Context: an optimization exercise on an open-source flow, tuned for a short achievable clock period and few clock cycles. The choices shown serve that exercise and are no tape-out recipe.
Function was checked by simulation only, so behaviour that the tests miss may differ from the original.
The series may have gaps, and a smaller design here may also do less where the tests do not look.
Power and IR drop assume default switching activity.

**design/flow/config.mk**
```make
export PLATFORM = sky130hd
export DESIGN_NAME = rv32i_mc
export DESIGN_NICKNAME = rv32i_mc
export VERILOG_FILES = /design/flow/design.v
export SDC_FILE = /design/flow/constraint.sdc
export NUM_CORES = 4
export LEC_CHECK = 0
export CAP_MARGIN = 20
export CORE_MARGIN = 2
export CORE_UTILIZATION = 40
export SLEW_MARGIN = 20
```
**design/flow/constraint.sdc**
```tcl
create_clock -name core_clock -period 12.0 [get_ports {clk}]
set_input_delay 2.4000 -clock core_clock [delete_from_list [all_inputs] [get_ports {clk}]]
set_output_delay 2.4000 -clock core_clock [all_outputs]
set_load 0.01 [all_outputs]
```
**design/flow/design.v**
```verilog
`default_nettype none
`timescale 1ns / 10ps
module alu(
    input [3:0] aluControl,
    input [31:0] aluIn1,
    input [31:0] aluIn2,
    output logic [31:0] aluRes,
    output wire isZero
);
  always_comb begin
    case (aluControl)
      4'b0000: aluRes = aluIn1 + aluIn2;
      4'b0001: aluRes = aluIn1 - aluIn2;
      4'b0011: aluRes = (aluIn1 | aluIn2);
      4'b0010: aluRes = (aluIn1 & aluIn2);
      4'b0110: aluRes = (aluIn1 ^ aluIn2);
      4'b0101: aluRes = {31'b0, {(($signed(aluIn1) < $signed(aluIn2)))}};
      4'b0111: aluRes = {31'b0, {(aluIn1 < aluIn2)}};
      4'b1000: aluRes = aluIn1 << aluIn2[4:0];
      4'b1001: aluRes = aluIn1 >> aluIn2[4:0];
      4'b1010: aluRes = $signed(aluIn1) >>> aluIn2[4:0];
      default: aluRes = 32'b0;
    endcase
  end
  assign isZero = (aluRes == 32'b0);
endmodule
`default_nettype none
`timescale 1ns / 10ps
module immgen (
    input [31:0] instr,
    output logic [31:0] imm
);
wire [31:0] Uimm = {instr[31], instr[30:12], {12{1'b0}}};
wire [31:0] Iimm = {{21{instr[31]}}, instr[30:20]};
wire [31:0] Simm = {{21{instr[31]}}, instr[30:25], instr[11:7]};
wire [31:0] Bimm = {{20{instr[31]}}, instr[7], instr[30:25], instr[11:8], 1'b0};
wire [31:0] Jimm = {{12{instr[31]}}, instr[19:12], instr[20], instr[30:21], 1'b0};
wire isALUimm = (instr[6:0] == 7'b0010011);   
wire isBranch = (instr[6:0] == 7'b1100011);   
wire isJALR = (instr[6:0] == 7'b1100111);   
wire isJAL = (instr[6:0] == 7'b1101111);   
wire isAUIPC = (instr[6:0] == 7'b0010111);   
wire isLUI = (instr[6:0] == 7'b0110111);   
wire isLoad = (instr[6:0] == 7'b0000011);   
wire isStore = (instr[6:0] == 7'b0100011);   
wire isUtype = isAUIPC || isLUI;
wire isItype = isALUimm || isJALR || isLoad;
wire isStype = isStore;
wire isBtype = isBranch;
wire isJtype = isJAL;
always_comb begin
    if (isUtype) imm = Uimm;
    else if (isItype) imm = Iimm;
    else if (isStype) imm = Simm;
    else if (isBtype) imm = Bimm;
    else if (isJtype) imm = Jimm;
    else imm = 32'b0;
end
endmodule
`default_nettype none
`timescale 1ns / 10ps
module regfile (
    input clk,
    input write_en,
    input [4:0] A1,
    input [4:0] A2,
    input [4:0] A3,
    input [31:0] WD,
    output wire [31:0] RD1,
    output wire [31:0] RD2
);
reg [31:0] RegisterFile [32];
assign RD1 = (A1 != 0) ? RegisterFile[A1] : 0;
assign RD2 = (A2 != 0) ? RegisterFile[A2] : 0;
always @(posedge clk) begin
    if((write_en) && (A3 != 32'b0)) begin
        RegisterFile[A3] <= WD;
    end
end
endmodule
`default_nettype none
`timescale 1ns / 10ps
module controller (
    input clk,
    input rst,
    input [6:0] opcode,
    input [2:0] funct3,
    input funct7_5,
    input aluIsZero,
    output logic PCWrite,
    output logic AdrSrc,
    output logic MemWrite,
    output logic IRWrite,
    output logic [1:0] ResultSrc,
    output logic [3:0] aluControl,
    output logic [1:0] ALUSrcB,
    output logic [1:0] ALUSrcA,
    output logic RegWrite
);
localparam FETCH = 5'd0, DECODE = 5'd1, MEMADR = 5'd2, MEMREAD = 5'd3, MEMWB = 5'd4,
MEMWRITE = 5'd5, EXECUTER = 5'd6, ALUWB = 5'd7, EXECUTEI = 5'd8, JAL = 5'd9,
JALR = 5'd10, LUI = 5'd11, AUIPC = 5'd12,
BEQ = 5'd13, BNE = 5'd14, BLT = 5'd15, BGE = 5'd16, BLTU = 5'd17, BGEU = 5'd18;
reg [4:0] state;
reg [4:0] next_state;
logic PCUpdate;
logic Branch;
logic BranchSel;
logic BranchCondition;
assign BranchCondition = BranchSel ? (!aluIsZero) : aluIsZero;
assign PCWrite = ((BranchCondition & Branch) || PCUpdate);
always @(posedge clk) begin
    if (rst)
        state <= FETCH;
    else
        state <= next_state;
end
always_comb begin
    case(state)
      FETCH:
        next_state = DECODE;
      DECODE: begin
        case(opcode)
          7'b0000011, 7'b0100011, 7'b1100111: next_state = MEMADR;
          7'b0110011: next_state = EXECUTER;
          7'b0010011: next_state = EXECUTEI;
          7'b1101111: next_state = JAL;
          7'b0110111: next_state = LUI;
          7'b0010111: next_state = AUIPC;
          7'b1100011: begin
            case(funct3)
              3'b000: next_state = BEQ;
              3'b001: next_state = BNE;
              3'b100: next_state = BLT;
              3'b101: next_state = BGE;
              3'b110: next_state = BLTU;
              3'b111: next_state = BGEU;
              default: next_state = DECODE;
            endcase
          end
          default: next_state = DECODE;
        endcase
      end
      MEMADR: begin
        case(opcode)
          7'b0000011: next_state = MEMREAD;
          7'b0100011: next_state = MEMWRITE;
          7'b1100111: next_state = JALR;
          default: next_state = MEMADR;
        endcase
      end
      EXECUTER, EXECUTEI, AUIPC, JAL, JALR: next_state = ALUWB;
      MEMREAD: next_state = MEMWB;
      MEMWRITE, MEMWB, ALUWB, LUI: next_state = FETCH;
      BEQ, BNE, BLT, BGE, BLTU, BGEU: next_state = FETCH;
      default: next_state = state;
    endcase
end
logic [1:0] ALUOp;
always_comb begin
    AdrSrc = 1'b0;
    ALUSrcA = 2'b00;
    ALUSrcB = 2'b00;
    ALUOp = 2'b00;
    ResultSrc = 2'b10;
    IRWrite = 1'b0;
    RegWrite = 1'b0;
    MemWrite = 1'b0;
    PCUpdate = 1'b0;
    Branch = 1'b0;
    BranchSel = 1'b0;
    case(state)
      FETCH: begin
        ALUSrcB = 2'b10;
        IRWrite = 1'b1;
        PCUpdate = 1'b1;
      end
      DECODE: begin
        ALUSrcA = 2'b01;
        ALUSrcB = 2'b01;
      end
      EXECUTER: begin
        ALUSrcA = 2'b10;
        ALUSrcB = 2'b00;
        ALUOp = 2'b10;
      end
      EXECUTEI: begin
        ALUSrcA = 2'b10;
        ALUSrcB = 2'b01;
        ALUOp = 2'b10;
      end
      LUI: begin
        ALUSrcA = 2'b11;
        ALUSrcB = 2'b01;
        ResultSrc = 2'b10;
        RegWrite = 1'b1;
      end
      AUIPC: begin
        ALUSrcA = 2'b01;
        ALUSrcB = 2'b01;
      end
      JAL: begin
        ALUSrcA = 2'b01;
        ALUSrcB = 2'b10;
        ResultSrc = 2'b00;
        PCUpdate = 1'b1;
      end
      ALUWB: begin
        ResultSrc = 2'b00;
        RegWrite = 1'b1;
        ALUSrcB = 2'b10;
      end
      JALR: begin
        ResultSrc = 2'b00;
        ALUSrcA = 2'b01;
        ALUSrcB = 2'b10;
        PCUpdate = 1'b1;
      end
      MEMADR: begin
        ALUSrcA = 2'b10;
        ALUSrcB = 2'b01;
      end
      MEMREAD: begin
        ALUSrcA = 2'b10;
        ALUSrcB = 2'b01;
        ResultSrc = 2'b00;
        AdrSrc = 1'b1;
      end
      MEMWRITE: begin
        ALUSrcA = 2'b10;
        ALUSrcB = 2'b01;
        ResultSrc = 2'b00;
        AdrSrc = 1'b1;
        MemWrite = 1'b1;
      end
      MEMWB: begin
        ALUSrcA = 2'b10;
        ALUSrcB = 2'b01;
        ResultSrc = 2'b01;
        RegWrite = 1'b1;
      end
      BEQ, BNE, BLT, BGE, BLTU, BGEU: begin
        ALUSrcA = 2'b10;
        ALUSrcB = 2'b00;
        ALUOp = 2'b01;
        ResultSrc = 2'b00;
        Branch = 1'b1;
        BranchSel = (state == BNE) || (state == BLT) || (state == BLTU);
      end
      default: ;
    endcase
end
always_comb begin
    case(ALUOp)
      2'b00: aluControl = 4'b0000;
      2'b01: begin
        case(funct3)
          3'b000, 3'b001: aluControl = 4'b0001;  
          3'b100, 3'b101: aluControl = 4'b0101;  
          3'b110, 3'b111: aluControl = 4'b0111;  
          default: aluControl = 4'b0000;
        endcase
      end
      2'b10: begin
        case(funct3)
          3'b000: begin
            if({opcode[5], funct7_5} == 2'b11) begin
              aluControl = 4'b0001;
            end else begin
              aluControl = 4'b0000;
            end
          end
          3'b101: begin
            if(funct7_5 == 1'b1) begin
              aluControl = 4'b1010;
            end else begin
              aluControl = 4'b1001;
            end
          end
          3'b001: aluControl = 4'b1000;
          3'b010: aluControl = 4'b0101;
          3'b011: aluControl = 4'b0111;
          3'b100: aluControl = 4'b0110;
          3'b110: aluControl = 4'b0011;
          3'b111: aluControl = 4'b0010;
          default: aluControl = 4'b0000;
        endcase
      end
      default: aluControl = 4'b0000;
    endcase
end
endmodule
`default_nettype none
`timescale 1ns / 10ps
module rv32i_mc (
    input clk,
    input rst,
    output wire [31:0] mem_addr,
    output wire [3:0] mem_wstrb,
    output wire [31:0] mem_wdata,
    input [31:0] mem_rdata
);
reg [31:0] pc;
always @(posedge clk) begin
  if(rst) begin
    pc <= 32'h1000;
  end else if(PCWrite) begin
    pc <= res;
  end
end
wire [31:0] Adr;
wire [31:0] instr;
wire [31:0] data;
reg decode;
reg [31:0] ir;
always @(posedge clk) begin
  decode <= IRWrite;
  if(decode) begin
    ir <= mem_rdata;
  end
end
assign instr = decode ? mem_rdata : ir;
wire [2:0] funct3 = instr[14:12];
wire [1:0] ld_off = aluOut[1:0];
wire [15:0] ld_half = ld_off[1] ? mem_rdata[31:16] : mem_rdata[15:0];
logic [7:0] ld_byte;
always_comb begin
  case (ld_off)
    2'b00: ld_byte = mem_rdata[7:0];
    2'b01: ld_byte = mem_rdata[15:8];
    2'b10: ld_byte = mem_rdata[23:16];
    default: ld_byte = mem_rdata[31:24];
  endcase
end
assign data = funct3[1] ? mem_rdata :
              funct3[0] ? {{16{ld_half[15] & ~funct3[2]}}, ld_half} :
                          {{24{ld_byte[7] & ~funct3[2]}}, ld_byte};
wire [1:0] st_off = Adr[1:0];
logic [3:0] st_strb;
always_comb begin
  if (funct3[1]) st_strb = 4'b1111;
  else if (funct3[0]) st_strb = st_off[1] ? 4'b1100 : 4'b0011;
  else st_strb = 4'b0001 << st_off;
end
assign mem_wstrb = MemWrite ? st_strb : 4'b0000;
assign mem_wdata = funct3[1] ? B :
                   funct3[0] ? {2{B[15:0]}} :
                               {4{B[7:0]}};
assign mem_addr = Adr;
assign Adr = AdrSrc ? res : pc;
reg [31:0] oldpc;
always @(posedge clk) begin
  if(IRWrite) begin
    oldpc <= pc;
  end
end
wire [31:0] imm;
immgen immgen (
  .instr(instr),
  .imm(imm)
);
wire [4:0] A1 = instr[19:15];
wire [4:0] A2 = instr[24:20];
wire [4:0] A3 = instr[11:7];
wire [31:0] RD1;
wire [31:0] RD2;
regfile regfile (
  .clk(clk),
  .write_en(RegWrite),
  .A1(A1),
  .A2(A2),
  .A3(A3),
  .WD(res),
  .RD1(RD1),
  .RD2(RD2)
);
reg [31:0] A;
reg [31:0] B;
always @(posedge clk) begin
  A <= RD1;
  B <= RD2;
end
logic [31:0] aluIn1;
logic [31:0] aluIn2;
wire [31:0] aluRes;
wire isZero;
always_comb begin
  case (ALUSrcA)
    2'b00: aluIn1 = pc;
    2'b01: aluIn1 = oldpc;
    2'b10: aluIn1 = A;
    default: aluIn1 = 0;
  endcase
  case (ALUSrcB)
    2'b00: aluIn2 = B;
    2'b01: aluIn2 = imm;
    2'b10: aluIn2 = 32'd4;
    2'b11: aluIn2 = aluOut;
    default: aluIn2 = 0;
  endcase
end
alu alu (
  .aluControl(aluControl),
  .aluIn1(aluIn1),
  .aluIn2(aluIn2),
  .aluRes(aluRes),
  .isZero(isZero)
);
reg [31:0] aluOut;
always @(posedge clk) begin
  aluOut <= aluRes;
end
logic [31:0] res;
always_comb begin
  case (ResultSrc)
    2'b00: res = aluOut;
    2'b01: res = data;
    2'b10: res = aluRes;
    default: res = 0;
  endcase
end
wire PCWrite;
wire AdrSrc;
wire MemWrite;
wire IRWrite;
wire [1:0] ResultSrc;
wire [3:0] aluControl;
wire [1:0] ALUSrcB;
wire [1:0] ALUSrcA;
wire RegWrite;
controller controller (
  .clk(clk),
  .rst(rst),
  .opcode(instr[6:0]),
  .funct3(instr[14:12]),
  .funct7_5(instr[30]),
  .aluIsZero(isZero),
  .PCWrite(PCWrite),
  .AdrSrc(AdrSrc),
  .MemWrite(MemWrite),
  .IRWrite(IRWrite),
  .ResultSrc(ResultSrc),
  .aluControl(aluControl),
  .ALUSrcB(ALUSrcB),
  .ALUSrcA(ALUSrcA),
  .RegWrite(RegWrite)
);
endmodule
```
**design/flow/run.sh**
```bash
#!/bin/bash
# synth_recipe.tcl (not shown) runs the flow's synth.tcl, then flattens the netlist and writes it again
# the make line also repeats each setting of config.mk as NAME=value (left out here)
make -C /OpenROAD-flow-scripts/flow DESIGN_CONFIG=/design/flow/config.mk WORK_HOME=/design/flow/orfs CLKGATE_MAP_FILE= SYNTH_SCRIPT=/design/flow/synth_recipe.tcl finish
```
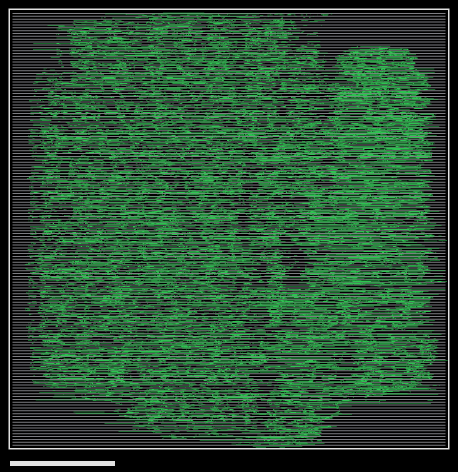
Fig. 1. Metal 1 (run 1).
Bar = 100 um. Supply wires on this layer in gray.
The layer carries 109 mm of wire. The layer holds 36% of the routed length.
Global Route met1 Usage: 41.5%
WL final: 306000 um
via count: 58200

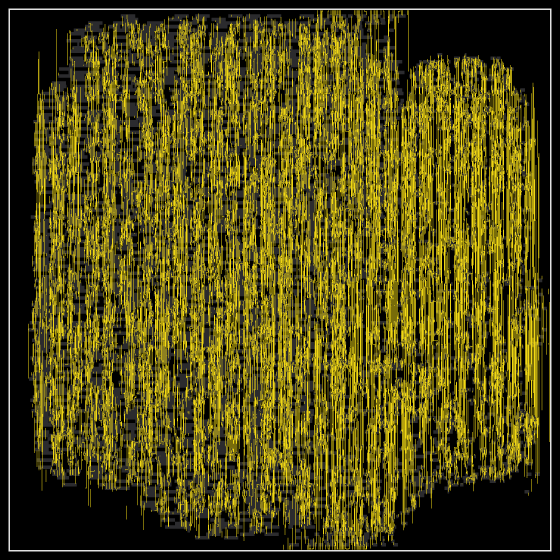
Fig. 2. The metal 2 layer (run 1).
Cells faint in the background.
The layer carries 139 mm of wire. The longest straight run is 152 um. The wires run mostly vertical. 5359 nets have wire on it.
met2 usage: 54.4%

==> flow_metrics.py, run 1 <==
metrics = {
    "outcome": {
        "outcome": "complete, no violations",
    },
    "synth": {
        "seq_area_frac_synth_pct": 51.4,
        "syn_inst": 6535,
        "synth_edf_count": 1056,
        "ys_ff_latch": 1222,
        "async_reset_ff_share_pct": 0,
        "ys_warn_count": 5,
        "synth-main-ff-cell": "edfxtp_1",
        "synth_cell_types": 104,
        "synth_area_um2": 68100,
        "avgSynthCellArea_um2": 10.4,
    },
    "timing": {
        "whs_ns": 0.480,
        "slew-limit-headroom_pct": 21.1,
        "rsz0062_at_grt": "false",
        "finalHoldViolations": 0,
        "tns_ns": 0,
        "fin_crit_ns": 11.79,
        "post-route-period-util_pct": 98.2,
        "tightestPinTransition_ns": 1.18,
        "slew_violations": 0,
        "worst_clock_skew_ns": 0.0277,
        "setup_viol": 0,
        "fmax_ghz": 0.0848,
    },
    "worst_setup_path": {
        "worst_path_max_delay_cell": "clkdlybuf4s50_1",
        "cpLargestDelayFamily": "compound AO/OA/AOI/OAI gates",
        "worst-path-buf-inv": 6,
        "arrival_ns": 9.39,
        "end_kind": "primary output",
        "max_stage_delay_ns": 0.56,
        "crit_fanout": 6,
        "cp-start-kind": "primary input",
        "crit_type": "primary input to primary output",
        "cp.required_ns": 9.60,
    },
    "layout": {
        "final_area_um2": 77000,
        "area_delta_synth_final_pct": 13.0,
        "layout_commonest_cell": "nand2_1",
        "drive_gt1_share_pct": 14.0,
        "fin_nets": 6693,
        "final_cell_mix": "nand2_1, edfxtp_1, nand3_1, nor2_1, buf_4",
    },
    "cts": {
        "h-tree-depth": 3,
        "cts-buffers-inserted": 118,
        "clock_path_buffers": 3,
        "clk_pin_slew_worst_paths_ns": 0.06,
        "cts_root_buf": "clkbuf_16",
        "cts_tree": "done",
        "postCtsSetupBuffers": 0,
        "insertion_delay_ns": 0.76,
        "clock_sinks": 1222,
    },
    "route": {
        "detail_route.wl_per_cell_um": 34.5,
        "viasPerCell": 6.55,
        "drtIter0Drc": 7771,
        "post-route-drc-count": 0,
        "firstDrtPassIters": 6,
        "ant_nets": 0,
    },
    "grt": {
        "overflow": 0,
        "grt_pass1_wl_um": 427000,
        "grt_max_degree": 156,
        "track_usage_pct": 34.4,
        "antenna_found_initial": 8,
        "grt_pass1_vias": 55300,
    },
    "die": {
        "coreArea_um2": 169000,
        "ios": 102,
        "die_h_um": 417,
        "initial_core_util_pct": 40.3,
        "fp.dieW_um": 417,
        "placementRows": 151,
        "die-area_um2": 174000,
    },
    "placement": {
        "placedInstanceArea_um2": 72900,
        "dp_hpwl_um": 197000,
        "gp_congestion": 1.06,
        "io_buffers": 101,
    },
    "worst_hold_path": {
        "hold_class": "flop to flop",
    },
    "flow_run": {
        "maxCapViolCount": 0,
    },
    "power_and_ir_drop": {
        "power_per_cell_area_nw_per_um2": 176,
        "ir_drop_v": 0.000124,
        "total_power_mw": 13.5,
        "leakage_nw": 27.4,
    },
}
Testbench counts for the RTL of run 1, summed over its fixed seeds: cycles 229,612.
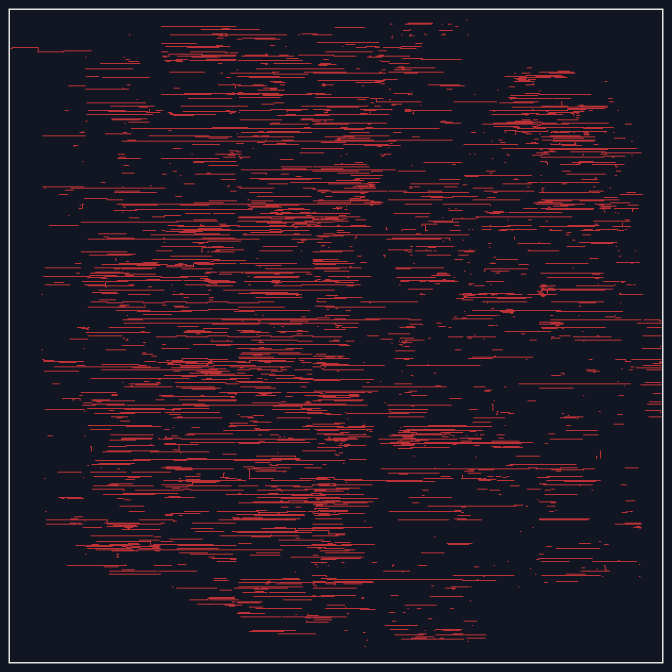
Fig. 3. The metal 3 layer (run 1).
The wires run mostly horizontal. The longest straight run is 197 um. The layer carries 28.2 mm of wire.
met3 usage: 5.97%

==> run 1: state kept, by name (all words and copies together), names as in the netlist <==
signal	flops
aluOut	32
pc	32
B	32
oldpc	32
ir	32
regfile.RegisterFile	1024
controller.state	5
A	32
decode	1
==> run 1: layout make-up <==
class	count	area [um^2]
well taps	2218	2780
repair buffers	410	3600
multi-input cells	4649	31000
diodes	8	20.0
clock buffers	153	3220
flip-flops and latches	1222	35000
fillers	15700	92300
clock inverters	69	734
inverters	157	634
==> run 1: where the power goes <==
group          internal (mW)  total, mW  switching (mW)
Sequential              5.14       5.36           0.220
Clock                   2.21       3.86            1.66
Combinational           1.32       4.30            2.98
==> run 1: kinds of logic after synthesis <==
family | count (synthesis) | synth area share, %
compound gates | 1234 | 13.1
xor+xnor | 16 | 0.206
fa+ha+maj | 101 | 1.88
buf+inv | 695 | 4.13
flops | 1222 | 51.4
mux | 416 | 11.1
other cells | 1 | 0.00550
simple gates | 2850 | 18.2
==> run 1: metal layers <==
metal	share of wire, %	GRT usage [%]	vias up
met5	0.014	0	-
li1	-	-	24700
met1	36	41.5	29000
met4	9.6	27.7	6
met2	46	54.4	3616
met3	9.2	5.97	899
==> run 1: stage by stage <==
stage | worst slack (ns) | util, % | cells
after floorplan | 0.850 | - | 6566
after global placement | 0.343 | 43.1 | 8653
after detailed placement | 0.258 | 43.1 | 8653
after CTS | 0.247 | 45.4 | 8875
after global routing | 0.0354 | 45.5 | 8878
final | 0.213 | 45.5 | 8886
==> run 1: timing repair <==
| action | 4_1_cts | 5_1_grt |
|---|---|---|
| setup endpoints to repair | 0 | 2 |
| endpoints found under the hold margin | 0 | 0 |
| resized for setup | 0 | 1 |
| hold buffers | 0 | 0 |
==> run 1: path summary, 6_finish.rpt <==
check	start	to	slack (ns)	cells past startpoint
max	mem_rdata[6]	mem_addr[29]	0.21	27
min	pc[6]	oldpc[6]	0.48	0
max reg2reg	controller.state[2]	pc[28]	3.25	26
min reg2reg	pc[6]	oldpc[6]	0.48	0
==> run 1: synthesized netlist by cell type, types with 11 or more instances <==
cell | n | area share [%]
mux2i_1 | 104 | 1.5
nor2b_1 | 21 | 0.19
mux4_2 | 261 | 8.6
o211a_1 | 32 | 0.47
mux2_2 | 43 | 0.71
nor3_1 | 57 | 0.42
a22oi_1 | 33 | 0.36
and3_1 | 108 | 0.99
o221ai_1 | 30 | 0.39
inv_1 | 141 | 0.78
a311oi_1 | 206 | 2.6
o2111ai_1 | 34 | 0.44
nor4_1 | 17 | 0.16
a221oi_1 | 36 | 0.46
a21oi_1 | 226 | 1.7
a22o_1 | 31 | 0.40
nand4_1 | 19 | 0.17
inv_2 | 11 | 0.061
o21ai_0 | 153 | 1.1
o2bb2ai_1 | 14 | 0.18
nand2b_1 | 17 | 0.16
buf_4 | 16 | 0.18
a21o_1 | 15 | 0.17
edfxtp_1 | 1056 | 47
o31ai_1 | 16 | 0.18
xnor2_1 | 12 | 0.15
or3_1 | 11 | 0.10
o22ai_1 | 45 | 0.41
or4_1 | 39 | 0.43
nor2_1 | 343 | 1.9
o21a_1 | 15 | 0.17
o211ai_1 | 58 | 0.64
buf_1 | 78 | 0.43
a31oi_1 | 112 | 1.0
ha_1 | 99 | 1.8
dfxtp_1 | 166 | 4.9
nand2_1 | 1543 | 8.5
nand3_1 | 625 | 4.6
o21ai_1 | 17 | 0.12
a221o_1 | 14 | 0.21
clkbuf_1 | 382 | 2.1
buf_2 | 52 | 0.38
a211oi_1 | 31 | 0.34
Fig. 4: run 1, track usage over the die
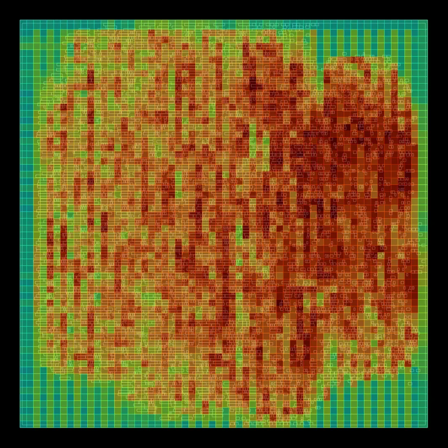

## Run 2: files that changed since run 1, shown whole
==> design/flow/design.v <==
`default_nettype none
`timescale 1ns / 10ps
module alu (
    input [31:0] a,
    input [31:0] b,
    input        sub,       
    input        s_add,
    input        s_sll,
    input        s_srl,
    input        s_sra,
    input        s_slt,
    input        s_sltu,
    input        s_xor,
    input        s_or,
    input        s_and,
    output wire [31:0] sum,   
    output wire [31:0] res,
    output wire eq,
    output wire lt,
    output wire ltu
);
  assign sum = a + (b ^ {32{sub}}) + {31'b0, sub};
  wire [32:0] diff = {1'b0, a} - {1'b0, b};
  assign ltu = diff[32];
  assign lt  = (a[31] ^ b[31]) ? a[31] : diff[31];
  assign eq  = (a == b);
  wire [31:0] sll = a << b[4:0];
  wire [31:0] srl = a >> b[4:0];
  wire [31:0] sra = $signed(a) >>> b[4:0];
  assign res = ({32{s_add}}  & sum)
             | ({32{s_sll}}  & sll)
             | ({32{s_srl}}  & srl)
             | ({32{s_sra}}  & sra)
             | ({32{s_slt}}  & {31'b0, lt})
             | ({32{s_sltu}} & {31'b0, ltu})
             | ({32{s_xor}}  & (a ^ b))
             | ({32{s_or}}   & (a | b))
             | ({32{s_and}}  & (a & b));
endmodule
`default_nettype none
`timescale 1ns / 10ps
module immgen (
    input [31:0] instr,
    output wire [31:0] imm_x,
    output wire [31:0] imm_t,
    output wire [31:0] imm_u
);
wire [31:0] Uimm = {instr[31:12], 12'b0};
wire [31:0] Iimm = {{21{instr[31]}}, instr[30:20]};
wire [31:0] Simm = {{21{instr[31]}}, instr[30:25], instr[11:7]};
wire [31:0] Bimm = {{20{instr[31]}}, instr[7], instr[30:25], instr[11:8], 1'b0};
wire [31:0] Jimm = {{12{instr[31]}}, instr[19:12], instr[20], instr[30:21], 1'b0};
assign imm_x = (instr[6:5] == 2'b01) ? Simm : Iimm;
assign imm_t = instr[2] ? (instr[3] ? Jimm : Uimm) : Bimm;
assign imm_u = Uimm;
endmodule
`default_nettype none
`timescale 1ns / 10ps
module regfile (
    input clk,
    input we1,
    input [4:0] wa1,
    input [31:0] wd1,
    input we2,
    input [4:0] wa2,
    input [31:0] wd2,
    input [4:0] A1,
    input [4:0] A2,
    output wire [31:0] RD1,
    output wire [31:0] RD2
);
reg [31:0] RegisterFile [32];
assign RD1 = (A1 != 0) ? RegisterFile[A1] : 0;
assign RD2 = (A2 != 0) ? RegisterFile[A2] : 0;
always @(posedge clk) begin
    if (we2 && !(we1 && wa1 == wa2))
        RegisterFile[wa2] <= wd2;
    if (we1)
        RegisterFile[wa1] <= wd1;
end
endmodule
`default_nettype none
`timescale 1ns / 10ps
module controller (
    input [31:0] instr,
    output wire isLUI,
    output wire isAUIPC,
    output wire isJAL,
    output wire isJALR,
    output wire isBR,
    output wire isLD,
    output wire isST,
    output wire uses1,     
    output wire uses2,     
    output wire bReg,      
    output wire wen,       
    output wire lwen,      
    output wire useConst,  
    output wire sub,
    output wire s_add,
    output wire s_sll,
    output wire s_srl,
    output wire s_sra,
    output wire s_slt,
    output wire s_sltu,
    output wire s_xor,
    output wire s_or,
    output wire s_and
);
wire [6:0] op = instr[6:0];
wire [2:0] f3 = instr[14:12];
wire f7 = instr[30];
wire rdnz = (instr[11:7] != 5'd0);
assign isLUI   = (op == 7'b0110111);
assign isAUIPC = (op == 7'b0010111);
assign isJAL   = (op == 7'b1101111);
assign isJALR  = (op == 7'b1100111);
assign isBR    = (op == 7'b1100011);
assign isLD    = (op == 7'b0000011);
assign isST    = (op == 7'b0100011);
wire isOPI     = (op == 7'b0010011);
wire isOP      = (op == 7'b0110011);
assign uses1 = isJALR | isBR | isLD | isST | isOPI | isOP;
assign uses2 = isBR | isST | isOP;
assign bReg  = isBR | isOP;
assign wen   = (isLUI | isAUIPC | isJAL | isJALR | isOPI | isOP) & rdnz;
assign lwen  = isLD & rdnz;
assign useConst = isLUI | isAUIPC | isJAL | isJALR;
wire arith = isOPI | isOP;
assign sub    = isOP & (f3 == 3'b000) & f7;
assign s_add  = arith & (f3 == 3'b000);
assign s_sll  = arith & (f3 == 3'b001);
assign s_slt  = arith & (f3 == 3'b010);
assign s_sltu = arith & (f3 == 3'b011);
assign s_xor  = arith & (f3 == 3'b100);
assign s_srl  = arith & (f3 == 3'b101) & !f7;
assign s_sra  = arith & (f3 == 3'b101) & f7;
assign s_or   = arith & (f3 == 3'b110);
assign s_and  = arith & (f3 == 3'b111);
endmodule
`default_nettype none
`timescale 1ns / 10ps
module rv32i_mc (
    input clk,
    input rst,
    output wire [31:0] mem_addr,
    output wire [3:0] mem_wstrb,
    output wire [31:0] mem_wdata,
    input [31:0] mem_rdata
);
reg [31:0] ma;       
reg        fv;       
reg [31:0] nfa;      
reg        av;       
reg [31:0] apc;      
reg        apt;      
assign mem_addr = ma;
reg [15:0] bv;
reg [25:0] btag [16];
reg [29:0] btgt [16];
wire [3:0] bidx = ma[5:2];
wire bhit = bv[bidx] && (btag[bidx] == ma[31:6]);
wire [31:0] pred = bhit ? {btgt[bidx], 2'b00} : ma + 32'd4;
reg [3:0]   qv;      
reg [127:0] qi;      
reg [127:0] qp;      
reg [3:0]   qt;      
wire kill;           
wire pop;            
wire push = av;
wire [4:0]   qv_x = {1'b0, qv};
wire [159:0] qi_x = {32'b0, qi};
wire [159:0] qp_x = {32'b0, qp};
wire [4:0]   qt_x = {1'b0, qt};
reg [3:0]   qv_n;
reg [127:0] qi_n;
reg [127:0] qp_n;
reg [3:0]   qt_n;
wire [3:0] qkeep = pop ? qv_x[4:1] : qv;       
wire [3:0] qprev = {qkeep[2:0], 1'b1};          
integer qk;
always @* begin
  for (qk = 0; qk < 4; qk = qk + 1) begin
    if (qkeep[qk]) begin
      qi_n[32*qk +: 32] = pop ? qi_x[32*(qk+1) +: 32] : qi_x[32*qk +: 32];
      qp_n[32*qk +: 32] = pop ? qp_x[32*(qk+1) +: 32] : qp_x[32*qk +: 32];
      qt_n[qk] = pop ? qt_x[qk+1] : qt_x[qk];
      qv_n[qk] = 1'b1;
    end else begin
      qi_n[32*qk +: 32] = mem_rdata;
      qp_n[32*qk +: 32] = apc;
      qt_n[qk] = apt;
      qv_n[qk] = push && qprev[qk];
    end
  end
end
always @(posedge clk) begin
  qi <= qi_n;
  qp <= qp_n;
  qt <= qt_n;
  if (rst || kill) qv <= 4'b0;
  else qv <= qv_n;
end
wire [2:0] qcnt = {2'b0, qv[0]} + {2'b0, qv[1]} + {2'b0, qv[2]} + {2'b0, qv[3]};
wire room = ({1'b0, qcnt} + {3'b0, av} + {3'b0, fv}) <= 4'd3;
wire        dv  = qv[0];
wire [31:0] ir  = qi[31:0];
wire [31:0] dpc = qp[31:0];
wire        dpt = qt[0];
wire dLUI, dAUIPC, dJAL, dJALR, dBR, dLD, dST, uses1, uses2, bReg, dWen, dLwen, dConst;
wire dSub, dAdd, dSll, dSrl, dSra, dSlt, dSltu, dXor, dOr, dAnd;
controller controller (
  .instr(ir),
  .isLUI(dLUI), .isAUIPC(dAUIPC), .isJAL(dJAL), .isJALR(dJALR), .isBR(dBR),
  .isLD(dLD), .isST(dST), .uses1(uses1), .uses2(uses2), .bReg(bReg),
  .wen(dWen), .lwen(dLwen), .useConst(dConst),
  .sub(dSub), .s_add(dAdd), .s_sll(dSll), .s_srl(dSrl), .s_sra(dSra),
  .s_slt(dSlt), .s_sltu(dSltu), .s_xor(dXor), .s_or(dOr), .s_and(dAnd)
);
wire [31:0] imm_x, imm_t, imm_u;
immgen immgen (.instr(ir), .imm_x(imm_x), .imm_t(imm_t), .imm_u(imm_u));
wire [4:0] rs1 = ir[19:15];
wire [4:0] rs2 = ir[24:20];
wire [4:0] rd  = ir[11:7];
wire [31:0] tgt = dpc + imm_t;
wire [31:0] pc4 = dpc + 32'd4;
reg        wV;       
reg [4:0]  wRd;
reg [31:0] wRes;
reg        l2Wen;    
reg [4:0]  l2Rd;
wire [31:0] ldval;
wire [31:0] RD1, RD2;
regfile regfile (
  .clk(clk),
  .we1(wV), .wa1(wRd), .wd1(wRes),
  .we2(l2Wen), .wa2(l2Rd), .wd2(ldval),
  .A1(rs1), .A2(rs2), .RD1(RD1), .RD2(RD2)
);
wire [31:0] r1 = (wV && wRd == rs1) ? wRes : (l2Wen && l2Rd == rs1) ? ldval : RD1;
wire [31:0] r2 = (wV && wRd == rs2) ? wRes : (l2Wen && l2Rd == rs2) ? ldval : RD2;
reg        eV;
reg        eWen, eLwen, eLD, eST, eBR, eJAL, eJALR;
reg [4:0]  eRd;
reg        mWen;     
reg [4:0]  mRd;
reg        lWen;     
reg [4:0]  lRd;
wire haz1 = uses1 && rs1 != 5'd0 &&
            ((eV && eLwen && eRd == rs1) || (mWen && mRd == rs1) || (lWen && lRd == rs1));
wire haz2 = uses2 && rs2 != 5'd0 &&
            ((eV && eLwen && eRd == rs2) || (mWen && mRd == rs2) || (lWen && lRd == rs2));
wire stall = haz1 || haz2;
wire fA = eV && eWen && eRd == rs1;
wire fB = eV && eWen && eRd == rs2;
wire sTaken = !dpt && (dJAL || (dBR && ir[31]));
wire go = dv && !stall;
wire redD = go && sTaken;
wire dPt = dpt || sTaken;
wire redE;
assign pop = go;
reg [31:0] eA, eB, eS, eConst, eTgt, eRtgt, ePc;
reg        efA, efB, efS;
reg        eSub, eAdd, eSll, eSrl, eSra, eSlt, eSltu, eXor, eOr, eAnd, eCst;
reg [2:0]  eF3;
reg        ePt, eBpt;
reg [31:0] resF;     
always @(posedge clk) begin
  if (rst) eV <= 1'b0;
  else eV <= go && !redE;
  eWen <= dWen; eLwen <= dLwen; eLD <= dLD; eST <= dST; eBR <= dBR;
  eJAL <= dJAL; eJALR <= dJALR;
  eRd <= rd;
  eA <= r1;
  eB <= bReg ? r2 : imm_x;
  eS <= r2;
  efA <= fA && uses1;
  efB <= fB && bReg;
  efS <= fB && dST;
  eSub <= dSub; eAdd <= dAdd; eSll <= dSll; eSrl <= dSrl; eSra <= dSra;
  eSlt <= dSlt; eSltu <= dSltu; eXor <= dXor; eOr <= dOr; eAnd <= dAnd;
  eCst <= dConst;
  eConst <= dLUI ? imm_u : dAUIPC ? tgt : pc4;
  eF3 <= ir[14:12];
  eTgt <= tgt;
  eRtgt <= dPt ? pc4 : tgt;
  ePc <= dpc;
  ePt <= dPt;
  eBpt <= dpt;
end
wire [31:0] a = efA ? resF : eA;
wire [31:0] b = efB ? resF : eB;
wire [31:0] s = efS ? resF : eS;
wire [31:0] sum, alures;
wire eq, lt, ltu;
alu alu (
  .a(a), .b(b), .sub(eSub),
  .s_add(eAdd), .s_sll(eSll), .s_srl(eSrl), .s_sra(eSra), .s_slt(eSlt),
  .s_sltu(eSltu), .s_xor(eXor), .s_or(eOr), .s_and(eAnd),
  .sum(sum), .res(alures), .eq(eq), .lt(lt), .ltu(ltu)
);
wire [31:0] res = alures | ({32{eCst}} & eConst);
wire cond = (eF3[2] ? (eF3[1] ? ltu : lt) : eq) ^ eF3[0];
wire taken = eBR && cond;
wire redB = eV && eBR && (cond ^ ePt);
wire redJ = eV && eJALR;
assign redE = redB || redJ;
assign kill = redE || redD;
wire ldst = eV && (eLD || eST);
wire [31:0] sumc = {sum[31:1], sum[0] & !eJALR};
wire [31:0] other = redD ? tgt : (fv ? pred : nfa);
wire issue = !ldst && (kill || room);
always @(posedge clk) begin
  if (rst) begin
    ma <= 32'h1000;
    nfa <= 32'h1000;
    fv <= 1'b1;
    av <= 1'b0;
  end else begin
    ma <= redB ? eRtgt : (ldst || redJ) ? sumc : other;
    nfa <= redB ? eRtgt : redJ ? sumc : other;
    fv <= issue;
    av <= fv && !kill;
  end
  apc <= ma;
  apt <= bhit;
end
wire bwr = eV && (eJAL || taken);
wire bclr = eV && eBR && eBpt && !cond;
wire [3:0] uidx = ePc[5:2];
always @(posedge clk) begin
  if (rst) bv <= 16'b0;
  else if (bwr) bv[uidx] <= 1'b1;
  else if (bclr) bv[uidx] <= 1'b0;
  if (bwr) begin
    btag[uidx] <= ePc[31:6];
    btgt[uidx] <= eTgt[31:2];
  end
end
always @(posedge clk) begin
  resF <= res;
  wRes <= res;
  wRd <= eRd;
  if (rst) wV <= 1'b0;
  else wV <= eV && eWen;
end
reg [3:0]  wstrb;
reg [31:0] wdata;
assign mem_wstrb = wstrb;
assign mem_wdata = wdata;
logic [3:0] st_strb;
always_comb begin
  if (eF3[1]) st_strb = 4'b1111;
  else if (eF3[0]) st_strb = sum[1] ? 4'b1100 : 4'b0011;
  else st_strb = 4'b0001 << sum[1:0];
end
wire eWr = eV && (eWen || eLwen);
reg [2:0] mF3, lF3, l2F3;
reg [1:0] mOff, lOff, l2Off;
reg [31:0] ldraw;
always @(posedge clk) begin
  if (rst) begin
    wstrb <= 4'b0;
    mWen <= 1'b0;
    lWen <= 1'b0;
    l2Wen <= 1'b0;
  end else begin
    wstrb <= (eV && eST) ? st_strb : 4'b0;
    mWen <= eV && eLwen;
    lWen <= mWen && !(eWr && eRd == mRd);
    l2Wen <= lWen && !(eWr && eRd == lRd);
  end
  wdata <= eF3[1] ? s : eF3[0] ? {2{s[15:0]}} : {4{s[7:0]}};
  mRd <= eRd; mF3 <= eF3; mOff <= sum[1:0];
  lRd <= mRd; lF3 <= mF3; lOff <= mOff;
  l2Rd <= lRd; l2F3 <= lF3; l2Off <= lOff;
  ldraw <= mem_rdata;
end
wire [15:0] ld_half = l2Off[1] ? ldraw[31:16] : ldraw[15:0];
logic [7:0] ld_byte;
always_comb begin
  case (l2Off)
    2'b00: ld_byte = ldraw[7:0];
    2'b01: ld_byte = ldraw[15:8];
    2'b10: ld_byte = ldraw[23:16];
    default: ld_byte = ldraw[31:24];
  endcase
end
assign ldval = l2F3[1] ? ldraw :
               l2F3[0] ? {{16{ld_half[15] & ~l2F3[2]}}, ld_half} :
                         {{24{ld_byte[7] & ~l2F3[2]}}, ld_byte};
endmodule
==> design/flow/config.mk <==
export PLATFORM = sky130hd
export DESIGN_NAME = rv32i_mc
export DESIGN_NICKNAME = rv32i_mc
export VERILOG_FILES = /design/flow/design.v
export SDC_FILE = /design/flow/constraint.sdc
export NUM_CORES = 4
export LEC_CHECK = 0
export ABC_CLOCK_PERIOD_IN_PS = 3000
export CAP_MARGIN = 20
export CORE_MARGIN = 2
export CORE_UTILIZATION = 40
export SETUP_SLACK_MARGIN = 5
export SLEW_MARGIN = 20
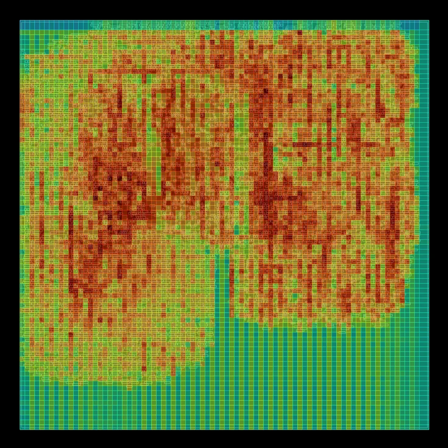
Fig. 5. Track usage over the die (run 2).
Core Util, Final: 45.1%
met2 usage: 43.8%
GRT Overall Usage: 27.8%
Global Route met1 Usage: 37.0%
Top Usage Layer GRT: met2

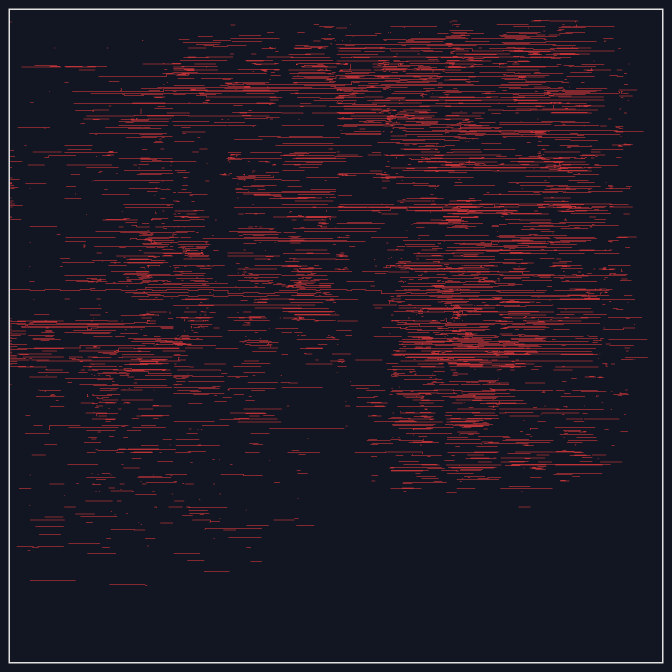
Fig. 6. The metal 3 layer (run 2).
via count: 90900
met3 usage: 5.64%
WL final: 477000 um

==> flow_metrics.py, run 2 <==
metrics = {
    "outcome": {
        "outcome": "complete, no violations",
    },
    "flow_run": {
        "maxCapViolCount": 0,
    },
    "layout": {
        "multi_input_area_um2": 53800,
        "reg_top3": "regfile.RegisterFile (1024), btgt (480), btag (416)",
        "drive_gt1_share_pct": 21.0,
        "final_area_um2": 149000,
        "largest_register_ffs": 1024,
        "ff_latch_area_um2": 75800,
        "n_fill_cell": 29200,
        "area_delta_synth_final_pct": 12.3,
        "top_register": "regfile.RegisterFile",
        "fin_nets": 10000,
        "final_cell_mix": "edfxtp_1, mux4_2, nor2_1, nand2_1, a21oi_1",
    },
    "grt": {
        "overflow": 0,
        "grt_pass1_wl_um": 664000,
        "antenna_found_initial": 28,
        "grt_pass1_vias": 87600,
        "grt_max_degree": 120,
    },
    "timing": {
        "worst_clock_skew_ns": 0.0456,
        "rsz0062_at_grt": "true",
        "tns_ns": 0,
        "slew-limit-headroom_pct": 13.6,
        "finalHoldViolations": 0,
        "setup_viol": 0,
        "tightestPinTransition_ns": 1.26,
        "layout_setup_ws_ns": 5.12,
        "fmax_ghz": 0.145,
    },
    "worst_setup_path": {
        "worstSetupEndpoint": "btgt[13][16]",
        "crit_fanout": 36,
        "worst_path_max_delay_cell": "and3_2",
        "cpLargestDelayFamily": "compound AO/OA/AOI/OAI gates",
        "crit_type": "flop to flop",
        "max_stage_delay_ns": 0.89,
        "end_kind": "flop",
        "worst-path-buf-inv": 4,
        "rr_worst_depth": 23,
        "path_depth": 23,
        "cp-start-kind": "flop",
        "arrival_ns": 7.42,
        "r2r-end": "btgt[13][16]",
        "cp.required_ns": 12.54,
        "regToRegSetupSlack_ns": 5.12,
        "crit_start": "efB",
    },
    "cts": {
        "clk_pin_slew_worst_paths_ns": 0.06,
        "insertion_delay_ns": 0.94,
        "cts_tree": "done",
        "postCtsSetupBuffers": 0,
        "cts-buffers-inserted": 295,
        "h-tree-depth": 5,
        "cts_root_buf": "clkbuf_16",
        "clock_path_buffers": 4,
        "clock_sinks": 2695,
    },
    "worst_hold_path": {
        "hold_class": "flop to flop",
    },
    "synth": {
        "ys_ff_latch": 2695,
        "avgSynthCellArea_um2": 13.2,
        "ys_warn_count": 2,
        "synth_cell_types": 86,
        "seq_area_frac_synth_pct": 57.2,
        "synth_area_leaders": "edfxtp_1, mux4_2, dfxtp_1",
        "yosys.area.top_type": "edfxtp_1",
        "synth_most_common_cell": "edfxtp_1",
        "synth_area_um2": 132000,
        "syn_inst": 10100,
        "synth-main-ff-cell": "edfxtp_1",
        "synth_commonest_cells": "edfxtp_1, nor2_1, mux4_2",
        "synth_edf_count": 2180,
        "async_reset_ff_share_pct": 0,
    },
    "route": {
        "ant_nets": 0,
        "viasPerCell": 6.29,
        "firstDrtPassIters": 10,
        "detail_route.wl_per_cell_um": 33.0,
        "post-route-drc-count": 0,
    },
    "die": {
        "die_h_um": 579,
        "initial_core_util_pct": 40.1,
    },
    "placement": {
        "placedInstanceArea_um2": 139000,
        "gp_congestion": 0.989,
        "post-place-ws_ns": 4.44,
        "io_buffers": 101,
        "dp_hpwl_um": 309000,
    },
    "power_and_ir_drop": {
        "power_frac_comb_pct": 24.4,
        "ir_drop_v": 0.000150,
        "switching_share_pct": 32.1,
        "intPower_mw": 18.6,
        "power_per_cell_area_nw_per_um2": 184,
        "leakage_nw": 50.8,
        "power_frac_clock_pct": 33.2,
        "seq_power_share_pct": 42.4,
    },
}
Testbench counts for the RTL of run 2, summed over its fixed seeds: cycles 79,356.
-- run 2: worst min-delay path by stage --
stage,start,end,cells past startpoint
after CTS,mOff[1],lOff[1],0
final,lOff[1],l2Off[1],0
after detailed placement,mOff[1],lOff[1],0
after floorplan,lF3[0],l2F3[0],0
after global routing,mF3[1],lF3[1],0
after global placement,mF3[0],lF3[0],0
-- run 2: per-layer routing --
metal	GRT usage, %	share of wire (%)
met5	0.0284	0.022
met4	13.2	5.4
met3	5.64	10
met2	43.8	46
met1	37.0	38
-- run 2: kinds of logic after synthesis --
logic type                 count (synthesis)  share of synthesized area (%)
AOI/OAI and AO/OA                       2242                           10.1
xor gates and xnor gates                 210                           1.39
adders and majority gates                169                           1.63
buffers and inverters                   1088                           3.16
DFF                                     2695                           57.2
muxes                                   1419                           19.3
and+or+nand+nor                         2230                           7.19
-- run 2: power by group through the flow --
stage,Combinational (mW),Clock [mW],Sequential (mW)
floorplan,4.03,0,11.4
global placement,6.41,0,11.8
detailed placement,6.44,0,11.8
CTS,6.48,9.20,11.6
global route,6.99,9.55,11.7
finish,6.69,9.12,11.6
-- run 2: metrics by stage --
step / power (mW) / cells / hold WS, ns / util (%)
2_1_floorplan: 15.5 / 10100 / 0.310 / -
3_3_place_gp: 18.2 / 13900 / 0.310 / 42.0
3_5_place_dp: 18.3 / 13900 / 0.312 / 42.0
4_1_cts: 27.3 / 14400 / 0.327 / 45.0
5_1_grt: 28.2 / 14400 / 0.332 / 45.1
6_report: 27.4 / 14400 / 0.327 / 45.1
-- run 2: final cells by class --
cell class              count  area share [%]
diodes                     11          0.0185
multi-input cells        6285            36.2
flip-flops and latches   2695            51.0
inverters                 164           0.415
clock buffers             389            5.46
clock inverters           140           0.962
repair buffers            396            2.34
well taps                4366            3.67
-- run 2: repair_timing --
action	4_1_cts	5_1_grt
pin swaps	14	1
endpoints found under the setup margin	947	238
resized for setup	17	9
cloned	14	1
hold buffers	0	0
Fig. 7: run 2, the metal 2 layer
Cells faint in the background.
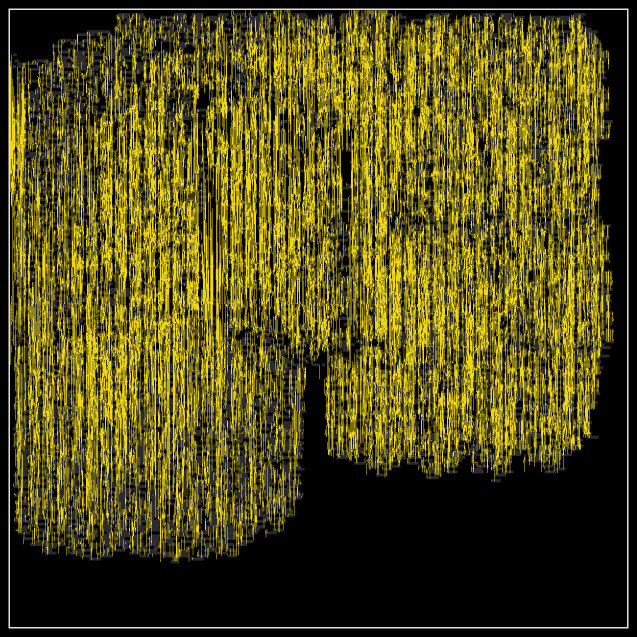

==> run 3: changes to the inputs <==
--- a/design/flow/design.v
+++ b/design/flow/design.v
@@ -1,5 +1,36 @@
 `default_nettype none
 `timescale 1ns / 10ps
+module ks_add #(parameter W = 32, parameter L = 5) (
+    input [W-1:0] a,
+    input [W-1:0] b,
+    input cin,
+    output wire [W-1:0] sum,
+    output wire cout
+);
+  wire [W-1:0] p0 = a ^ b;
+  wire [W-1:0] g0 = a & b;
+  wire [(L+1)*W-1:0] G;
+  wire [(L+1)*W-1:0] P;
+  assign G[W-1:0] = {g0[W-1:1], g0[0] | (p0[0] & cin)};
+  assign P[W-1:0] = p0;
+  genvar l, i;
+  generate
+    for (l = 0; l < L; l = l + 1) begin : lvl
+      for (i = 0; i < W; i = i + 1) begin : bit_
+        if (i >= (1 << l)) begin : comb
+          assign G[(l+1)*W+i] = G[l*W+i] | (P[l*W+i] & G[l*W+i-(1<<l)]);
+          assign P[(l+1)*W+i] = P[l*W+i] & P[l*W+i-(1<<l)];
+        end else begin : pass
+          assign G[(l+1)*W+i] = G[l*W+i];
+          assign P[(l+1)*W+i] = P[l*W+i];
+        end
+      end
+    end
+  endgenerate
+  wire [W-1:0] c = {G[L*W +: W-1], cin};
+  assign sum = p0 ^ c;
+  assign cout = G[L*W+W-1];
+endmodule
 module alu (
     input [31:0] a,
     input [31:0] b,
@@ -19,10 +50,13 @@
     output wire lt,
     output wire ltu
 );
-  assign sum = a + (b ^ {32{sub}}) + {31'b0, sub};
-  wire [32:0] diff = {1'b0, a} - {1'b0, b};
-  assign ltu = diff[32];
-  assign lt  = (a[31] ^ b[31]) ? a[31] : diff[31];
+  wire unused_c;
+  ks_add #(32) adder (.a(a), .b(b ^ {32{sub}}), .cin(sub), .sum(sum), .cout(unused_c));
+  wire [31:0] unused_d;
+  wire geu;
+  ks_add #(32) cmp (.a(a), .b(~b), .cin(1'b1), .sum(unused_d), .cout(geu));
+  assign ltu = !geu;
+  assign lt  = (a[31] ^ b[31]) ? a[31] : ltu;
   assign eq  = (a == b);
   wire [31:0] sll = a << b[4:0];
   wire [31:0] srl = a >> b[4:0];
@@ -155,12 +189,25 @@
 reg [31:0] apc;      
 reg        apt;      
 assign mem_addr = ma;
-reg [15:0] bv;
-reg [25:0] btag [16];
-reg [29:0] btgt [16];
-wire [3:0] bidx = ma[5:2];
-wire bhit = bv[bidx] && (btag[bidx] == ma[31:6]);
-wire [31:0] pred = bhit ? {btgt[bidx], 2'b00} : ma + 32'd4;
+localparam BN = 4;
+reg [BN-1:0] bv;
+reg [29:0] bpc  [BN];
+reg [29:0] btgt [BN];
+reg [BN-1:0] bm;
+reg [29:0] btsel;
+integer bi;
+always @* begin
+  btsel = 30'b0;
+  for (bi = 0; bi < BN; bi = bi + 1) begin
+    bm[bi] = bv[bi] && (bpc[bi] == ma[31:2]);
+    btsel = btsel | ({30{bm[bi]}} & btgt[bi]);
+  end
+end
+wire bhit = |bm;
+wire [31:0] ma4;
+wire ma4_c;
+ks_add #(32) ma_inc (.a(ma), .b(32'd4), .cin(1'b0), .sum(ma4), .cout(ma4_c));
+wire [31:0] pred = bhit ? {btsel, 2'b00} : ma4;
 reg [3:0]   qv;      
 reg [127:0] qi;      
 reg [127:0] qp;      
@@ -222,8 +269,10 @@
 wire [4:0] rs1 = ir[19:15];
 wire [4:0] rs2 = ir[24:20];
 wire [4:0] rd  = ir[11:7];
-wire [31:0] tgt = dpc + imm_t;
-wire [31:0] pc4 = dpc + 32'd4;
+wire [31:0] tgt, pc4;
+wire tgt_c, pc4_c;
+ks_add #(32) tgt_add (.a(dpc), .b(imm_t), .cin(1'b0), .sum(tgt), .cout(tgt_c));
+ks_add #(32) pc4_add (.a(dpc), .b(32'd4), .cin(1'b0), .sum(pc4), .cout(pc4_c));
 reg        wV;       
 reg [4:0]  wRd;
 reg [31:0] wRes;
@@ -260,23 +309,19 @@
 wire redE;
 assign pop = go;
 reg [31:0] eA, eB, eS, eConst, eTgt, eRtgt, ePc;
-reg        efA, efB, efS;
 reg        eSub, eAdd, eSll, eSrl, eSra, eSlt, eSltu, eXor, eOr, eAnd, eCst;
 reg [2:0]  eF3;
 reg        ePt, eBpt;
-reg [31:0] resF;     
+wire [31:0] res;     
 always @(posedge clk) begin
   if (rst) eV <= 1'b0;
   else eV <= go && !redE;
   eWen <= dWen; eLwen <= dLwen; eLD <= dLD; eST <= dST; eBR <= dBR;
   eJAL <= dJAL; eJALR <= dJALR;
   eRd <= rd;
-  eA <= r1;
-  eB <= bReg ? r2 : imm_x;
-  eS <= r2;
-  efA <= fA && uses1;
-  efB <= fB && bReg;
-  efS <= fB && dST;
+  eA <= fA ? res : r1;
+  eB <= !bReg ? imm_x : fB ? res : r2;
+  eS <= fB ? res : r2;
   eSub <= dSub; eAdd <= dAdd; eSll <= dSll; eSrl <= dSrl; eSra <= dSra;
   eSlt <= dSlt; eSltu <= dSltu; eXor <= dXor; eOr <= dOr; eAnd <= dAnd;
   eCst <= dConst;
@@ -288,9 +333,9 @@
   ePt <= dPt;
   eBpt <= dpt;
 end
-wire [31:0] a = efA ? resF : eA;
-wire [31:0] b = efB ? resF : eB;
-wire [31:0] s = efS ? resF : eS;
+wire [31:0] a = eA;
+wire [31:0] b = eB;
+wire [31:0] s = eS;
 wire [31:0] sum, alures;
 wire eq, lt, ltu;
 alu alu (
@@ -299,7 +344,7 @@
   .s_sltu(eSltu), .s_xor(eXor), .s_or(eOr), .s_and(eAnd),
   .sum(sum), .res(alures), .eq(eq), .lt(lt), .ltu(ltu)
 );
-wire [31:0] res = alures | ({32{eCst}} & eConst);
+assign res = alures | ({32{eCst}} & eConst);
 wire cond = (eF3[2] ? (eF3[1] ? ltu : lt) : eq) ^ eF3[0];
 wire taken = eBR && cond;
 wire redB = eV && eBR && (cond ^ ePt);
@@ -318,27 +363,57 @@
     av <= 1'b0;
   end else begin
     ma <= redB ? eRtgt : (ldst || redJ) ? sumc : other;
-    nfa <= redB ? eRtgt : redJ ? sumc : other;
+    nfa <= other;    
     fv <= issue;
     av <= fv && !kill;
   end
   apc <= ma;
   apt <= bhit;
 end
-wire bwr = eV && (eJAL || taken);
-wire bclr = eV && eBR && eBpt && !cond;
-wire [3:0] uidx = ePc[5:2];
+reg [BN-1:0] em;      
+integer bj;
+always @* begin
+  for (bj = 0; bj < BN; bj = bj + 1)
+    em[bj] = bv[bj] && (bpc[bj] == ePc[31:2]);
+end
+reg        uwr, uclr;
+reg [BN-1:0] um;
+reg [29:0] upc;
+reg [29:0] utgt;
+reg [1:0] bptr;    
 always @(posedge clk) begin
-  if (rst) bv <= 16'b0;
-  else if (bwr) bv[uidx] <= 1'b1;
-  else if (bclr) bv[uidx] <= 1'b0;
-  if (bwr) begin
-    btag[uidx] <= ePc[31:6];
-    btgt[uidx] <= eTgt[31:2];
+  if (rst) begin
+    uwr <= 1'b0;
+    uclr <= 1'b0;
+  end else begin
+    uwr <= eV && (eJAL || taken);
+    uclr <= eV && eBR && eBpt && !cond;
+  end
+  um <= em;
+  upc <= ePc[31:2];
+  utgt <= eTgt[31:2];
+end
+integer bk;
+always @(posedge clk) begin
+  if (rst) begin
+    bv <= {BN{1'b0}};
+    bptr <= 0;
+  end else if (uwr) begin
+    if (um == 0) begin
+      bv[bptr] <= 1'b1;
+      bptr <= bptr + 1'b1;
+    end
+  end else if (uclr) begin
+    bv <= bv & ~um;
+  end
+  for (bk = 0; bk < BN; bk = bk + 1) begin
+    if (uwr && (um == 0 ? (bptr == bk) : um[bk])) begin
+      bpc[bk] <= upc;
+      btgt[bk] <= utgt;
+    end
   end
 end
 always @(posedge clk) begin
-  resF <= res;
   wRes <= res;
   wRd <= eRd;
   if (rst) wV <= 1'b0;
==> design/flow/flow/run.sh (new file) <==
#!/bin/bash
# Standard layout (standard.sh), with repair_timing aiming well below
# the design's clock period.
echo "export SETUP_SLACK_MARGIN = 8.5" >> config.mk
echo "export ABC_CLOCK_PERIOD_IN_PS = 3000" >> config.mk
bash standard.sh > standard.log 2>&1
==> design/flow/standard.sh (new file) <==
#!/bin/bash
# synth_recipe.tcl (not shown) runs the flow's synth.tcl, then flattens the netlist and writes it again
# the make line also repeats each setting of config.mk as NAME=value (left out here)
make -C /OpenROAD-flow-scripts/flow DESIGN_CONFIG=/design/flow/config.mk WORK_HOME=/design/flow/orfs CLKGATE_MAP_FILE= SYNTH_SCRIPT=/design/flow/synth_recipe.tcl "${@:-finish}"
==> design/flow/config.mk (replaced) <==
export PLATFORM = sky130hd
export DESIGN_NAME = rv32i_mc
export DESIGN_NICKNAME = rv32i_mc
export VERILOG_FILES = /design/flow/design.v
export SDC_FILE = /design/flow/constraint.sdc
export NUM_CORES = 4
export LEC_CHECK = 0
export CAP_MARGIN = 20
export CORE_MARGIN = 2
export CORE_UTILIZATION = 40
export SLEW_MARGIN = 20
export SETUP_SLACK_MARGIN = 8.5
export ABC_CLOCK_PERIOD_IN_PS = 3000
removed: design/flow/run.sh
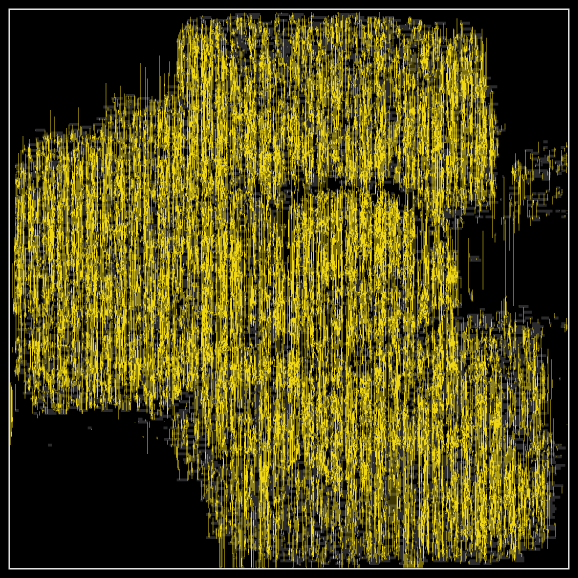
Fig. 8. The metal 2 layer (run 3).
Cells faint in the background.
via count: 82600
WL final: 433000 um
met2 usage: 46.0%

==> flow_metrics.py, run 3 <==
metrics = {
    "placement": {
        "dp_hpwl_um": 265000,
        "placedInstanceArea_um2": 114000,
        "io_buffers": 101,
        "gp_congestion": 0.997,
    },
    "outcome": {
        "outcome": "complete, no violations",
    },
    "timing": {
        "rsz0062_at_grt": "true",
        "whs_ns": 0.322,
        "fmax_ghz": 0.250,
        "worst_clock_skew_ns": 0.115,
        "tightestPinTransition_ns": 1.22,
        "setup_viol": 0,
        "slew-limit-headroom_pct": 18.8,
        "slew_violations": 0,
        "post-route-period-util_pct": 33.3,
        "tns_ns": 0,
        "fin_crit_ns": 4.00,
        "finalHoldViolations": 0,
    },
    "synth": {
        "ys_warn_count": 4,
        "yosys.area.top_type": "edfxtp_1",
        "ys_ff_latch": 2092,
        "synth-main-ff-cell": "edfxtp_1",
        "synth_most_common_cell": "edfxtp_1",
        "async_reset_ff_share_pct": 0,
        "syn_inst": 9132,
        "synth_area_leaders": "edfxtp_1, mux4_2, dfxtp_1",
        "yosysTopAreaCellShare_pct": 42.1,
        "synth_commonest_cells": "edfxtp_1, nor2_1, nand2_1",
        "synth_area_um2": 109000,
        "synth_edf_count": 1524,
        "synth_cell_types": 96,
        "avgSynthCellArea_um2": 11.9,
        "seq_area_frac_synth_pct": 52.6,
    },
    "die": {
        "coreArea_um2": 271000,
        "die_h_um": 525,
        "ios": 102,
        "initial_core_util_pct": 40.2,
        "placementRows": 191,
        "fp.dieW_um": 525,
        "die-area_um2": 276000,
    },
    "route": {
        "detail_route.wl_per_cell_um": 33.4,
        "post-route-drc-count": 0,
        "firstDrtPassIters": 9,
        "drtIter0Drc": 12500,
        "viasPerCell": 6.37,
        "ant_nets": 0,
    },
    "layout": {
        "largest_register_ffs": 1024,
        "top_register": "regfile.RegisterFile",
        "area_delta_synth_final_pct": 18.4,
        "layout_commonest_cell": "edfxtp_1",
        "final_area_um2": 129000,
        "reg_top3": "regfile.RegisterFile (1024), qi (128), qp (128)",
        "final_core_util_pct": 47.5,
        "drive_gt1_share_pct": 28.0,
        "n_fill_cell": 23800,
        "fin_nets": 9409,
        "final_cell_mix": "edfxtp_1, nor2_1, nand2_1, mux4_2, a21oi_1",
    },
    "cts": {
        "clock_sinks": 2092,
        "cts-buffers-inserted": 227,
        "clk_pin_slew_worst_paths_ns": 0.07,
        "h-tree-depth": 4,
        "cts_root_buf": "clkbuf_16",
        "cts_tree": "done",
        "cts_hold_buf": 0,
        "insertion_delay_ns": 0.97,
        "clock_path_buffers": 4,
    },
    "grt": {
        "track_usage_pct": 30.3,
        "grt_max_degree": 68,
        "antenna_found_initial": 22,
        "grt_pass1_wl_um": 601000,
        "overflow": 0,
        "grt_pass1_vias": 78500,
    },
    "worst_setup_path": {
        "crit_fanout": 2,
        "end_kind": "primary output",
        "arrival_ns": 1.60,
        "crit_type": "flop to primary output",
        "r2r-start": "qi[2]",
        "rr_worst_depth": 16,
        "cp.required_ns": 9.60,
        "cp-start-kind": "flop",
        "r2r-end": "ma[29]",
        "regToRegSetupSlack_ns": 8.07,
    },
    "worst_hold_path": {
        "hold_depth": 0,
        "holdPathEnd": "l2F3[1]",
        "hold_class": "flop to flop",
        "worstHoldStart": "lF3[1]",
    },
    "power_and_ir_drop": {
        "leakage_nw": 45.8,
        "ir_drop_v": 0.000129,
        "power_per_cell_area_nw_per_um2": 184,
        "total_power_mw": 23.6,
    },
    "flow_run": {
        "maxCapViolCount": 0,
    },
}
Testbench counts for the RTL of run 3, summed over its fixed seeds: cycles 79,356.
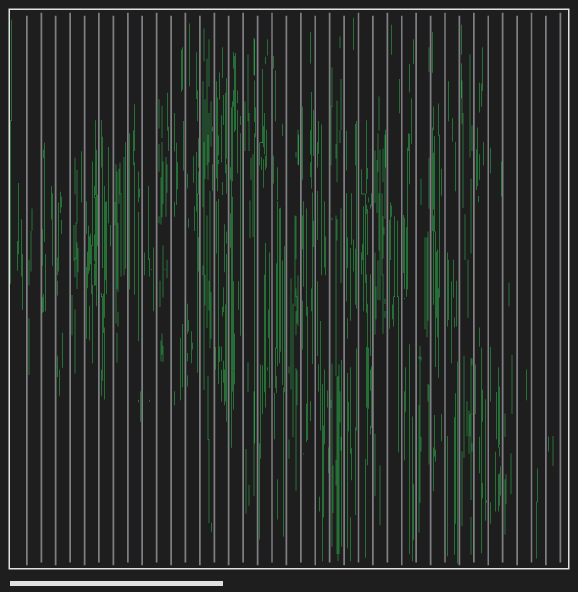
Fig. 9. Metal 4 (run 3).
Bar = 200 um. Supply wires on this layer in gray.
The layer carries 26.6 mm of wire. The wires run mostly vertical. The layer holds 6.1% of the routed length.

run 3: changes by cell type after synthesis, sizes merged, moves of 53 or more:
cell    change
and2       -57
dfxtp      +53
edfxtp    -656
mux2i     -122
mux4      -184
nor2b      +74
xnor2     +173
run 3: layer usage:
metal  vias to the layer above  GRT usage [%]  wire, um
met5                         -              0        71
met4                        10           15.6     26600
met3                      1091           7.27     50900
met2                      5765           46.0    191000
met1                     41500           40.5    165000
li1                      34300              -         -
run 3: cells by family (layout without fill, tap and decap cells):
group	after synthesis	count (layout)	share of synthesized area, %
adder cells (fa/ha/maj)	174	174	2.03
buffers and inverters	1041	1293	3.68
other	0	9	0
XOR/XNOR	434	434	3.50
AND/OR/NAND/NOR	2284	2289	8.97
AO/OA/AOI/OAI	2036	2037	11.0
flip-flops	2092	2092	52.6
multiplexers	1071	1072	18.2
run 3: timing repair:
item | in CTS | in global routing
endpoints found under the hold margin | 0 | 0
buffers inserted | 252 | 96
pin swaps | 122 | 148
resized for setup | 895 | 303
setup endpoints to repair | 884 | 461
gates cloned | 26 | 5
run 3: report_power, final:
part	switching [mW]	internal (mW)	total, mW	leakage, nW
logic	4.17	3.00	7.17	23.0
registers	0.658	8.58	9.24	19.1
clock network	3.08	4.13	7.22	3.73
run 3: worst max-delay path by stage:
stage	startpoint	endpoint	cells past startpoint
floorplan	wRd[3]	regfile.RegisterFile[24][0]	8
global placement	flop	eB[15]	9
detailed placement	flop	eB[10]	10
CTS	ma[29]	mem_addr[29]	2
global route	ma[29]	mem_addr[29]	2
finish	ma[29]	mem_addr[29]	2
run 3: layout make-up:
cell class / instances / area, um^2 / share of cell area [%]
clock buffers: 316 / 6470 / 5.03
multi-input cells: 6006 / 51000 / 39.6
diodes: 9 / 22.5 / 0.0175
well taps: 3570 / 4470 / 3.47
inverters: 138 / 554 / 0.431
clock inverters: 103 / 1090 / 0.847
repair buffers: 736 / 7600 / 5.91
flip-flops and latches: 2092 / 57400 / 44.6
run 3: stage by stage:
step | setup WS, ns | cells
floorplan | 7.75 | 9132
global placement | 6.46 | 12200
detailed placement | 6.55 | 12200
CTS | 7.97 | 12900
global route | 8.00 | 13000
finish | 8.00 | 13000
run 3: worst max-delay path, stage by stage, from the launching register on:
cell and delay (ns):
dfxtp_4 0.37, buf_8 0.14, buf_6 0.12
Fig. 10: run 3, metal 1
Bar = 200 um. Supply wires on this layer in gray.
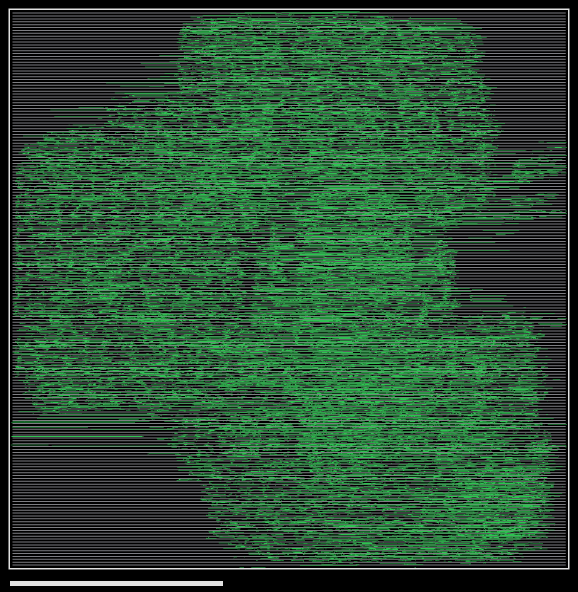

==> run 4: changes to the inputs <==
--- a/design/flow/design.v
+++ b/design/flow/design.v
@@ -182,10 +182,14 @@
     output wire [31:0] mem_wdata,
     input [31:0] mem_rdata
 );
+reg [31:0] fpc;      
+reg        fen;      
 reg [31:0] ma;       
-reg        fv;       
-reg [31:0] nfa;      
+reg        bf;       
 reg        av;       
+reg        afc;      
+reg [31:0] acw;      
+reg        afill;    
 reg [31:0] apc;      
 reg        apt;      
 assign mem_addr = ma;
@@ -199,15 +203,33 @@
 always @* begin
   btsel = 30'b0;
   for (bi = 0; bi < BN; bi = bi + 1) begin
-    bm[bi] = bv[bi] && (bpc[bi] == ma[31:2]);
+    bm[bi] = bv[bi] && (bpc[bi] == fpc[31:2]);
     btsel = btsel | ({30{bm[bi]}} & btgt[bi]);
   end
 end
 wire bhit = |bm;
-wire [31:0] ma4;
-wire ma4_c;
-ks_add #(32) ma_inc (.a(ma), .b(32'd4), .cin(1'b0), .sum(ma4), .cout(ma4_c));
-wire [31:0] pred = bhit ? {btsel, 2'b00} : ma4;
+wire [31:0] fpc4;
+wire fpc4_c;
+ks_add #(32) fpc_inc (.a(fpc), .b(32'd4), .cin(1'b0), .sum(fpc4), .cout(fpc4_c));
+wire [31:0] pred = bhit ? {btsel, 2'b00} : fpc4;
+localparam CK = 5;
+localparam CN = 1 << CK;
+reg [CN-1:0] cv;
+reg [29-CK:0] ctag [CN];
+reg [31:0] cdat [CN];
+wire [CK-1:0] cidx = fpc[CK+1:2];
+wire chit = cv[cidx] && (ctag[cidx] == fpc[31:CK+2]);
+wire fok = fen && (chit || bf);      
+wire [31:0] incoming = afc ? acw : mem_rdata;
+wire [CK-1:0] fidx = apc[CK+1:2];
+always @(posedge clk) begin
+  if (rst) cv <= {CN{1'b0}};
+  else if (afill) cv[fidx] <= 1'b1;
+  if (afill) begin
+    ctag[fidx] <= apc[31:CK+2];
+    cdat[fidx] <= mem_rdata;
+  end
+end
 reg [3:0]   qv;      
 reg [127:0] qi;      
 reg [127:0] qp;      
@@ -234,7 +256,7 @@
       qt_n[qk] = pop ? qt_x[qk+1] : qt_x[qk];
       qv_n[qk] = 1'b1;
     end else begin
-      qi_n[32*qk +: 32] = mem_rdata;
+      qi_n[32*qk +: 32] = incoming;
       qp_n[32*qk +: 32] = apc;
       qt_n[qk] = apt;
       qv_n[qk] = push && qprev[qk];
@@ -249,7 +271,7 @@
   else qv <= qv_n;
 end
 wire [2:0] qcnt = {2'b0, qv[0]} + {2'b0, qv[1]} + {2'b0, qv[2]} + {2'b0, qv[3]};
-wire room = ({1'b0, qcnt} + {3'b0, av} + {3'b0, fv}) <= 4'd3;
+wire room = ({1'b0, qcnt} + {3'b0, av} + {3'b0, fen}) <= 4'd3;
 wire        dv  = qv[0];
 wire [31:0] ir  = qi[31:0];
 wire [31:0] dpc = qp[31:0];
@@ -353,21 +375,26 @@
 assign kill = redE || redD;
 wire ldst = eV && (eLD || eST);
 wire [31:0] sumc = {sum[31:1], sum[0] & !eJALR};
-wire [31:0] other = redD ? tgt : (fv ? pred : nfa);
-wire issue = !ldst && (kill || room);
+wire [31:0] other = redD ? tgt : (fok ? pred : fpc);
 always @(posedge clk) begin
   if (rst) begin
     ma <= 32'h1000;
-    nfa <= 32'h1000;
-    fv <= 1'b1;
+    fpc <= 32'h1000;
+    fen <= 1'b1;
+    bf <= 1'b1;
     av <= 1'b0;
+    afill <= 1'b0;
   end else begin
     ma <= redB ? eRtgt : (ldst || redJ) ? sumc : other;
-    nfa <= other;    
-    fv <= issue;
-    av <= fv && !kill;
+    fpc <= redB ? eRtgt : redJ ? sumc : other;
+    fen <= kill || room;
+    bf <= !ldst;
+    av <= fok && !kill;
+    afill <= fen && bf && !chit;
   end
-  apc <= ma;
+  afc <= chit;
+  acw <= cdat[cidx];
+  apc <= fpc;
   apt <= bhit;
 end
 reg [BN-1:0] em;      
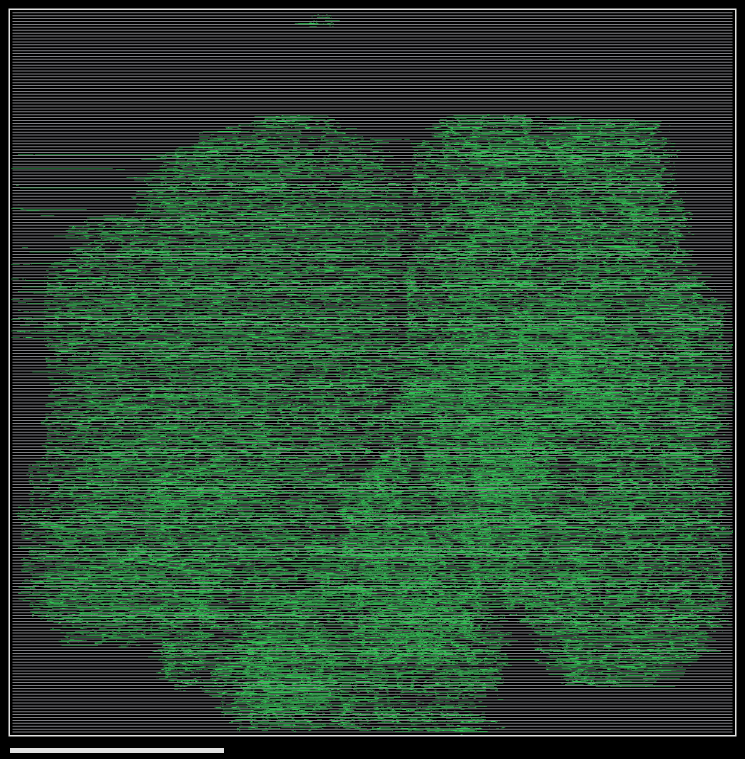
Fig. 11. Metal 1 (run 4).
Bar = 200 um. Supply wires on this layer in gray.
12537 nets have wire on it. The longest straight run is 145 um. The layer holds 37% of the routed length. The wires run mostly horizontal.
Global Route met1 Usage: 35.8%
via count: 119000
WL final: 636000 um

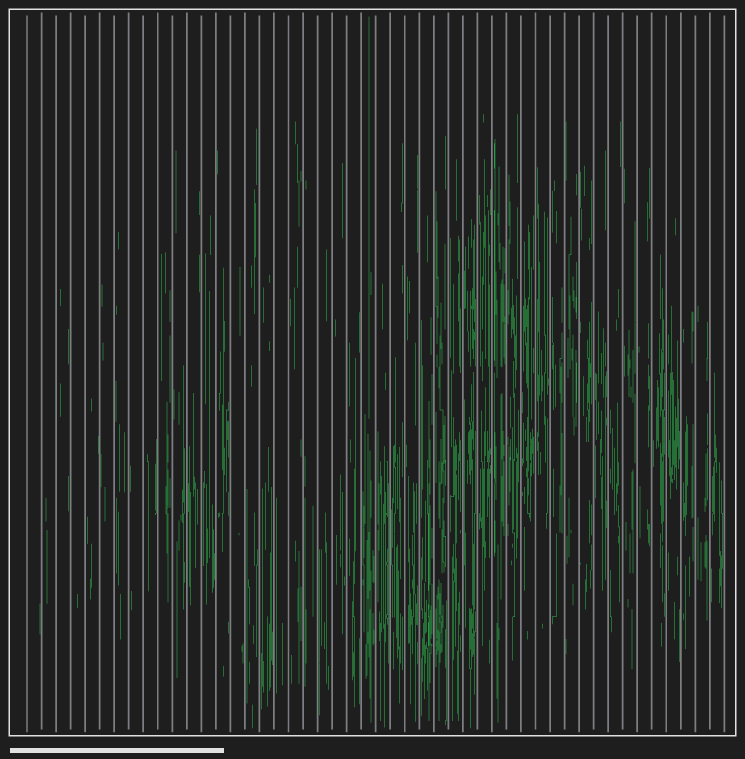
Fig. 12. Metal 4 (run 4).
Bar = 200 um. Supply wires on this layer in gray.

==> flow_metrics.py, run 4 <==
metrics = {
    "outcome": {
        "outcome": "complete, no violations",
    },
    "timing": {
        "post-route-period-util_pct": 35.6,
        "finalHoldViolations": 0,
        "fmax_ghz": 0.234,
        "fin_crit_ns": 4.27,
        "tightestPinTransition_ns": 1.22,
        "layout_setup_ws_ns": 7.73,
        "setup_viol": 0,
        "worst_clock_skew_ns": 0.0679,
        "slew_violations": 0,
        "tns_ns": 0,
        "slew-limit-headroom_pct": 18.3,
        "rsz0062_at_grt": "true",
    },
    "route": {
        "detail_route.wl_per_cell_um": 33.3,
        "ant_nets": 0,
        "post-route-drc-count": 0,
        "drtIter0Drc": 17600,
        "viasPerCell": 6.23,
        "firstDrtPassIters": 9,
    },
    "layout": {
        "drive_gt1_share_pct": 28.0,
        "multi_input_area_um2": 67600,
        "final_cell_mix": "edfxtp_1, mux4_2, nor2_1, a21oi_1, nand2_1",
        "final_area_um2": 213000,
        "area_delta_synth_final_pct": 17.7,
        "final_cells": 19100,
        "layout_commonest_cell": "edfxtp_1",
        "reg_top3": "cdat (1024), regfile.RegisterFile (1024), ctag (800)",
        "n_fill_cell": 38600,
        "ff_latch_area_um2": 114000,
        "fin_nets": 13000,
    },
    "synth": {
        "yosysTopAreaCellShare_pct": 55.5,
        "yosys.area.top_type": "edfxtp_1",
        "ys_warn_count": 4,
        "synth_cell_types": 96,
        "ys_ff_latch": 3983,
        "synth_edf_count": 3348,
        "synth_most_common_cell": "edfxtp_1",
        "syn_inst": 12500,
        "synth_area_leaders": "edfxtp_1, mux4_2, dfxtp_1",
        "synth_commonest_cells": "edfxtp_1, mux4_2, nor2_1",
        "avgSynthCellArea_um2": 14.5,
        "synth-main-ff-cell": "edfxtp_1",
        "synth_area_um2": 181000,
        "seq_area_frac_synth_pct": 62.5,
        "async_reset_ff_share_pct": 0,
    },
    "cts": {
        "clk_pin_slew_worst_paths_ns": 0.06,
        "h-tree-depth": 5,
        "cts-buffers-inserted": 405,
        "cts_hold_buf": 0,
        "cts_root_buf": "clkbuf_16",
        "cts_tree": "done",
        "insertion_delay_ns": 1.02,
        "clock_sinks": 3983,
        "clock_path_buffers": 4,
    },
    "die": {
        "placementRows": 247,
        "die-area_um2": 459000,
        "fp.dieW_um": 677,
        "ios": 102,
        "die_h_um": 677,
        "coreArea_um2": 452000,
        "initial_core_util_pct": 40.1,
    },
    "worst_setup_path": {
        "worst-path-buf-inv": 8,
        "r2r-start": "fpc[2]",
        "max_stage_delay_ns": 0.58,
        "cp-start-kind": "flop",
        "crit_fanout": 8,
        "crit_type": "flop to flop",
        "worst_path_max_delay_cell": "or4bb_1",
        "crit_top_cell": "buf_16",
        "cp.required_ns": 12.89,
        "path_cells": "buf_16, buf_16, bufbuf_16, buf_4, mux4_2, mux2i_1, o22ai_1, nor3_4, or4bb_1, nor4bb_4, a41oi_4, buf_12, buf_12, buf_16, buf_4, o22ai_4, mux2i_1, a32o_1",
        "crit_start": "fpc[2]",
        "arrival_ns": 5.15,
        "end_kind": "flop",
        "cpLargestDelayFamily": "buffers and inverters",
    },
    "placement": {
        "post-place-ws_ns": 5.85,
        "gp_congestion": 0.979,
        "dp.cells": 17900,
        "dp_hpwl_um": 369000,
        "placedInstanceArea_um2": 190000,
        "io_buffers": 101,
    },
    "grt": {
        "track_usage_pct": 26.9,
        "grt_pass1_wl_um": 885000,
        "grt_pass1_vias": 114000,
        "overflow": 0,
        "antenna_found_initial": 24,
        "grt_max_degree": 89,
    },
    "worst_hold_path": {
        "worstHoldStart": "eTgt[10]",
        "hold_class": "flop to flop",
    },
    "power_and_ir_drop": {
        "leakage_nw": 70.8,
        "power_per_cell_area_nw_per_um2": 178,
        "ir_drop_v": 0.000141,
    },
    "flow_run": {
        "maxCapViolCount": 0,
    },
}
Testbench counts for the RTL of run 4, summed over its fixed seeds: cycles 74,432.
==> run 4: repair_timing <==
item / 4_1_cts / 5_1_grt
setup endpoints to repair: 2372 / 1064
gates resized for setup: 1043 / 356
buffers inserted: 260 / 111
pin swaps: 222 / 193
cloned: 55 / 7
==> run 4: path summary, 6_finish.rpt <==
check	depth (start not counted)	slack (ns)	to
setup reg to reg	18	7.73	fpc[21]
hold reg to reg	0	0.33	utgt[8]
setup / recovery	18	7.73	fpc[21]
hold / removal	0	0.33	utgt[8]
==> run 4: layout make-up <==
cell class	instances	share of cell area, %
Clock inverter	211	1.07
Tap cell	5976	3.50
Antenna cell	13	0.0152
Inverter	167	0.307
Timing Repair Buffer	954	4.94
Multi-Input combinational cell	7282	31.7
Clock buffer	550	5.28
Sequential cell	3983	53.2
==> run 4: layer usage <==
layer	up-vias	global-route usage, %	part of all wire, %
met1	61100	35.8	37
met2	7478	42.2	46
met5	-	0	0.027
met4	14	13.0	5.8
li1	49100	-	-
met3	1624	5.56	11
==> run 4: cell families after synthesis <==
kind of cell / count (synthesis) / share of synthesized area (%)
compound gates: 2460 / 8.00
xor+xnor: 418 / 2.02
fa+ha+maj: 179 / 1.25
buf+inv: 1255 / 2.72
flops: 3983 / 62.5
mux: 1650 / 17.3
simple gates: 2571 / 6.19
==> run 4: report_power, final <==
group / internal (mW) / leakage [nW] / total [mW] / switching [mW]
clock: 7.43 / 6.62 / 13.0 / 5.58
sequential: 15.8 / 35.2 / 16.5 / 0.709
combinational: 3.58 / 29.0 / 8.43 / 4.85
total: 26.8 / 70.8 / 37.9 / 11.1
==> run 4: through the flow <==
| stage | util, % | hold slack (ns) | power (mW) |
|---|---|---|---|
| finish | 47.2 | 0.325 | 37.9 |
| detailed placement | 42.1 | 0.312 | 23.5 |
| floorplan | - | 0.310 | 20.7 |
| global placement | 42.1 | 0.310 | 23.4 |
| global route | 47.2 | 0.330 | 39.0 |
| CTS | 46.7 | 0.326 | 37.3 |
==> run 4: worst register-to-register path: stages, from the launching register on <==
cell and delay (ns):
dfxtp_4 0.36, buf_16 0.17, buf_16 0.19, bufbuf_16 0.31
buf_4 0.16, mux4_2 0.33, mux2i_1 0.08, o22ai_1 0.25
nor3_4 0.11, or4bb_1 0.59, nor4bb_4 0.32, a41oi_4 0.16
buf_12 0.20, buf_12 0.14, buf_16 0.15, buf_4 0.15
o22ai_4 0.11, mux2i_1 0.11, a32o_1 0.27
Fig. 13: run 4, the metal 2 layer
Cells faint in the background.
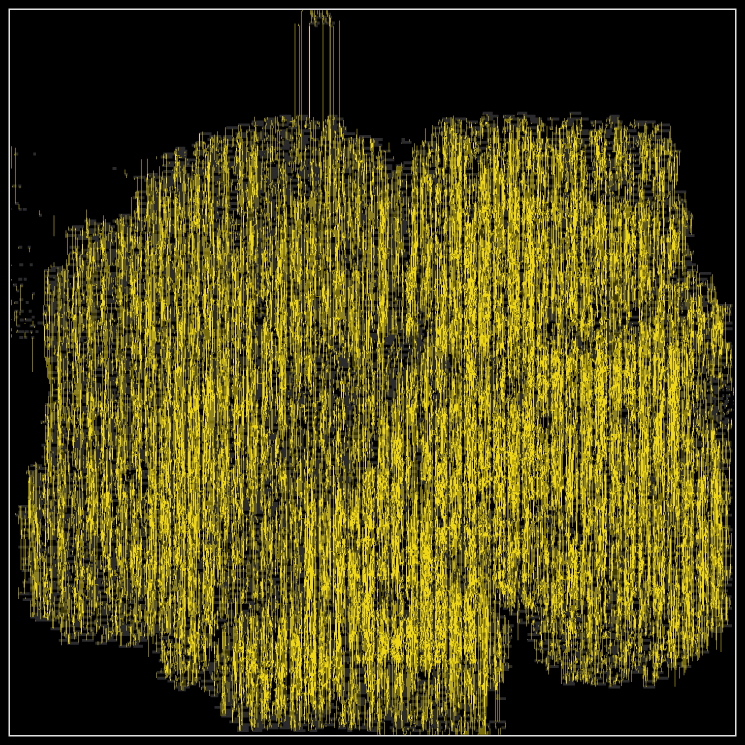

==> run 5: changes to the inputs <==
--- a/design/flow/design.v
+++ b/design/flow/design.v
@@ -76,7 +76,8 @@
 module immgen (
     input [31:0] instr,
     output wire [31:0] imm_x,
-    output wire [31:0] imm_t,
+    output wire [31:0] imm_b,
+    output wire [31:0] imm_j,
     output wire [31:0] imm_u
 );
 wire [31:0] Uimm = {instr[31:12], 12'b0};
@@ -85,7 +86,8 @@
 wire [31:0] Bimm = {{20{instr[31]}}, instr[7], instr[30:25], instr[11:8], 1'b0};
 wire [31:0] Jimm = {{12{instr[31]}}, instr[19:12], instr[20], instr[30:21], 1'b0};
 assign imm_x = (instr[6:5] == 2'b01) ? Simm : Iimm;
-assign imm_t = instr[2] ? (instr[3] ? Jimm : Uimm) : Bimm;
+assign imm_b = Bimm;
+assign imm_j = Jimm;
 assign imm_u = Uimm;
 endmodule
 `default_nettype none
@@ -212,15 +214,26 @@
 wire fpc4_c;
 ks_add #(32) fpc_inc (.a(fpc), .b(32'd4), .cin(1'b0), .sum(fpc4), .cout(fpc4_c));
 wire [31:0] pred = bhit ? {btsel, 2'b00} : fpc4;
-localparam CK = 5;
+localparam CK = 4;
 localparam CN = 1 << CK;
 reg [CN-1:0] cv;
 reg [29-CK:0] ctag [CN];
 reg [31:0] cdat [CN];
-wire [CK-1:0] cidx = fpc[CK+1:2];
-wire chit = cv[cidx] && (ctag[cidx] == fpc[31:CK+2]);
+reg        chit;     
+reg [31:0] cword;    
+wire fast = fen && chit && !av;
 wire fok = fen && (chit || bf);      
-wire [31:0] incoming = afc ? acw : mem_rdata;
+wire slowok = fok && !fast;          
+wire [31:0] incoming = fast ? cword : afc ? acw : mem_rdata;
+wire [31:0] inpc = fast ? fpc : apc;
+wire        inpt = fast ? bhit : apt;
+wire [31:0] eRtgt_w;
+wire [CK-1:0] iP = pred[CK+1:2];
+wire [CK-1:0] iH = fpc[CK+1:2];
+wire [CK-1:0] iB = eRtgt_w[CK+1:2];
+wire hitP = cv[iP] && (ctag[iP] == pred[31:CK+2]);
+wire hitH = cv[iH] && (ctag[iH] == fpc[31:CK+2]);
+wire hitB = cv[iB] && (ctag[iB] == eRtgt_w[31:CK+2]);
 wire [CK-1:0] fidx = apc[CK+1:2];
 always @(posedge clk) begin
   if (rst) cv <= {CN{1'b0}};
@@ -236,7 +249,7 @@
 reg [3:0]   qt;      
 wire kill;           
 wire pop;            
-wire push = av;
+wire push = av || fast;
 wire [4:0]   qv_x = {1'b0, qv};
 wire [159:0] qi_x = {32'b0, qi};
 wire [159:0] qp_x = {32'b0, qp};
@@ -257,8 +270,8 @@
       qv_n[qk] = 1'b1;
     end else begin
       qi_n[32*qk +: 32] = incoming;
-      qp_n[32*qk +: 32] = apc;
-      qt_n[qk] = apt;
+      qp_n[32*qk +: 32] = inpc;
+      qt_n[qk] = inpt;
       qv_n[qk] = push && qprev[qk];
     end
   end
@@ -286,14 +299,17 @@
   .sub(dSub), .s_add(dAdd), .s_sll(dSll), .s_srl(dSrl), .s_sra(dSra),
   .s_slt(dSlt), .s_sltu(dSltu), .s_xor(dXor), .s_or(dOr), .s_and(dAnd)
 );
-wire [31:0] imm_x, imm_t, imm_u;
-immgen immgen (.instr(ir), .imm_x(imm_x), .imm_t(imm_t), .imm_u(imm_u));
+wire [31:0] imm_x, imm_b, imm_j, imm_u;
+immgen immgen (.instr(ir), .imm_x(imm_x), .imm_b(imm_b), .imm_j(imm_j), .imm_u(imm_u));
 wire [4:0] rs1 = ir[19:15];
 wire [4:0] rs2 = ir[24:20];
 wire [4:0] rd  = ir[11:7];
-wire [31:0] tgt, pc4;
-wire tgt_c, pc4_c;
-ks_add #(32) tgt_add (.a(dpc), .b(imm_t), .cin(1'b0), .sum(tgt), .cout(tgt_c));
+wire [31:0] tgtB, tgtJ, tgtU, pc4;
+wire tgtB_c, tgtJ_c, tgtU_c, pc4_c;
+ks_add #(32) tgtB_add (.a(dpc), .b(imm_b), .cin(1'b0), .sum(tgtB), .cout(tgtB_c));
+ks_add #(32) tgtJ_add (.a(dpc), .b(imm_j), .cin(1'b0), .sum(tgtJ), .cout(tgtJ_c));
+ks_add #(32) tgtU_add (.a(dpc), .b(imm_u), .cin(1'b0), .sum(tgtU), .cout(tgtU_c));
+wire [31:0] tgt = ir[3] ? tgtJ : tgtB;    
 ks_add #(32) pc4_add (.a(dpc), .b(32'd4), .cin(1'b0), .sum(pc4), .cout(pc4_c));
 reg        wV;       
 reg [4:0]  wRd;
@@ -331,6 +347,7 @@
 wire redE;
 assign pop = go;
 reg [31:0] eA, eB, eS, eConst, eTgt, eRtgt, ePc;
+assign eRtgt_w = eRtgt;
 reg        eSub, eAdd, eSll, eSrl, eSra, eSlt, eSltu, eXor, eOr, eAnd, eCst;
 reg [2:0]  eF3;
 reg        ePt, eBpt;
@@ -347,7 +364,7 @@
   eSub <= dSub; eAdd <= dAdd; eSll <= dSll; eSrl <= dSrl; eSra <= dSra;
   eSlt <= dSlt; eSltu <= dSltu; eXor <= dXor; eOr <= dOr; eAnd <= dAnd;
   eCst <= dConst;
-  eConst <= dLUI ? imm_u : dAUIPC ? tgt : pc4;
+  eConst <= dLUI ? imm_u : dAUIPC ? tgtU : pc4;
   eF3 <= ir[14:12];
   eTgt <= tgt;
   eRtgt <= dPt ? pc4 : tgt;
@@ -389,11 +406,14 @@
     fpc <= redB ? eRtgt : redJ ? sumc : other;
     fen <= kill || room;
     bf <= !ldst;
-    av <= fok && !kill;
+    av <= slowok && !kill;
     afill <= fen && bf && !chit;
   end
+  if (rst || (!redB && (redJ || redD))) chit <= 1'b0;
+  else chit <= redB ? hitB : fok ? hitP : hitH;
+  cword <= redB ? cdat[iB] : fok ? cdat[iP] : cdat[iH];
   afc <= chit;
-  acw <= cdat[cidx];
+  acw <= cword;
   apc <= fpc;
   apt <= bhit;
 end
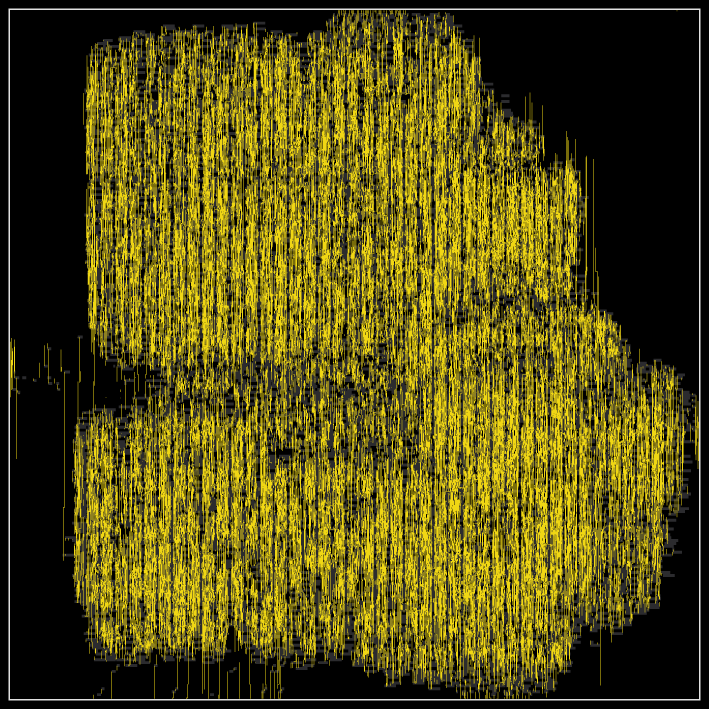
Fig. 14. The metal 2 layer (run 5).
Cells faint in the background.
WL final: 672000 um
via count: 126000
met2 usage: 45.5%

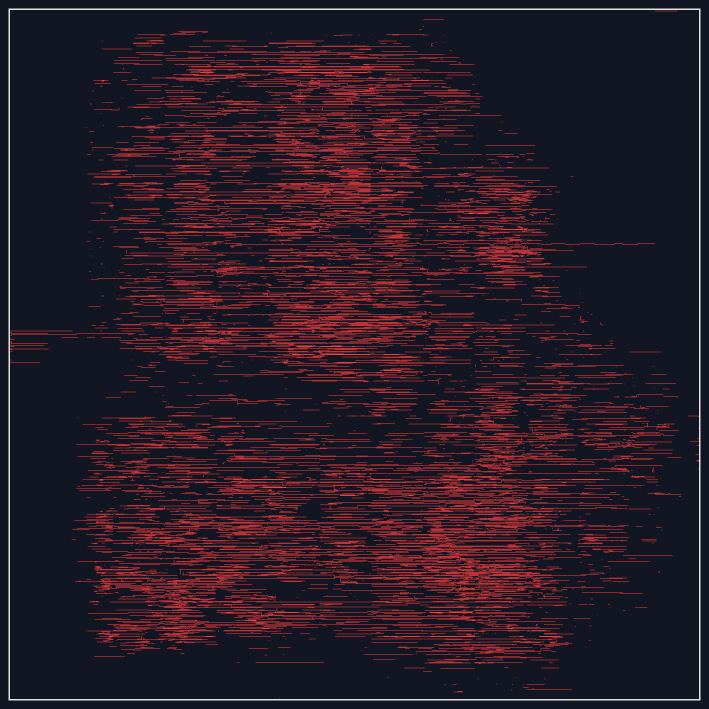
Fig. 15. The metal 3 layer (run 5).
The wires run mostly horizontal. The layer carries 96.0 mm of wire. 1998 nets have wire on it.
met3 usage: 8.71%

==> flow_metrics.py, run 5 <==
metrics = {
    "die": {
        "die_h_um": 645,
        "coreArea_um2": 409000,
        "fp.dieW_um": 645,
        "die-area_um2": 416000,
    },
    "grt": {
        "grt_pass1_wl_um": 922000,
        "antenna_found_initial": 52,
        "track_usage_pct": 31.1,
    },
    "placement": {
        "placedInstanceArea_um2": 172000,
        "dp_hpwl_um": 380000,
        "gp_congestion": 0.980,
        "post-place-ws_ns": 5.12,
    },
    "worst_setup_path": {
        "end_kind": "flop",
        "worst_path_max_delay_cell": "or4_4",
        "cpLargestDelayFamily": "simple AND/OR/NAND/NOR gates",
        "crit_start": "bpc[2][22]",
        "crit_type": "flop to flop",
        "cp-start-kind": "flop",
        "path_cells": "xnor2_2, nand4_1, nor4_4, and2_4, nor4_4, inv_2, mux2i_4, buf_6, buf_12, clkbuf_16, mux2i_1, mux2i_1, xor2_1, o221ai_1, or4_4, o31ai_4, o2111ai_2, o41ai_2",
        "worstSetupEndpoint": "chit",
        "max_stage_delay_ns": 0.47,
        "cp.required_ns": 12.88,
    },
    "layout": {
        "reg_top3": "regfile.RegisterFile (1024), cdat (512), ctag (416)",
        "final_cell_mix": "edfxtp_1, nand2_1, mux4_2, nor2_1, o21ai_0",
        "area_delta_synth_final_pct": 20.7,
        "final_core_util_pct": 48.4,
        "ff_latch_area_um2": 87000,
        "drive_gt1_share_pct": 29.0,
        "layout_commonest_cell": "edfxtp_1",
        "final_area_um2": 198000,
        "fin_nets": 13800,
    },
    "synth": {
        "synth-compound-area-share_pct": 9.90,
        "synth_cell_types": 94,
        "yosysTopAreaCellShare_pct": 44.9,
        "yosys.area.top_type": "edfxtp_1",
        "synth-xor-area-share_pct": 2.89,
        "synth_commonest_cells": "edfxtp_1, nand2_1, mux4_2",
        "synthAdderAreaFrac_pct": 1.56,
        "synth_area_leaders": "edfxtp_1, mux4_2, dfxtp_1",
        "avgSynthCellArea_um2": 12.3,
    },
    "timing": {
        "slew_violations": 0,
        "fin_crit_ns": 4.51,
        "slew-limit-headroom_pct": 18.6,
        "post-route-period-util_pct": 37.6,
        "fmax_ghz": 0.222,
        "setup_viol": 0,
        "rsz0062_at_grt": "true",
        "layout_setup_ws_ns": 7.49,
    },
    "cts": {
        "cts_root_buf": "clkbuf_16",
        "cts_hold_buf": 0,
        "cts_tree": "done",
        "h-tree-depth": 5,
        "clk_pin_slew_worst_paths_ns": 0.06,
        "clock_sinks": 3104,
    },
    "power_and_ir_drop": {
        "leakage_nw": 68.9,
    },
    "route": {
        "firstDrtPassIters": 10,
        "viasPerCell": 6.53,
        "routed-wl-met3_um": 96000,
        "wl_met2_um": 286000,
        "top_layer_used": "met5",
        "met1Wirelength_um": 242000,
        "ant_nets": 0,
    },
    "outcome": {
        "outcome": "complete, no violations",
    },
}
Testbench counts for the RTL of run 5, summed over its fixed seeds: cycles 74,218.
[run 5: cell types whose count changed after synthesis, sizes merged, moves of 107 or more]
cell	delta
nand2	+806
nand3	+220
edfxtp	-896
mux2i	+140
o21ai	+279
mux2	-111
clkbuf	+107
[run 5: worst reg2reg max path, cell delays in order, from the launching register on]
cell and delay, ns:
edfxtp_1 0.44, xnor2_2 0.25, nand4_1 0.23, nor4_4 0.44, and2_4 0.26, nor4_4 0.07
inv_2 0.11, mux2i_4 0.32, buf_6 0.15, buf_12 0.14, clkbuf_16 0.20, mux2i_1 0.08
mux2i_1 0.29, xor2_1 0.19, o221ai_1 0.19, or4_4 0.47, o31ai_4 0.23, o2111ai_2 0.16
o41ai_2 0.22
[run 5: per-stage QoR]
step	std cells	hold WS [ns]
after floorplan	13300	0.310
after global placement	18000	0.311
after detailed placement	18100	0.312
after CTS	19200	0.321
after global routing	19300	0.329
final	19400	0.323
[run 5: per-layer routing]
layer  vias up  GRT usage, %
met5         -             0
met4        20          18.3
met3      2004          8.71
met2      9956          45.5
met1     63100          41.5
li1      51300             -
[run 5: timing repair]
action / 4_1_cts / 5_1_grt
buffers inserted: 381 / 150
cloned: 99 / 24
gates resized for setup: 1454 / 561
setup endpoints to repair: 883 / 578
pin swaps: 265 / 280
[run 5: final cells by class]
type	count	share of cell area, %
well taps	5451	3.44
clock inverters	163	0.954
diodes	20	0.0253
inverters	170	0.339
clock buffers	466	4.84
multi-input cells	8827	39.5
flip-flops and latches	3104	43.9
repair buffers	1152	6.98
[run 5: where the power goes]
group	total [mW]	leakage [nW]	internal, mW	switching (mW)
Combinational	5.58	35.3	2.36	3.21
Clock	11.0	5.58	6.32	4.64
Sequential	12.3	28.0	12.0	0.354
[run 5: cells by family after synthesis]
family | count (synthesis)
fa+ha+maj | 201
compound gates | 2783
simple gates | 3515
mux | 1772
buf+inv | 1413
xor+xnor | 542
flops | 3104
[run 5: worst min path at each step]
stage | cells after the start | to | startpoint
after global placement | 0 | utgt[25] | eTgt[27]
after global routing | 0 | utgt[0] | eTgt[2]
final | 0 | utgt[19] | eTgt[21]
after floorplan | 0 | l2F3[0] | lF3[0]
after detailed placement | 0 | l2F3[2] | lF3[2]
after CTS | 0 | utgt[19] | eTgt[21]
Fig. 16: run 5, metal 4
Bar = 200 um. Supply wires on this layer in gray.
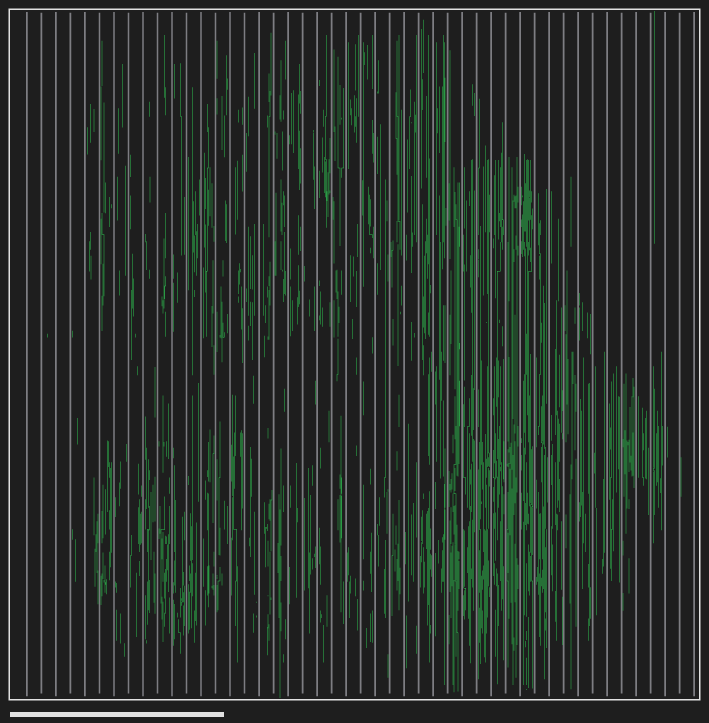

==> run 6: changes to the inputs <==
--- a/design/flow/design.v
+++ b/design/flow/design.v
@@ -228,12 +228,41 @@
 wire [31:0] inpc = fast ? fpc : apc;
 wire        inpt = fast ? bhit : apt;
 wire [31:0] eRtgt_w;
-wire [CK-1:0] iP = pred[CK+1:2];
 wire [CK-1:0] iH = fpc[CK+1:2];
 wire [CK-1:0] iB = eRtgt_w[CK+1:2];
-wire hitP = cv[iP] && (ctag[iP] == pred[31:CK+2]);
-wire hitH = cv[iH] && (ctag[iH] == fpc[31:CK+2]);
+reg        hitS, hitH;
+reg [31:0] wordS, wordH;
+integer ck;
+always @* begin
+  hitS = 1'b0;
+  hitH = 1'b0;
+  wordS = 32'b0;
+  wordH = 32'b0;
+  for (ck = 0; ck < CN; ck = ck + 1) begin
+    hitH = hitH | ((iH == ck) && cv[ck] && (ctag[ck] == fpc[31:CK+2]));
+    wordH = wordH | ({32{iH == ck}} & cdat[ck]);
+    if (ck < CN - 1) begin
+      hitS = hitS | ((iH == ck) && cv[ck+1] && (ctag[ck+1] == fpc[31:CK+2]));
+      wordS = wordS | ({32{iH == ck}} & cdat[ck+1]);
+    end
+  end
+end
 wire hitB = cv[iB] && (ctag[iB] == eRtgt_w[31:CK+2]);
+reg        hitT;
+reg [31:0] wordT;
+reg [CK-1:0] iT;
+integer ti;
+always @* begin
+  hitT = 1'b0;
+  wordT = 32'b0;
+  for (ti = 0; ti < BN; ti = ti + 1) begin
+    iT = btgt[ti][CK-1:0];
+    hitT = hitT | (bm[ti] && cv[iT] && (ctag[iT] == btgt[ti][29:CK]));
+    wordT = wordT | ({32{bm[ti]}} & cdat[iT]);
+  end
+end
+wire hitP = bhit ? hitT : hitS;
+wire [31:0] wordP = bhit ? wordT : wordS;
 wire [CK-1:0] fidx = apc[CK+1:2];
 always @(posedge clk) begin
   if (rst) cv <= {CN{1'b0}};
@@ -411,7 +440,7 @@
   end
   if (rst || (!redB && (redJ || redD))) chit <= 1'b0;
   else chit <= redB ? hitB : fok ? hitP : hitH;
-  cword <= redB ? cdat[iB] : fok ? cdat[iP] : cdat[iH];
+  cword <= redB ? cdat[iB] : fok ? wordP : wordH;
   afc <= chit;
   acw <= cword;
   apc <= fpc;
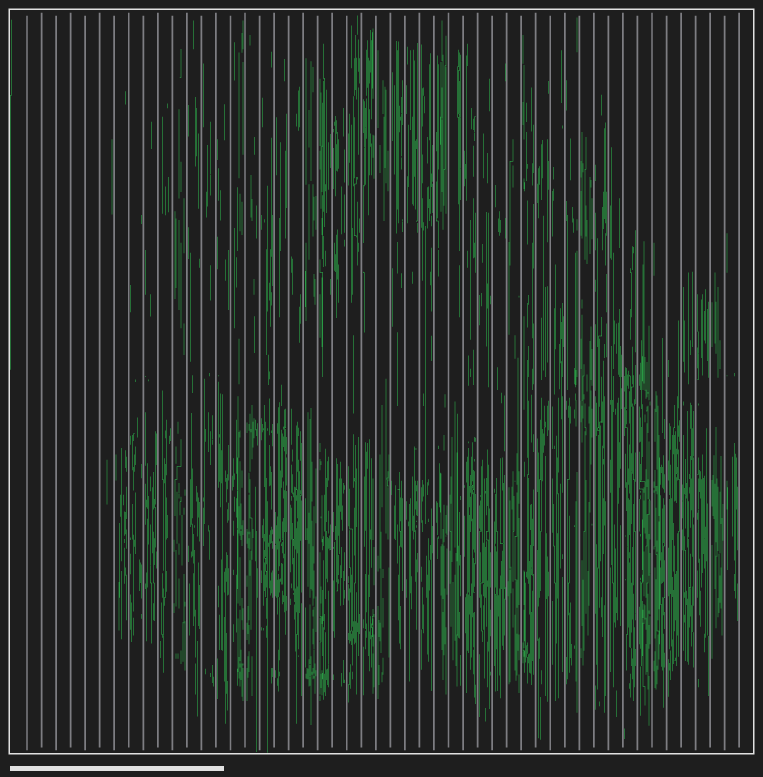
Fig. 17. Metal 4 (run 6).
Bar = 200 um. Supply wires on this layer in gray.
The layer holds 7.6% of the routed length. 859 nets have wire on it.
via count: 155000
WL final: 907000 um

==> flow_metrics.py, run 6 <==
metrics = {
    "outcome": {
        "outcome": "complete, no violations",
    },
    "synth": {
        "syn_inst": 15000,
        "avgSynthCellArea_um2": 12.7,
        "ys_warn_count": 4,
        "synth_commonest_cells": "edfxtp_1, mux4_2, nor2_1",
        "synth-compound-area-share_pct": 10.8,
        "synth_edf_count": 2452,
        "synth-main-ff-cell": "edfxtp_1",
        "synth_area_leaders": "edfxtp_1, mux4_2, dfxtp_1",
        "yosysTopAreaCellShare_pct": 38.7,
        "synth_cell_types": 85,
        "async_reset_ff_share_pct": 0,
        "synth_top_family_by_area": "multiplexers",
        "ys_ff_latch": 3120,
        "synth_most_common_cell": "edfxtp_1",
        "synth-simple-area-share_pct": 7.31,
        "synthAdderAreaFrac_pct": 1.37,
        "synth_area_um2": 190000,
        "seq_area_frac_synth_pct": 45.7,
        "yosys.area.top_type": "edfxtp_1",
        "synth-xor-area-share_pct": 4.53,
        "synth_mux_area_share_pct": 26.8,
    },
    "grt": {
        "grt_max_degree": 103,
        "grt_pass1_vias": 143000,
        "track_usage_pct": 36.4,
        "grt_pass1_wl_um": 1220000,
        "overflow": 0,
        "antenna_found_initial": 74,
    },
    "timing": {
        "slew_violations": 0,
        "fin_crit_ns": 4.28,
        "rsz0062_at_grt": "true",
        "tightestPinTransition_ns": 1.32,
        "fmax_ghz": 0.234,
        "whs_ns": 0.318,
        "setup_viol": 0,
        "post-route-period-util_pct": 35.6,
        "worst_clock_skew_ns": 0.0849,
        "tns_ns": 0,
        "slew-limit-headroom_pct": 11.7,
        "finalHoldViolations": 0,
    },
    "placement": {
        "io_buffers": 101,
        "dp_hpwl_um": 562000,
        "placedInstanceArea_um2": 198000,
        "dp.cells": 20300,
        "gp_congestion": 1.09,
    },
    "power_and_ir_drop": {
        "seq_power_share_pct": 43.7,
        "total_power_mw": 28.7,
        "power_frac_comb_pct": 17.5,
        "intPower_mw": 20.4,
        "switching_share_pct": 29.1,
        "power_per_cell_area_nw_per_um2": 129,
        "ir_drop_v": 0.000111,
        "power_frac_clock_pct": 38.8,
        "leakage_nw": 74.3,
        "p_sw_mw": 8.35,
    },
    "worst_hold_path": {
        "worstHoldStart": "lOff[0]",
        "hold_class": "flop to flop",
    },
    "layout": {
        "fin_nets": 15200,
        "drive_gt1_share_pct": 30.7,
        "top_register": "regfile.RegisterFile",
        "layout_commonest_cell": "edfxtp_1",
        "largest_register_ffs": 1024,
        "area_delta_synth_final_pct": 17.0,
        "final_cells": 21500,
        "final_cell_mix": "edfxtp_1, mux4_2, nand2_1, nor2_1, o21ai_0",
        "reg_top3": "regfile.RegisterFile (1024), cdat (512), ctag (416)",
        "final_area_um2": 223000,
    },
    "worst_setup_path": {
        "end_kind": "flop",
        "crit_fanout": 21,
        "cp.required_ns": 12.97,
        "crit_type": "flop to flop",
        "cp-start-kind": "flop",
        "arrival_ns": 5.24,
        "crit_start": "fpc[21]",
        "r2r-start": "fpc[21]",
    },
    "cts": {
        "cts_tree": "done",
        "clock_path_buffers": 4,
        "h-tree-depth": 5,
        "insertion_delay_ns": 1.07,
        "cts-buffers-inserted": 345,
        "clk_pin_slew_worst_paths_ns": 0.07,
        "cts_root_buf": "clkbuf_16",
        "clock_sinks": 3120,
    },
    "route": {
        "drtIter0Drc": 31100,
        "viasPerCell": 7.21,
        "ant_nets": 0,
        "post-route-drc-count": 0,
        "firstDrtPassIters": 10,
        "detail_route.wl_per_cell_um": 42.2,
    },
    "die": {
        "die-area_um2": 481000,
        "coreArea_um2": 474000,
        "die_h_um": 694,
        "placementRows": 253,
        "fp.dieW_um": 694,
        "initial_core_util_pct": 40.1,
        "ios": 102,
    },
    "flow_run": {
        "maxCapViolCount": 0,
    },
}
Testbench counts for the RTL of run 6, summed over its fixed seeds: cycles 74,327.
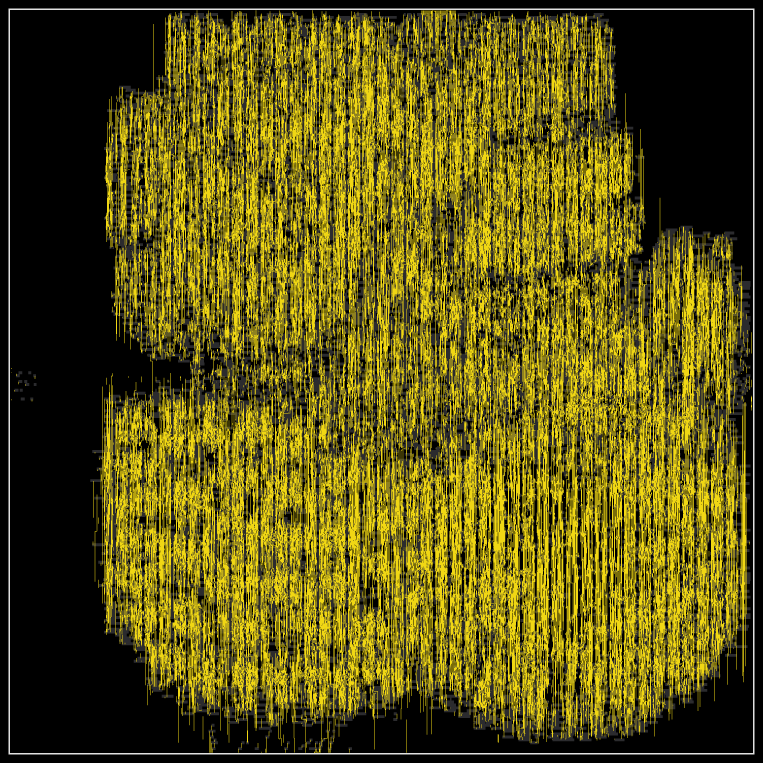
Fig. 18. The metal 2 layer (run 6).
Cells faint in the background.
12562 nets have wire on it. The layer holds 41% of the routed length. The wires run mostly vertical. The layer carries 367 mm of wire. The longest straight run is 243 um.
met2 usage: 50.4%

==> run 6: cell count changes after synthesis, sizes merged, moves of 52 or more <==
cell / delta
xor2: +148
a221oi: +130
clkbuf: +88
a311oi: -98
nand2: -551
mux4: +793
buf: +171
nand4: +150
a22oi: +302
a21oi: +52
nand3: -136
a22o: +121
xnor2: +291
==> run 6: final cells by class <==
cell class                      instances  area [um^2]
Fill cell                           41200       252000
Multi-Input combinational cell      10200       102000
Sequential cell                      3120        87400
Clock buffer                          447         9600
Timing Repair inverter                  1         8.76
Antenna cell                           36         90.1
Inverter                              193          818
Tap cell                             6247         7820
Clock inverter                        190         2020
Timing Repair Buffer                 1070        12700
==> run 6: power groups by stage <==
| stage | Sequential (mW) | Combinational (mW) | Clock, mW |
|---|---|---|---|
| 2_1_floorplan | 12.4 | 2.65 | 0 |
| 3_3_place_gp | 12.8 | 4.10 | 0 |
| 3_5_place_dp | 12.8 | 4.13 | 0 |
| 4_1_cts | 12.5 | 4.60 | 11.1 |
| 5_1_grt | 12.5 | 5.15 | 11.6 |
| 6_report | 12.5 | 5.03 | 11.2 |
==> run 6: per-layer routing <==
metal / global-route usage, % / wire length (um)
met1: 47.7 / 318000
met2: 50.4 / 367000
met3: 15.2 / 151000
met4: 20.9 / 69100
met5: 0.440 / 695
==> run 6: what timing repair did <==
item                                    4_1_cts  5_1_grt
buffers inserted                            322      105
pin swaps                                   139      132
gates resized for setup                    1364      410
endpoints found under the setup margin     1809      908
gates cloned                                 79       14
hold buffers                                  0        0
==> run 6: stage by stage <==
stage / setup slack, ns / utilization, %
floorplan: 7.68 / -
global placement: 6.11 / 41.8
detailed placement: 6.07 / 41.8
CTS: 7.98 / 46.3
global route: 7.98 / 46.9
finish: 7.72 / 46.9
==> run 6: worst max-delay path: stages, from the launching register on <==
cell and delay, ns:
dfxtp_2 0.49, buf_4 0.43, xor2_1 0.37, nor4_1 1.00, nand4_1 0.69, o2111ai_1 0.45
nor3_2 0.17, a211o_1 0.37, o22ai_2 0.15
==> run 6: worst paths after layout <==
path | end | slack, ns | cells past startpoint
hold / removal | l2Off[0] | 0.32 | 0
setup / recovery | chit | 7.72 | 8
setup reg to reg | chit | 7.72 | 8
hold reg to reg | l2Off[0] | 0.32 | 0
==> run 6: cell families (layout without fill, tap and decap cells) <==
family	after synthesis	count (layout)
compound gates	3331	3334
xor+xnor	982	982
fa+ha+maj	204	204
buf+inv	1695	1901
flops	3120	3120
mux	2512	2512
other cells	0	36
simple gates	3151	3159

==> gallery <==
The metal 3 layer.
shot_01.png
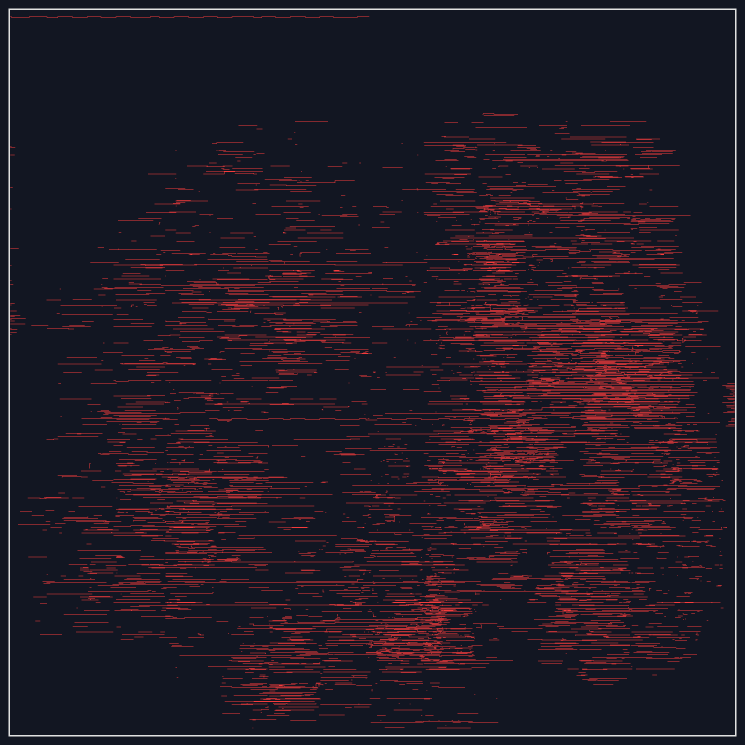
shot_02.png
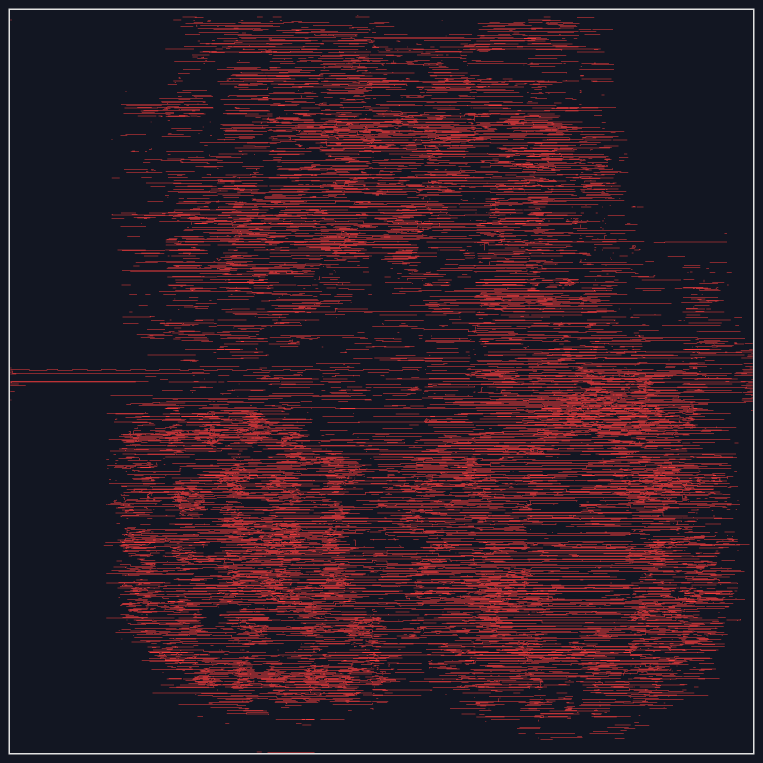
shot_03.png
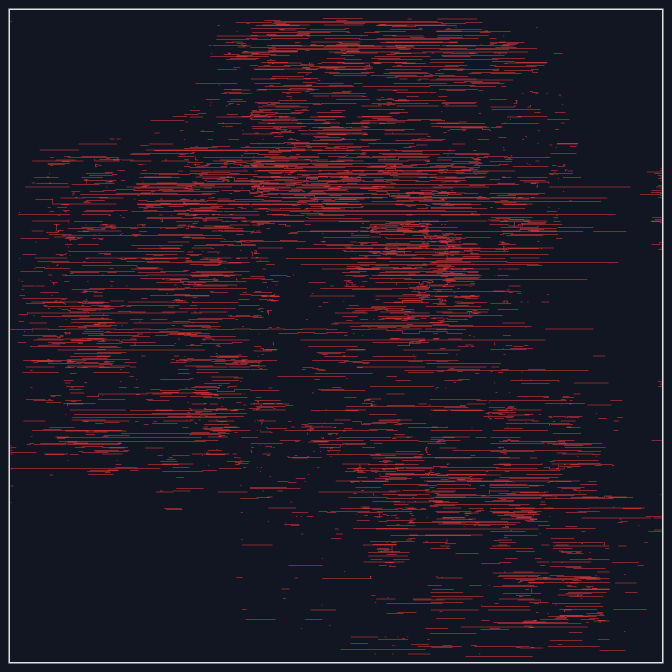
| picture | from |
|---|---|
| shot_02.png | run 6 |
| shot_01.png | run 4 |
| shot_03.png | run 3 |


==> gallery <==
Metal 1.
Bar = 200 um. Supply wires on this layer in gray.
panel A
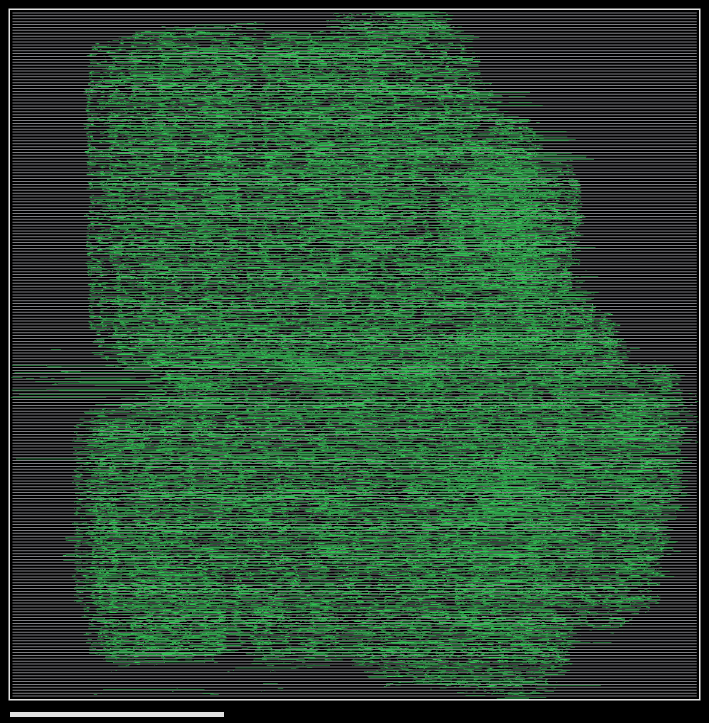
panel B
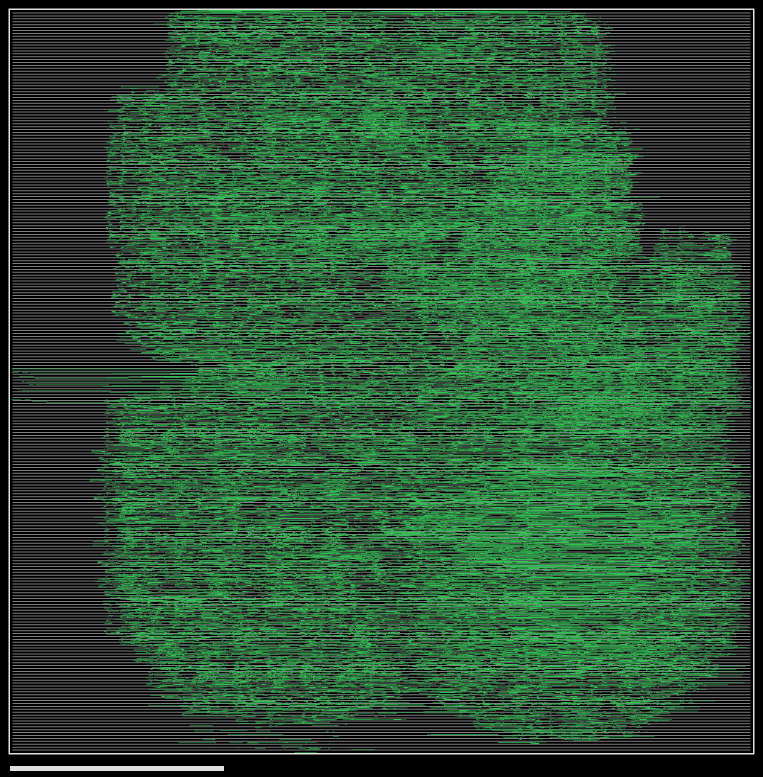
panel C
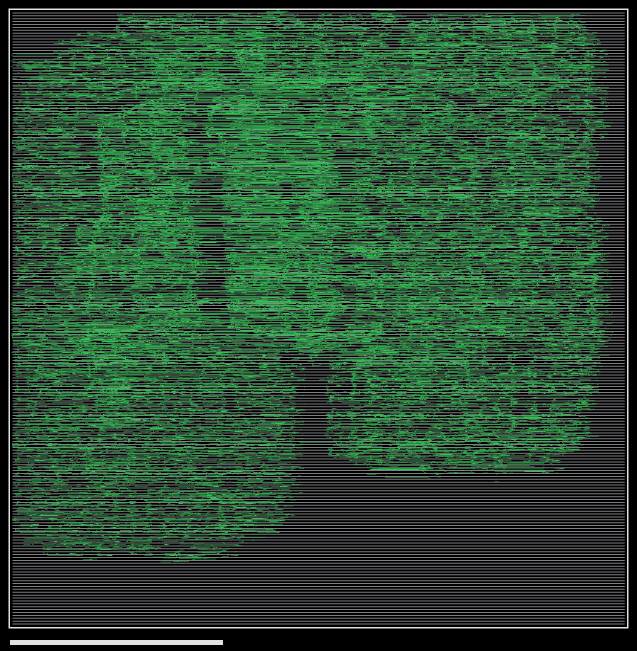
run 6 -> panel B
run 5 -> panel A
run 2 -> panel C
- largest die: panel B
- smallest die: panel C

Key to panel A:
The layer carries 242 mm of wire. The wires run mostly horizontal. The layer holds 36% of the routed length.

## port drivers added, routing unchanged
No port has a modelled driver above. Below, the same layouts with a new extraction and two added sets of constraints.
Step 1 (the two cells are an assumption about what drives the block):
set clk [get_ports {clk}]
set_driving_cell -lib_cell sky130_fd_sc_hd__clkbuf_16 $clk
set_driving_cell -lib_cell sky130_fd_sc_hd__buf_2 [delete_from_list [all_inputs] $clk]
Step 2, shift: input delay + t, output delay - t, t = (earliest + latest rising clock arrival at the registers) / 2. This alone moves slack from input paths to output paths.
Three values: ideal, step 1, step 2; two values: the first two.
run	t (ns)	slack for setup (ns)	worst setup path at the end	worst register clock-pin slew, ns	pins driven straight from the clock port
run 1	0.824	0.213 / 0.186 / 0.186	input to output	0.07 / 0.07	1
run 2	1.024	5.123 / 5.123 / 5.123	register to register	0.07 / 0.07	1
run 3	1.004	8.004 / 7.908 / 7.736	input to register	0.07 / 0.07	1
run 4	1.111	7.732 / 7.732 / 7.530	input to register	0.08 / 0.08	1
run 5	1.084	7.488 / 7.488 / 7.423	input to register	0.07 / 0.07	1
run 6	1.143	7.725 / 7.725 / 7.352	input to register	0.08 / 0.08	1
After both steps setup and hold are still met in every run listed. For run 6, which loses most, drivers alone change the setup slack by 0.000 ns; drivers and shift together by -0.373 ns.
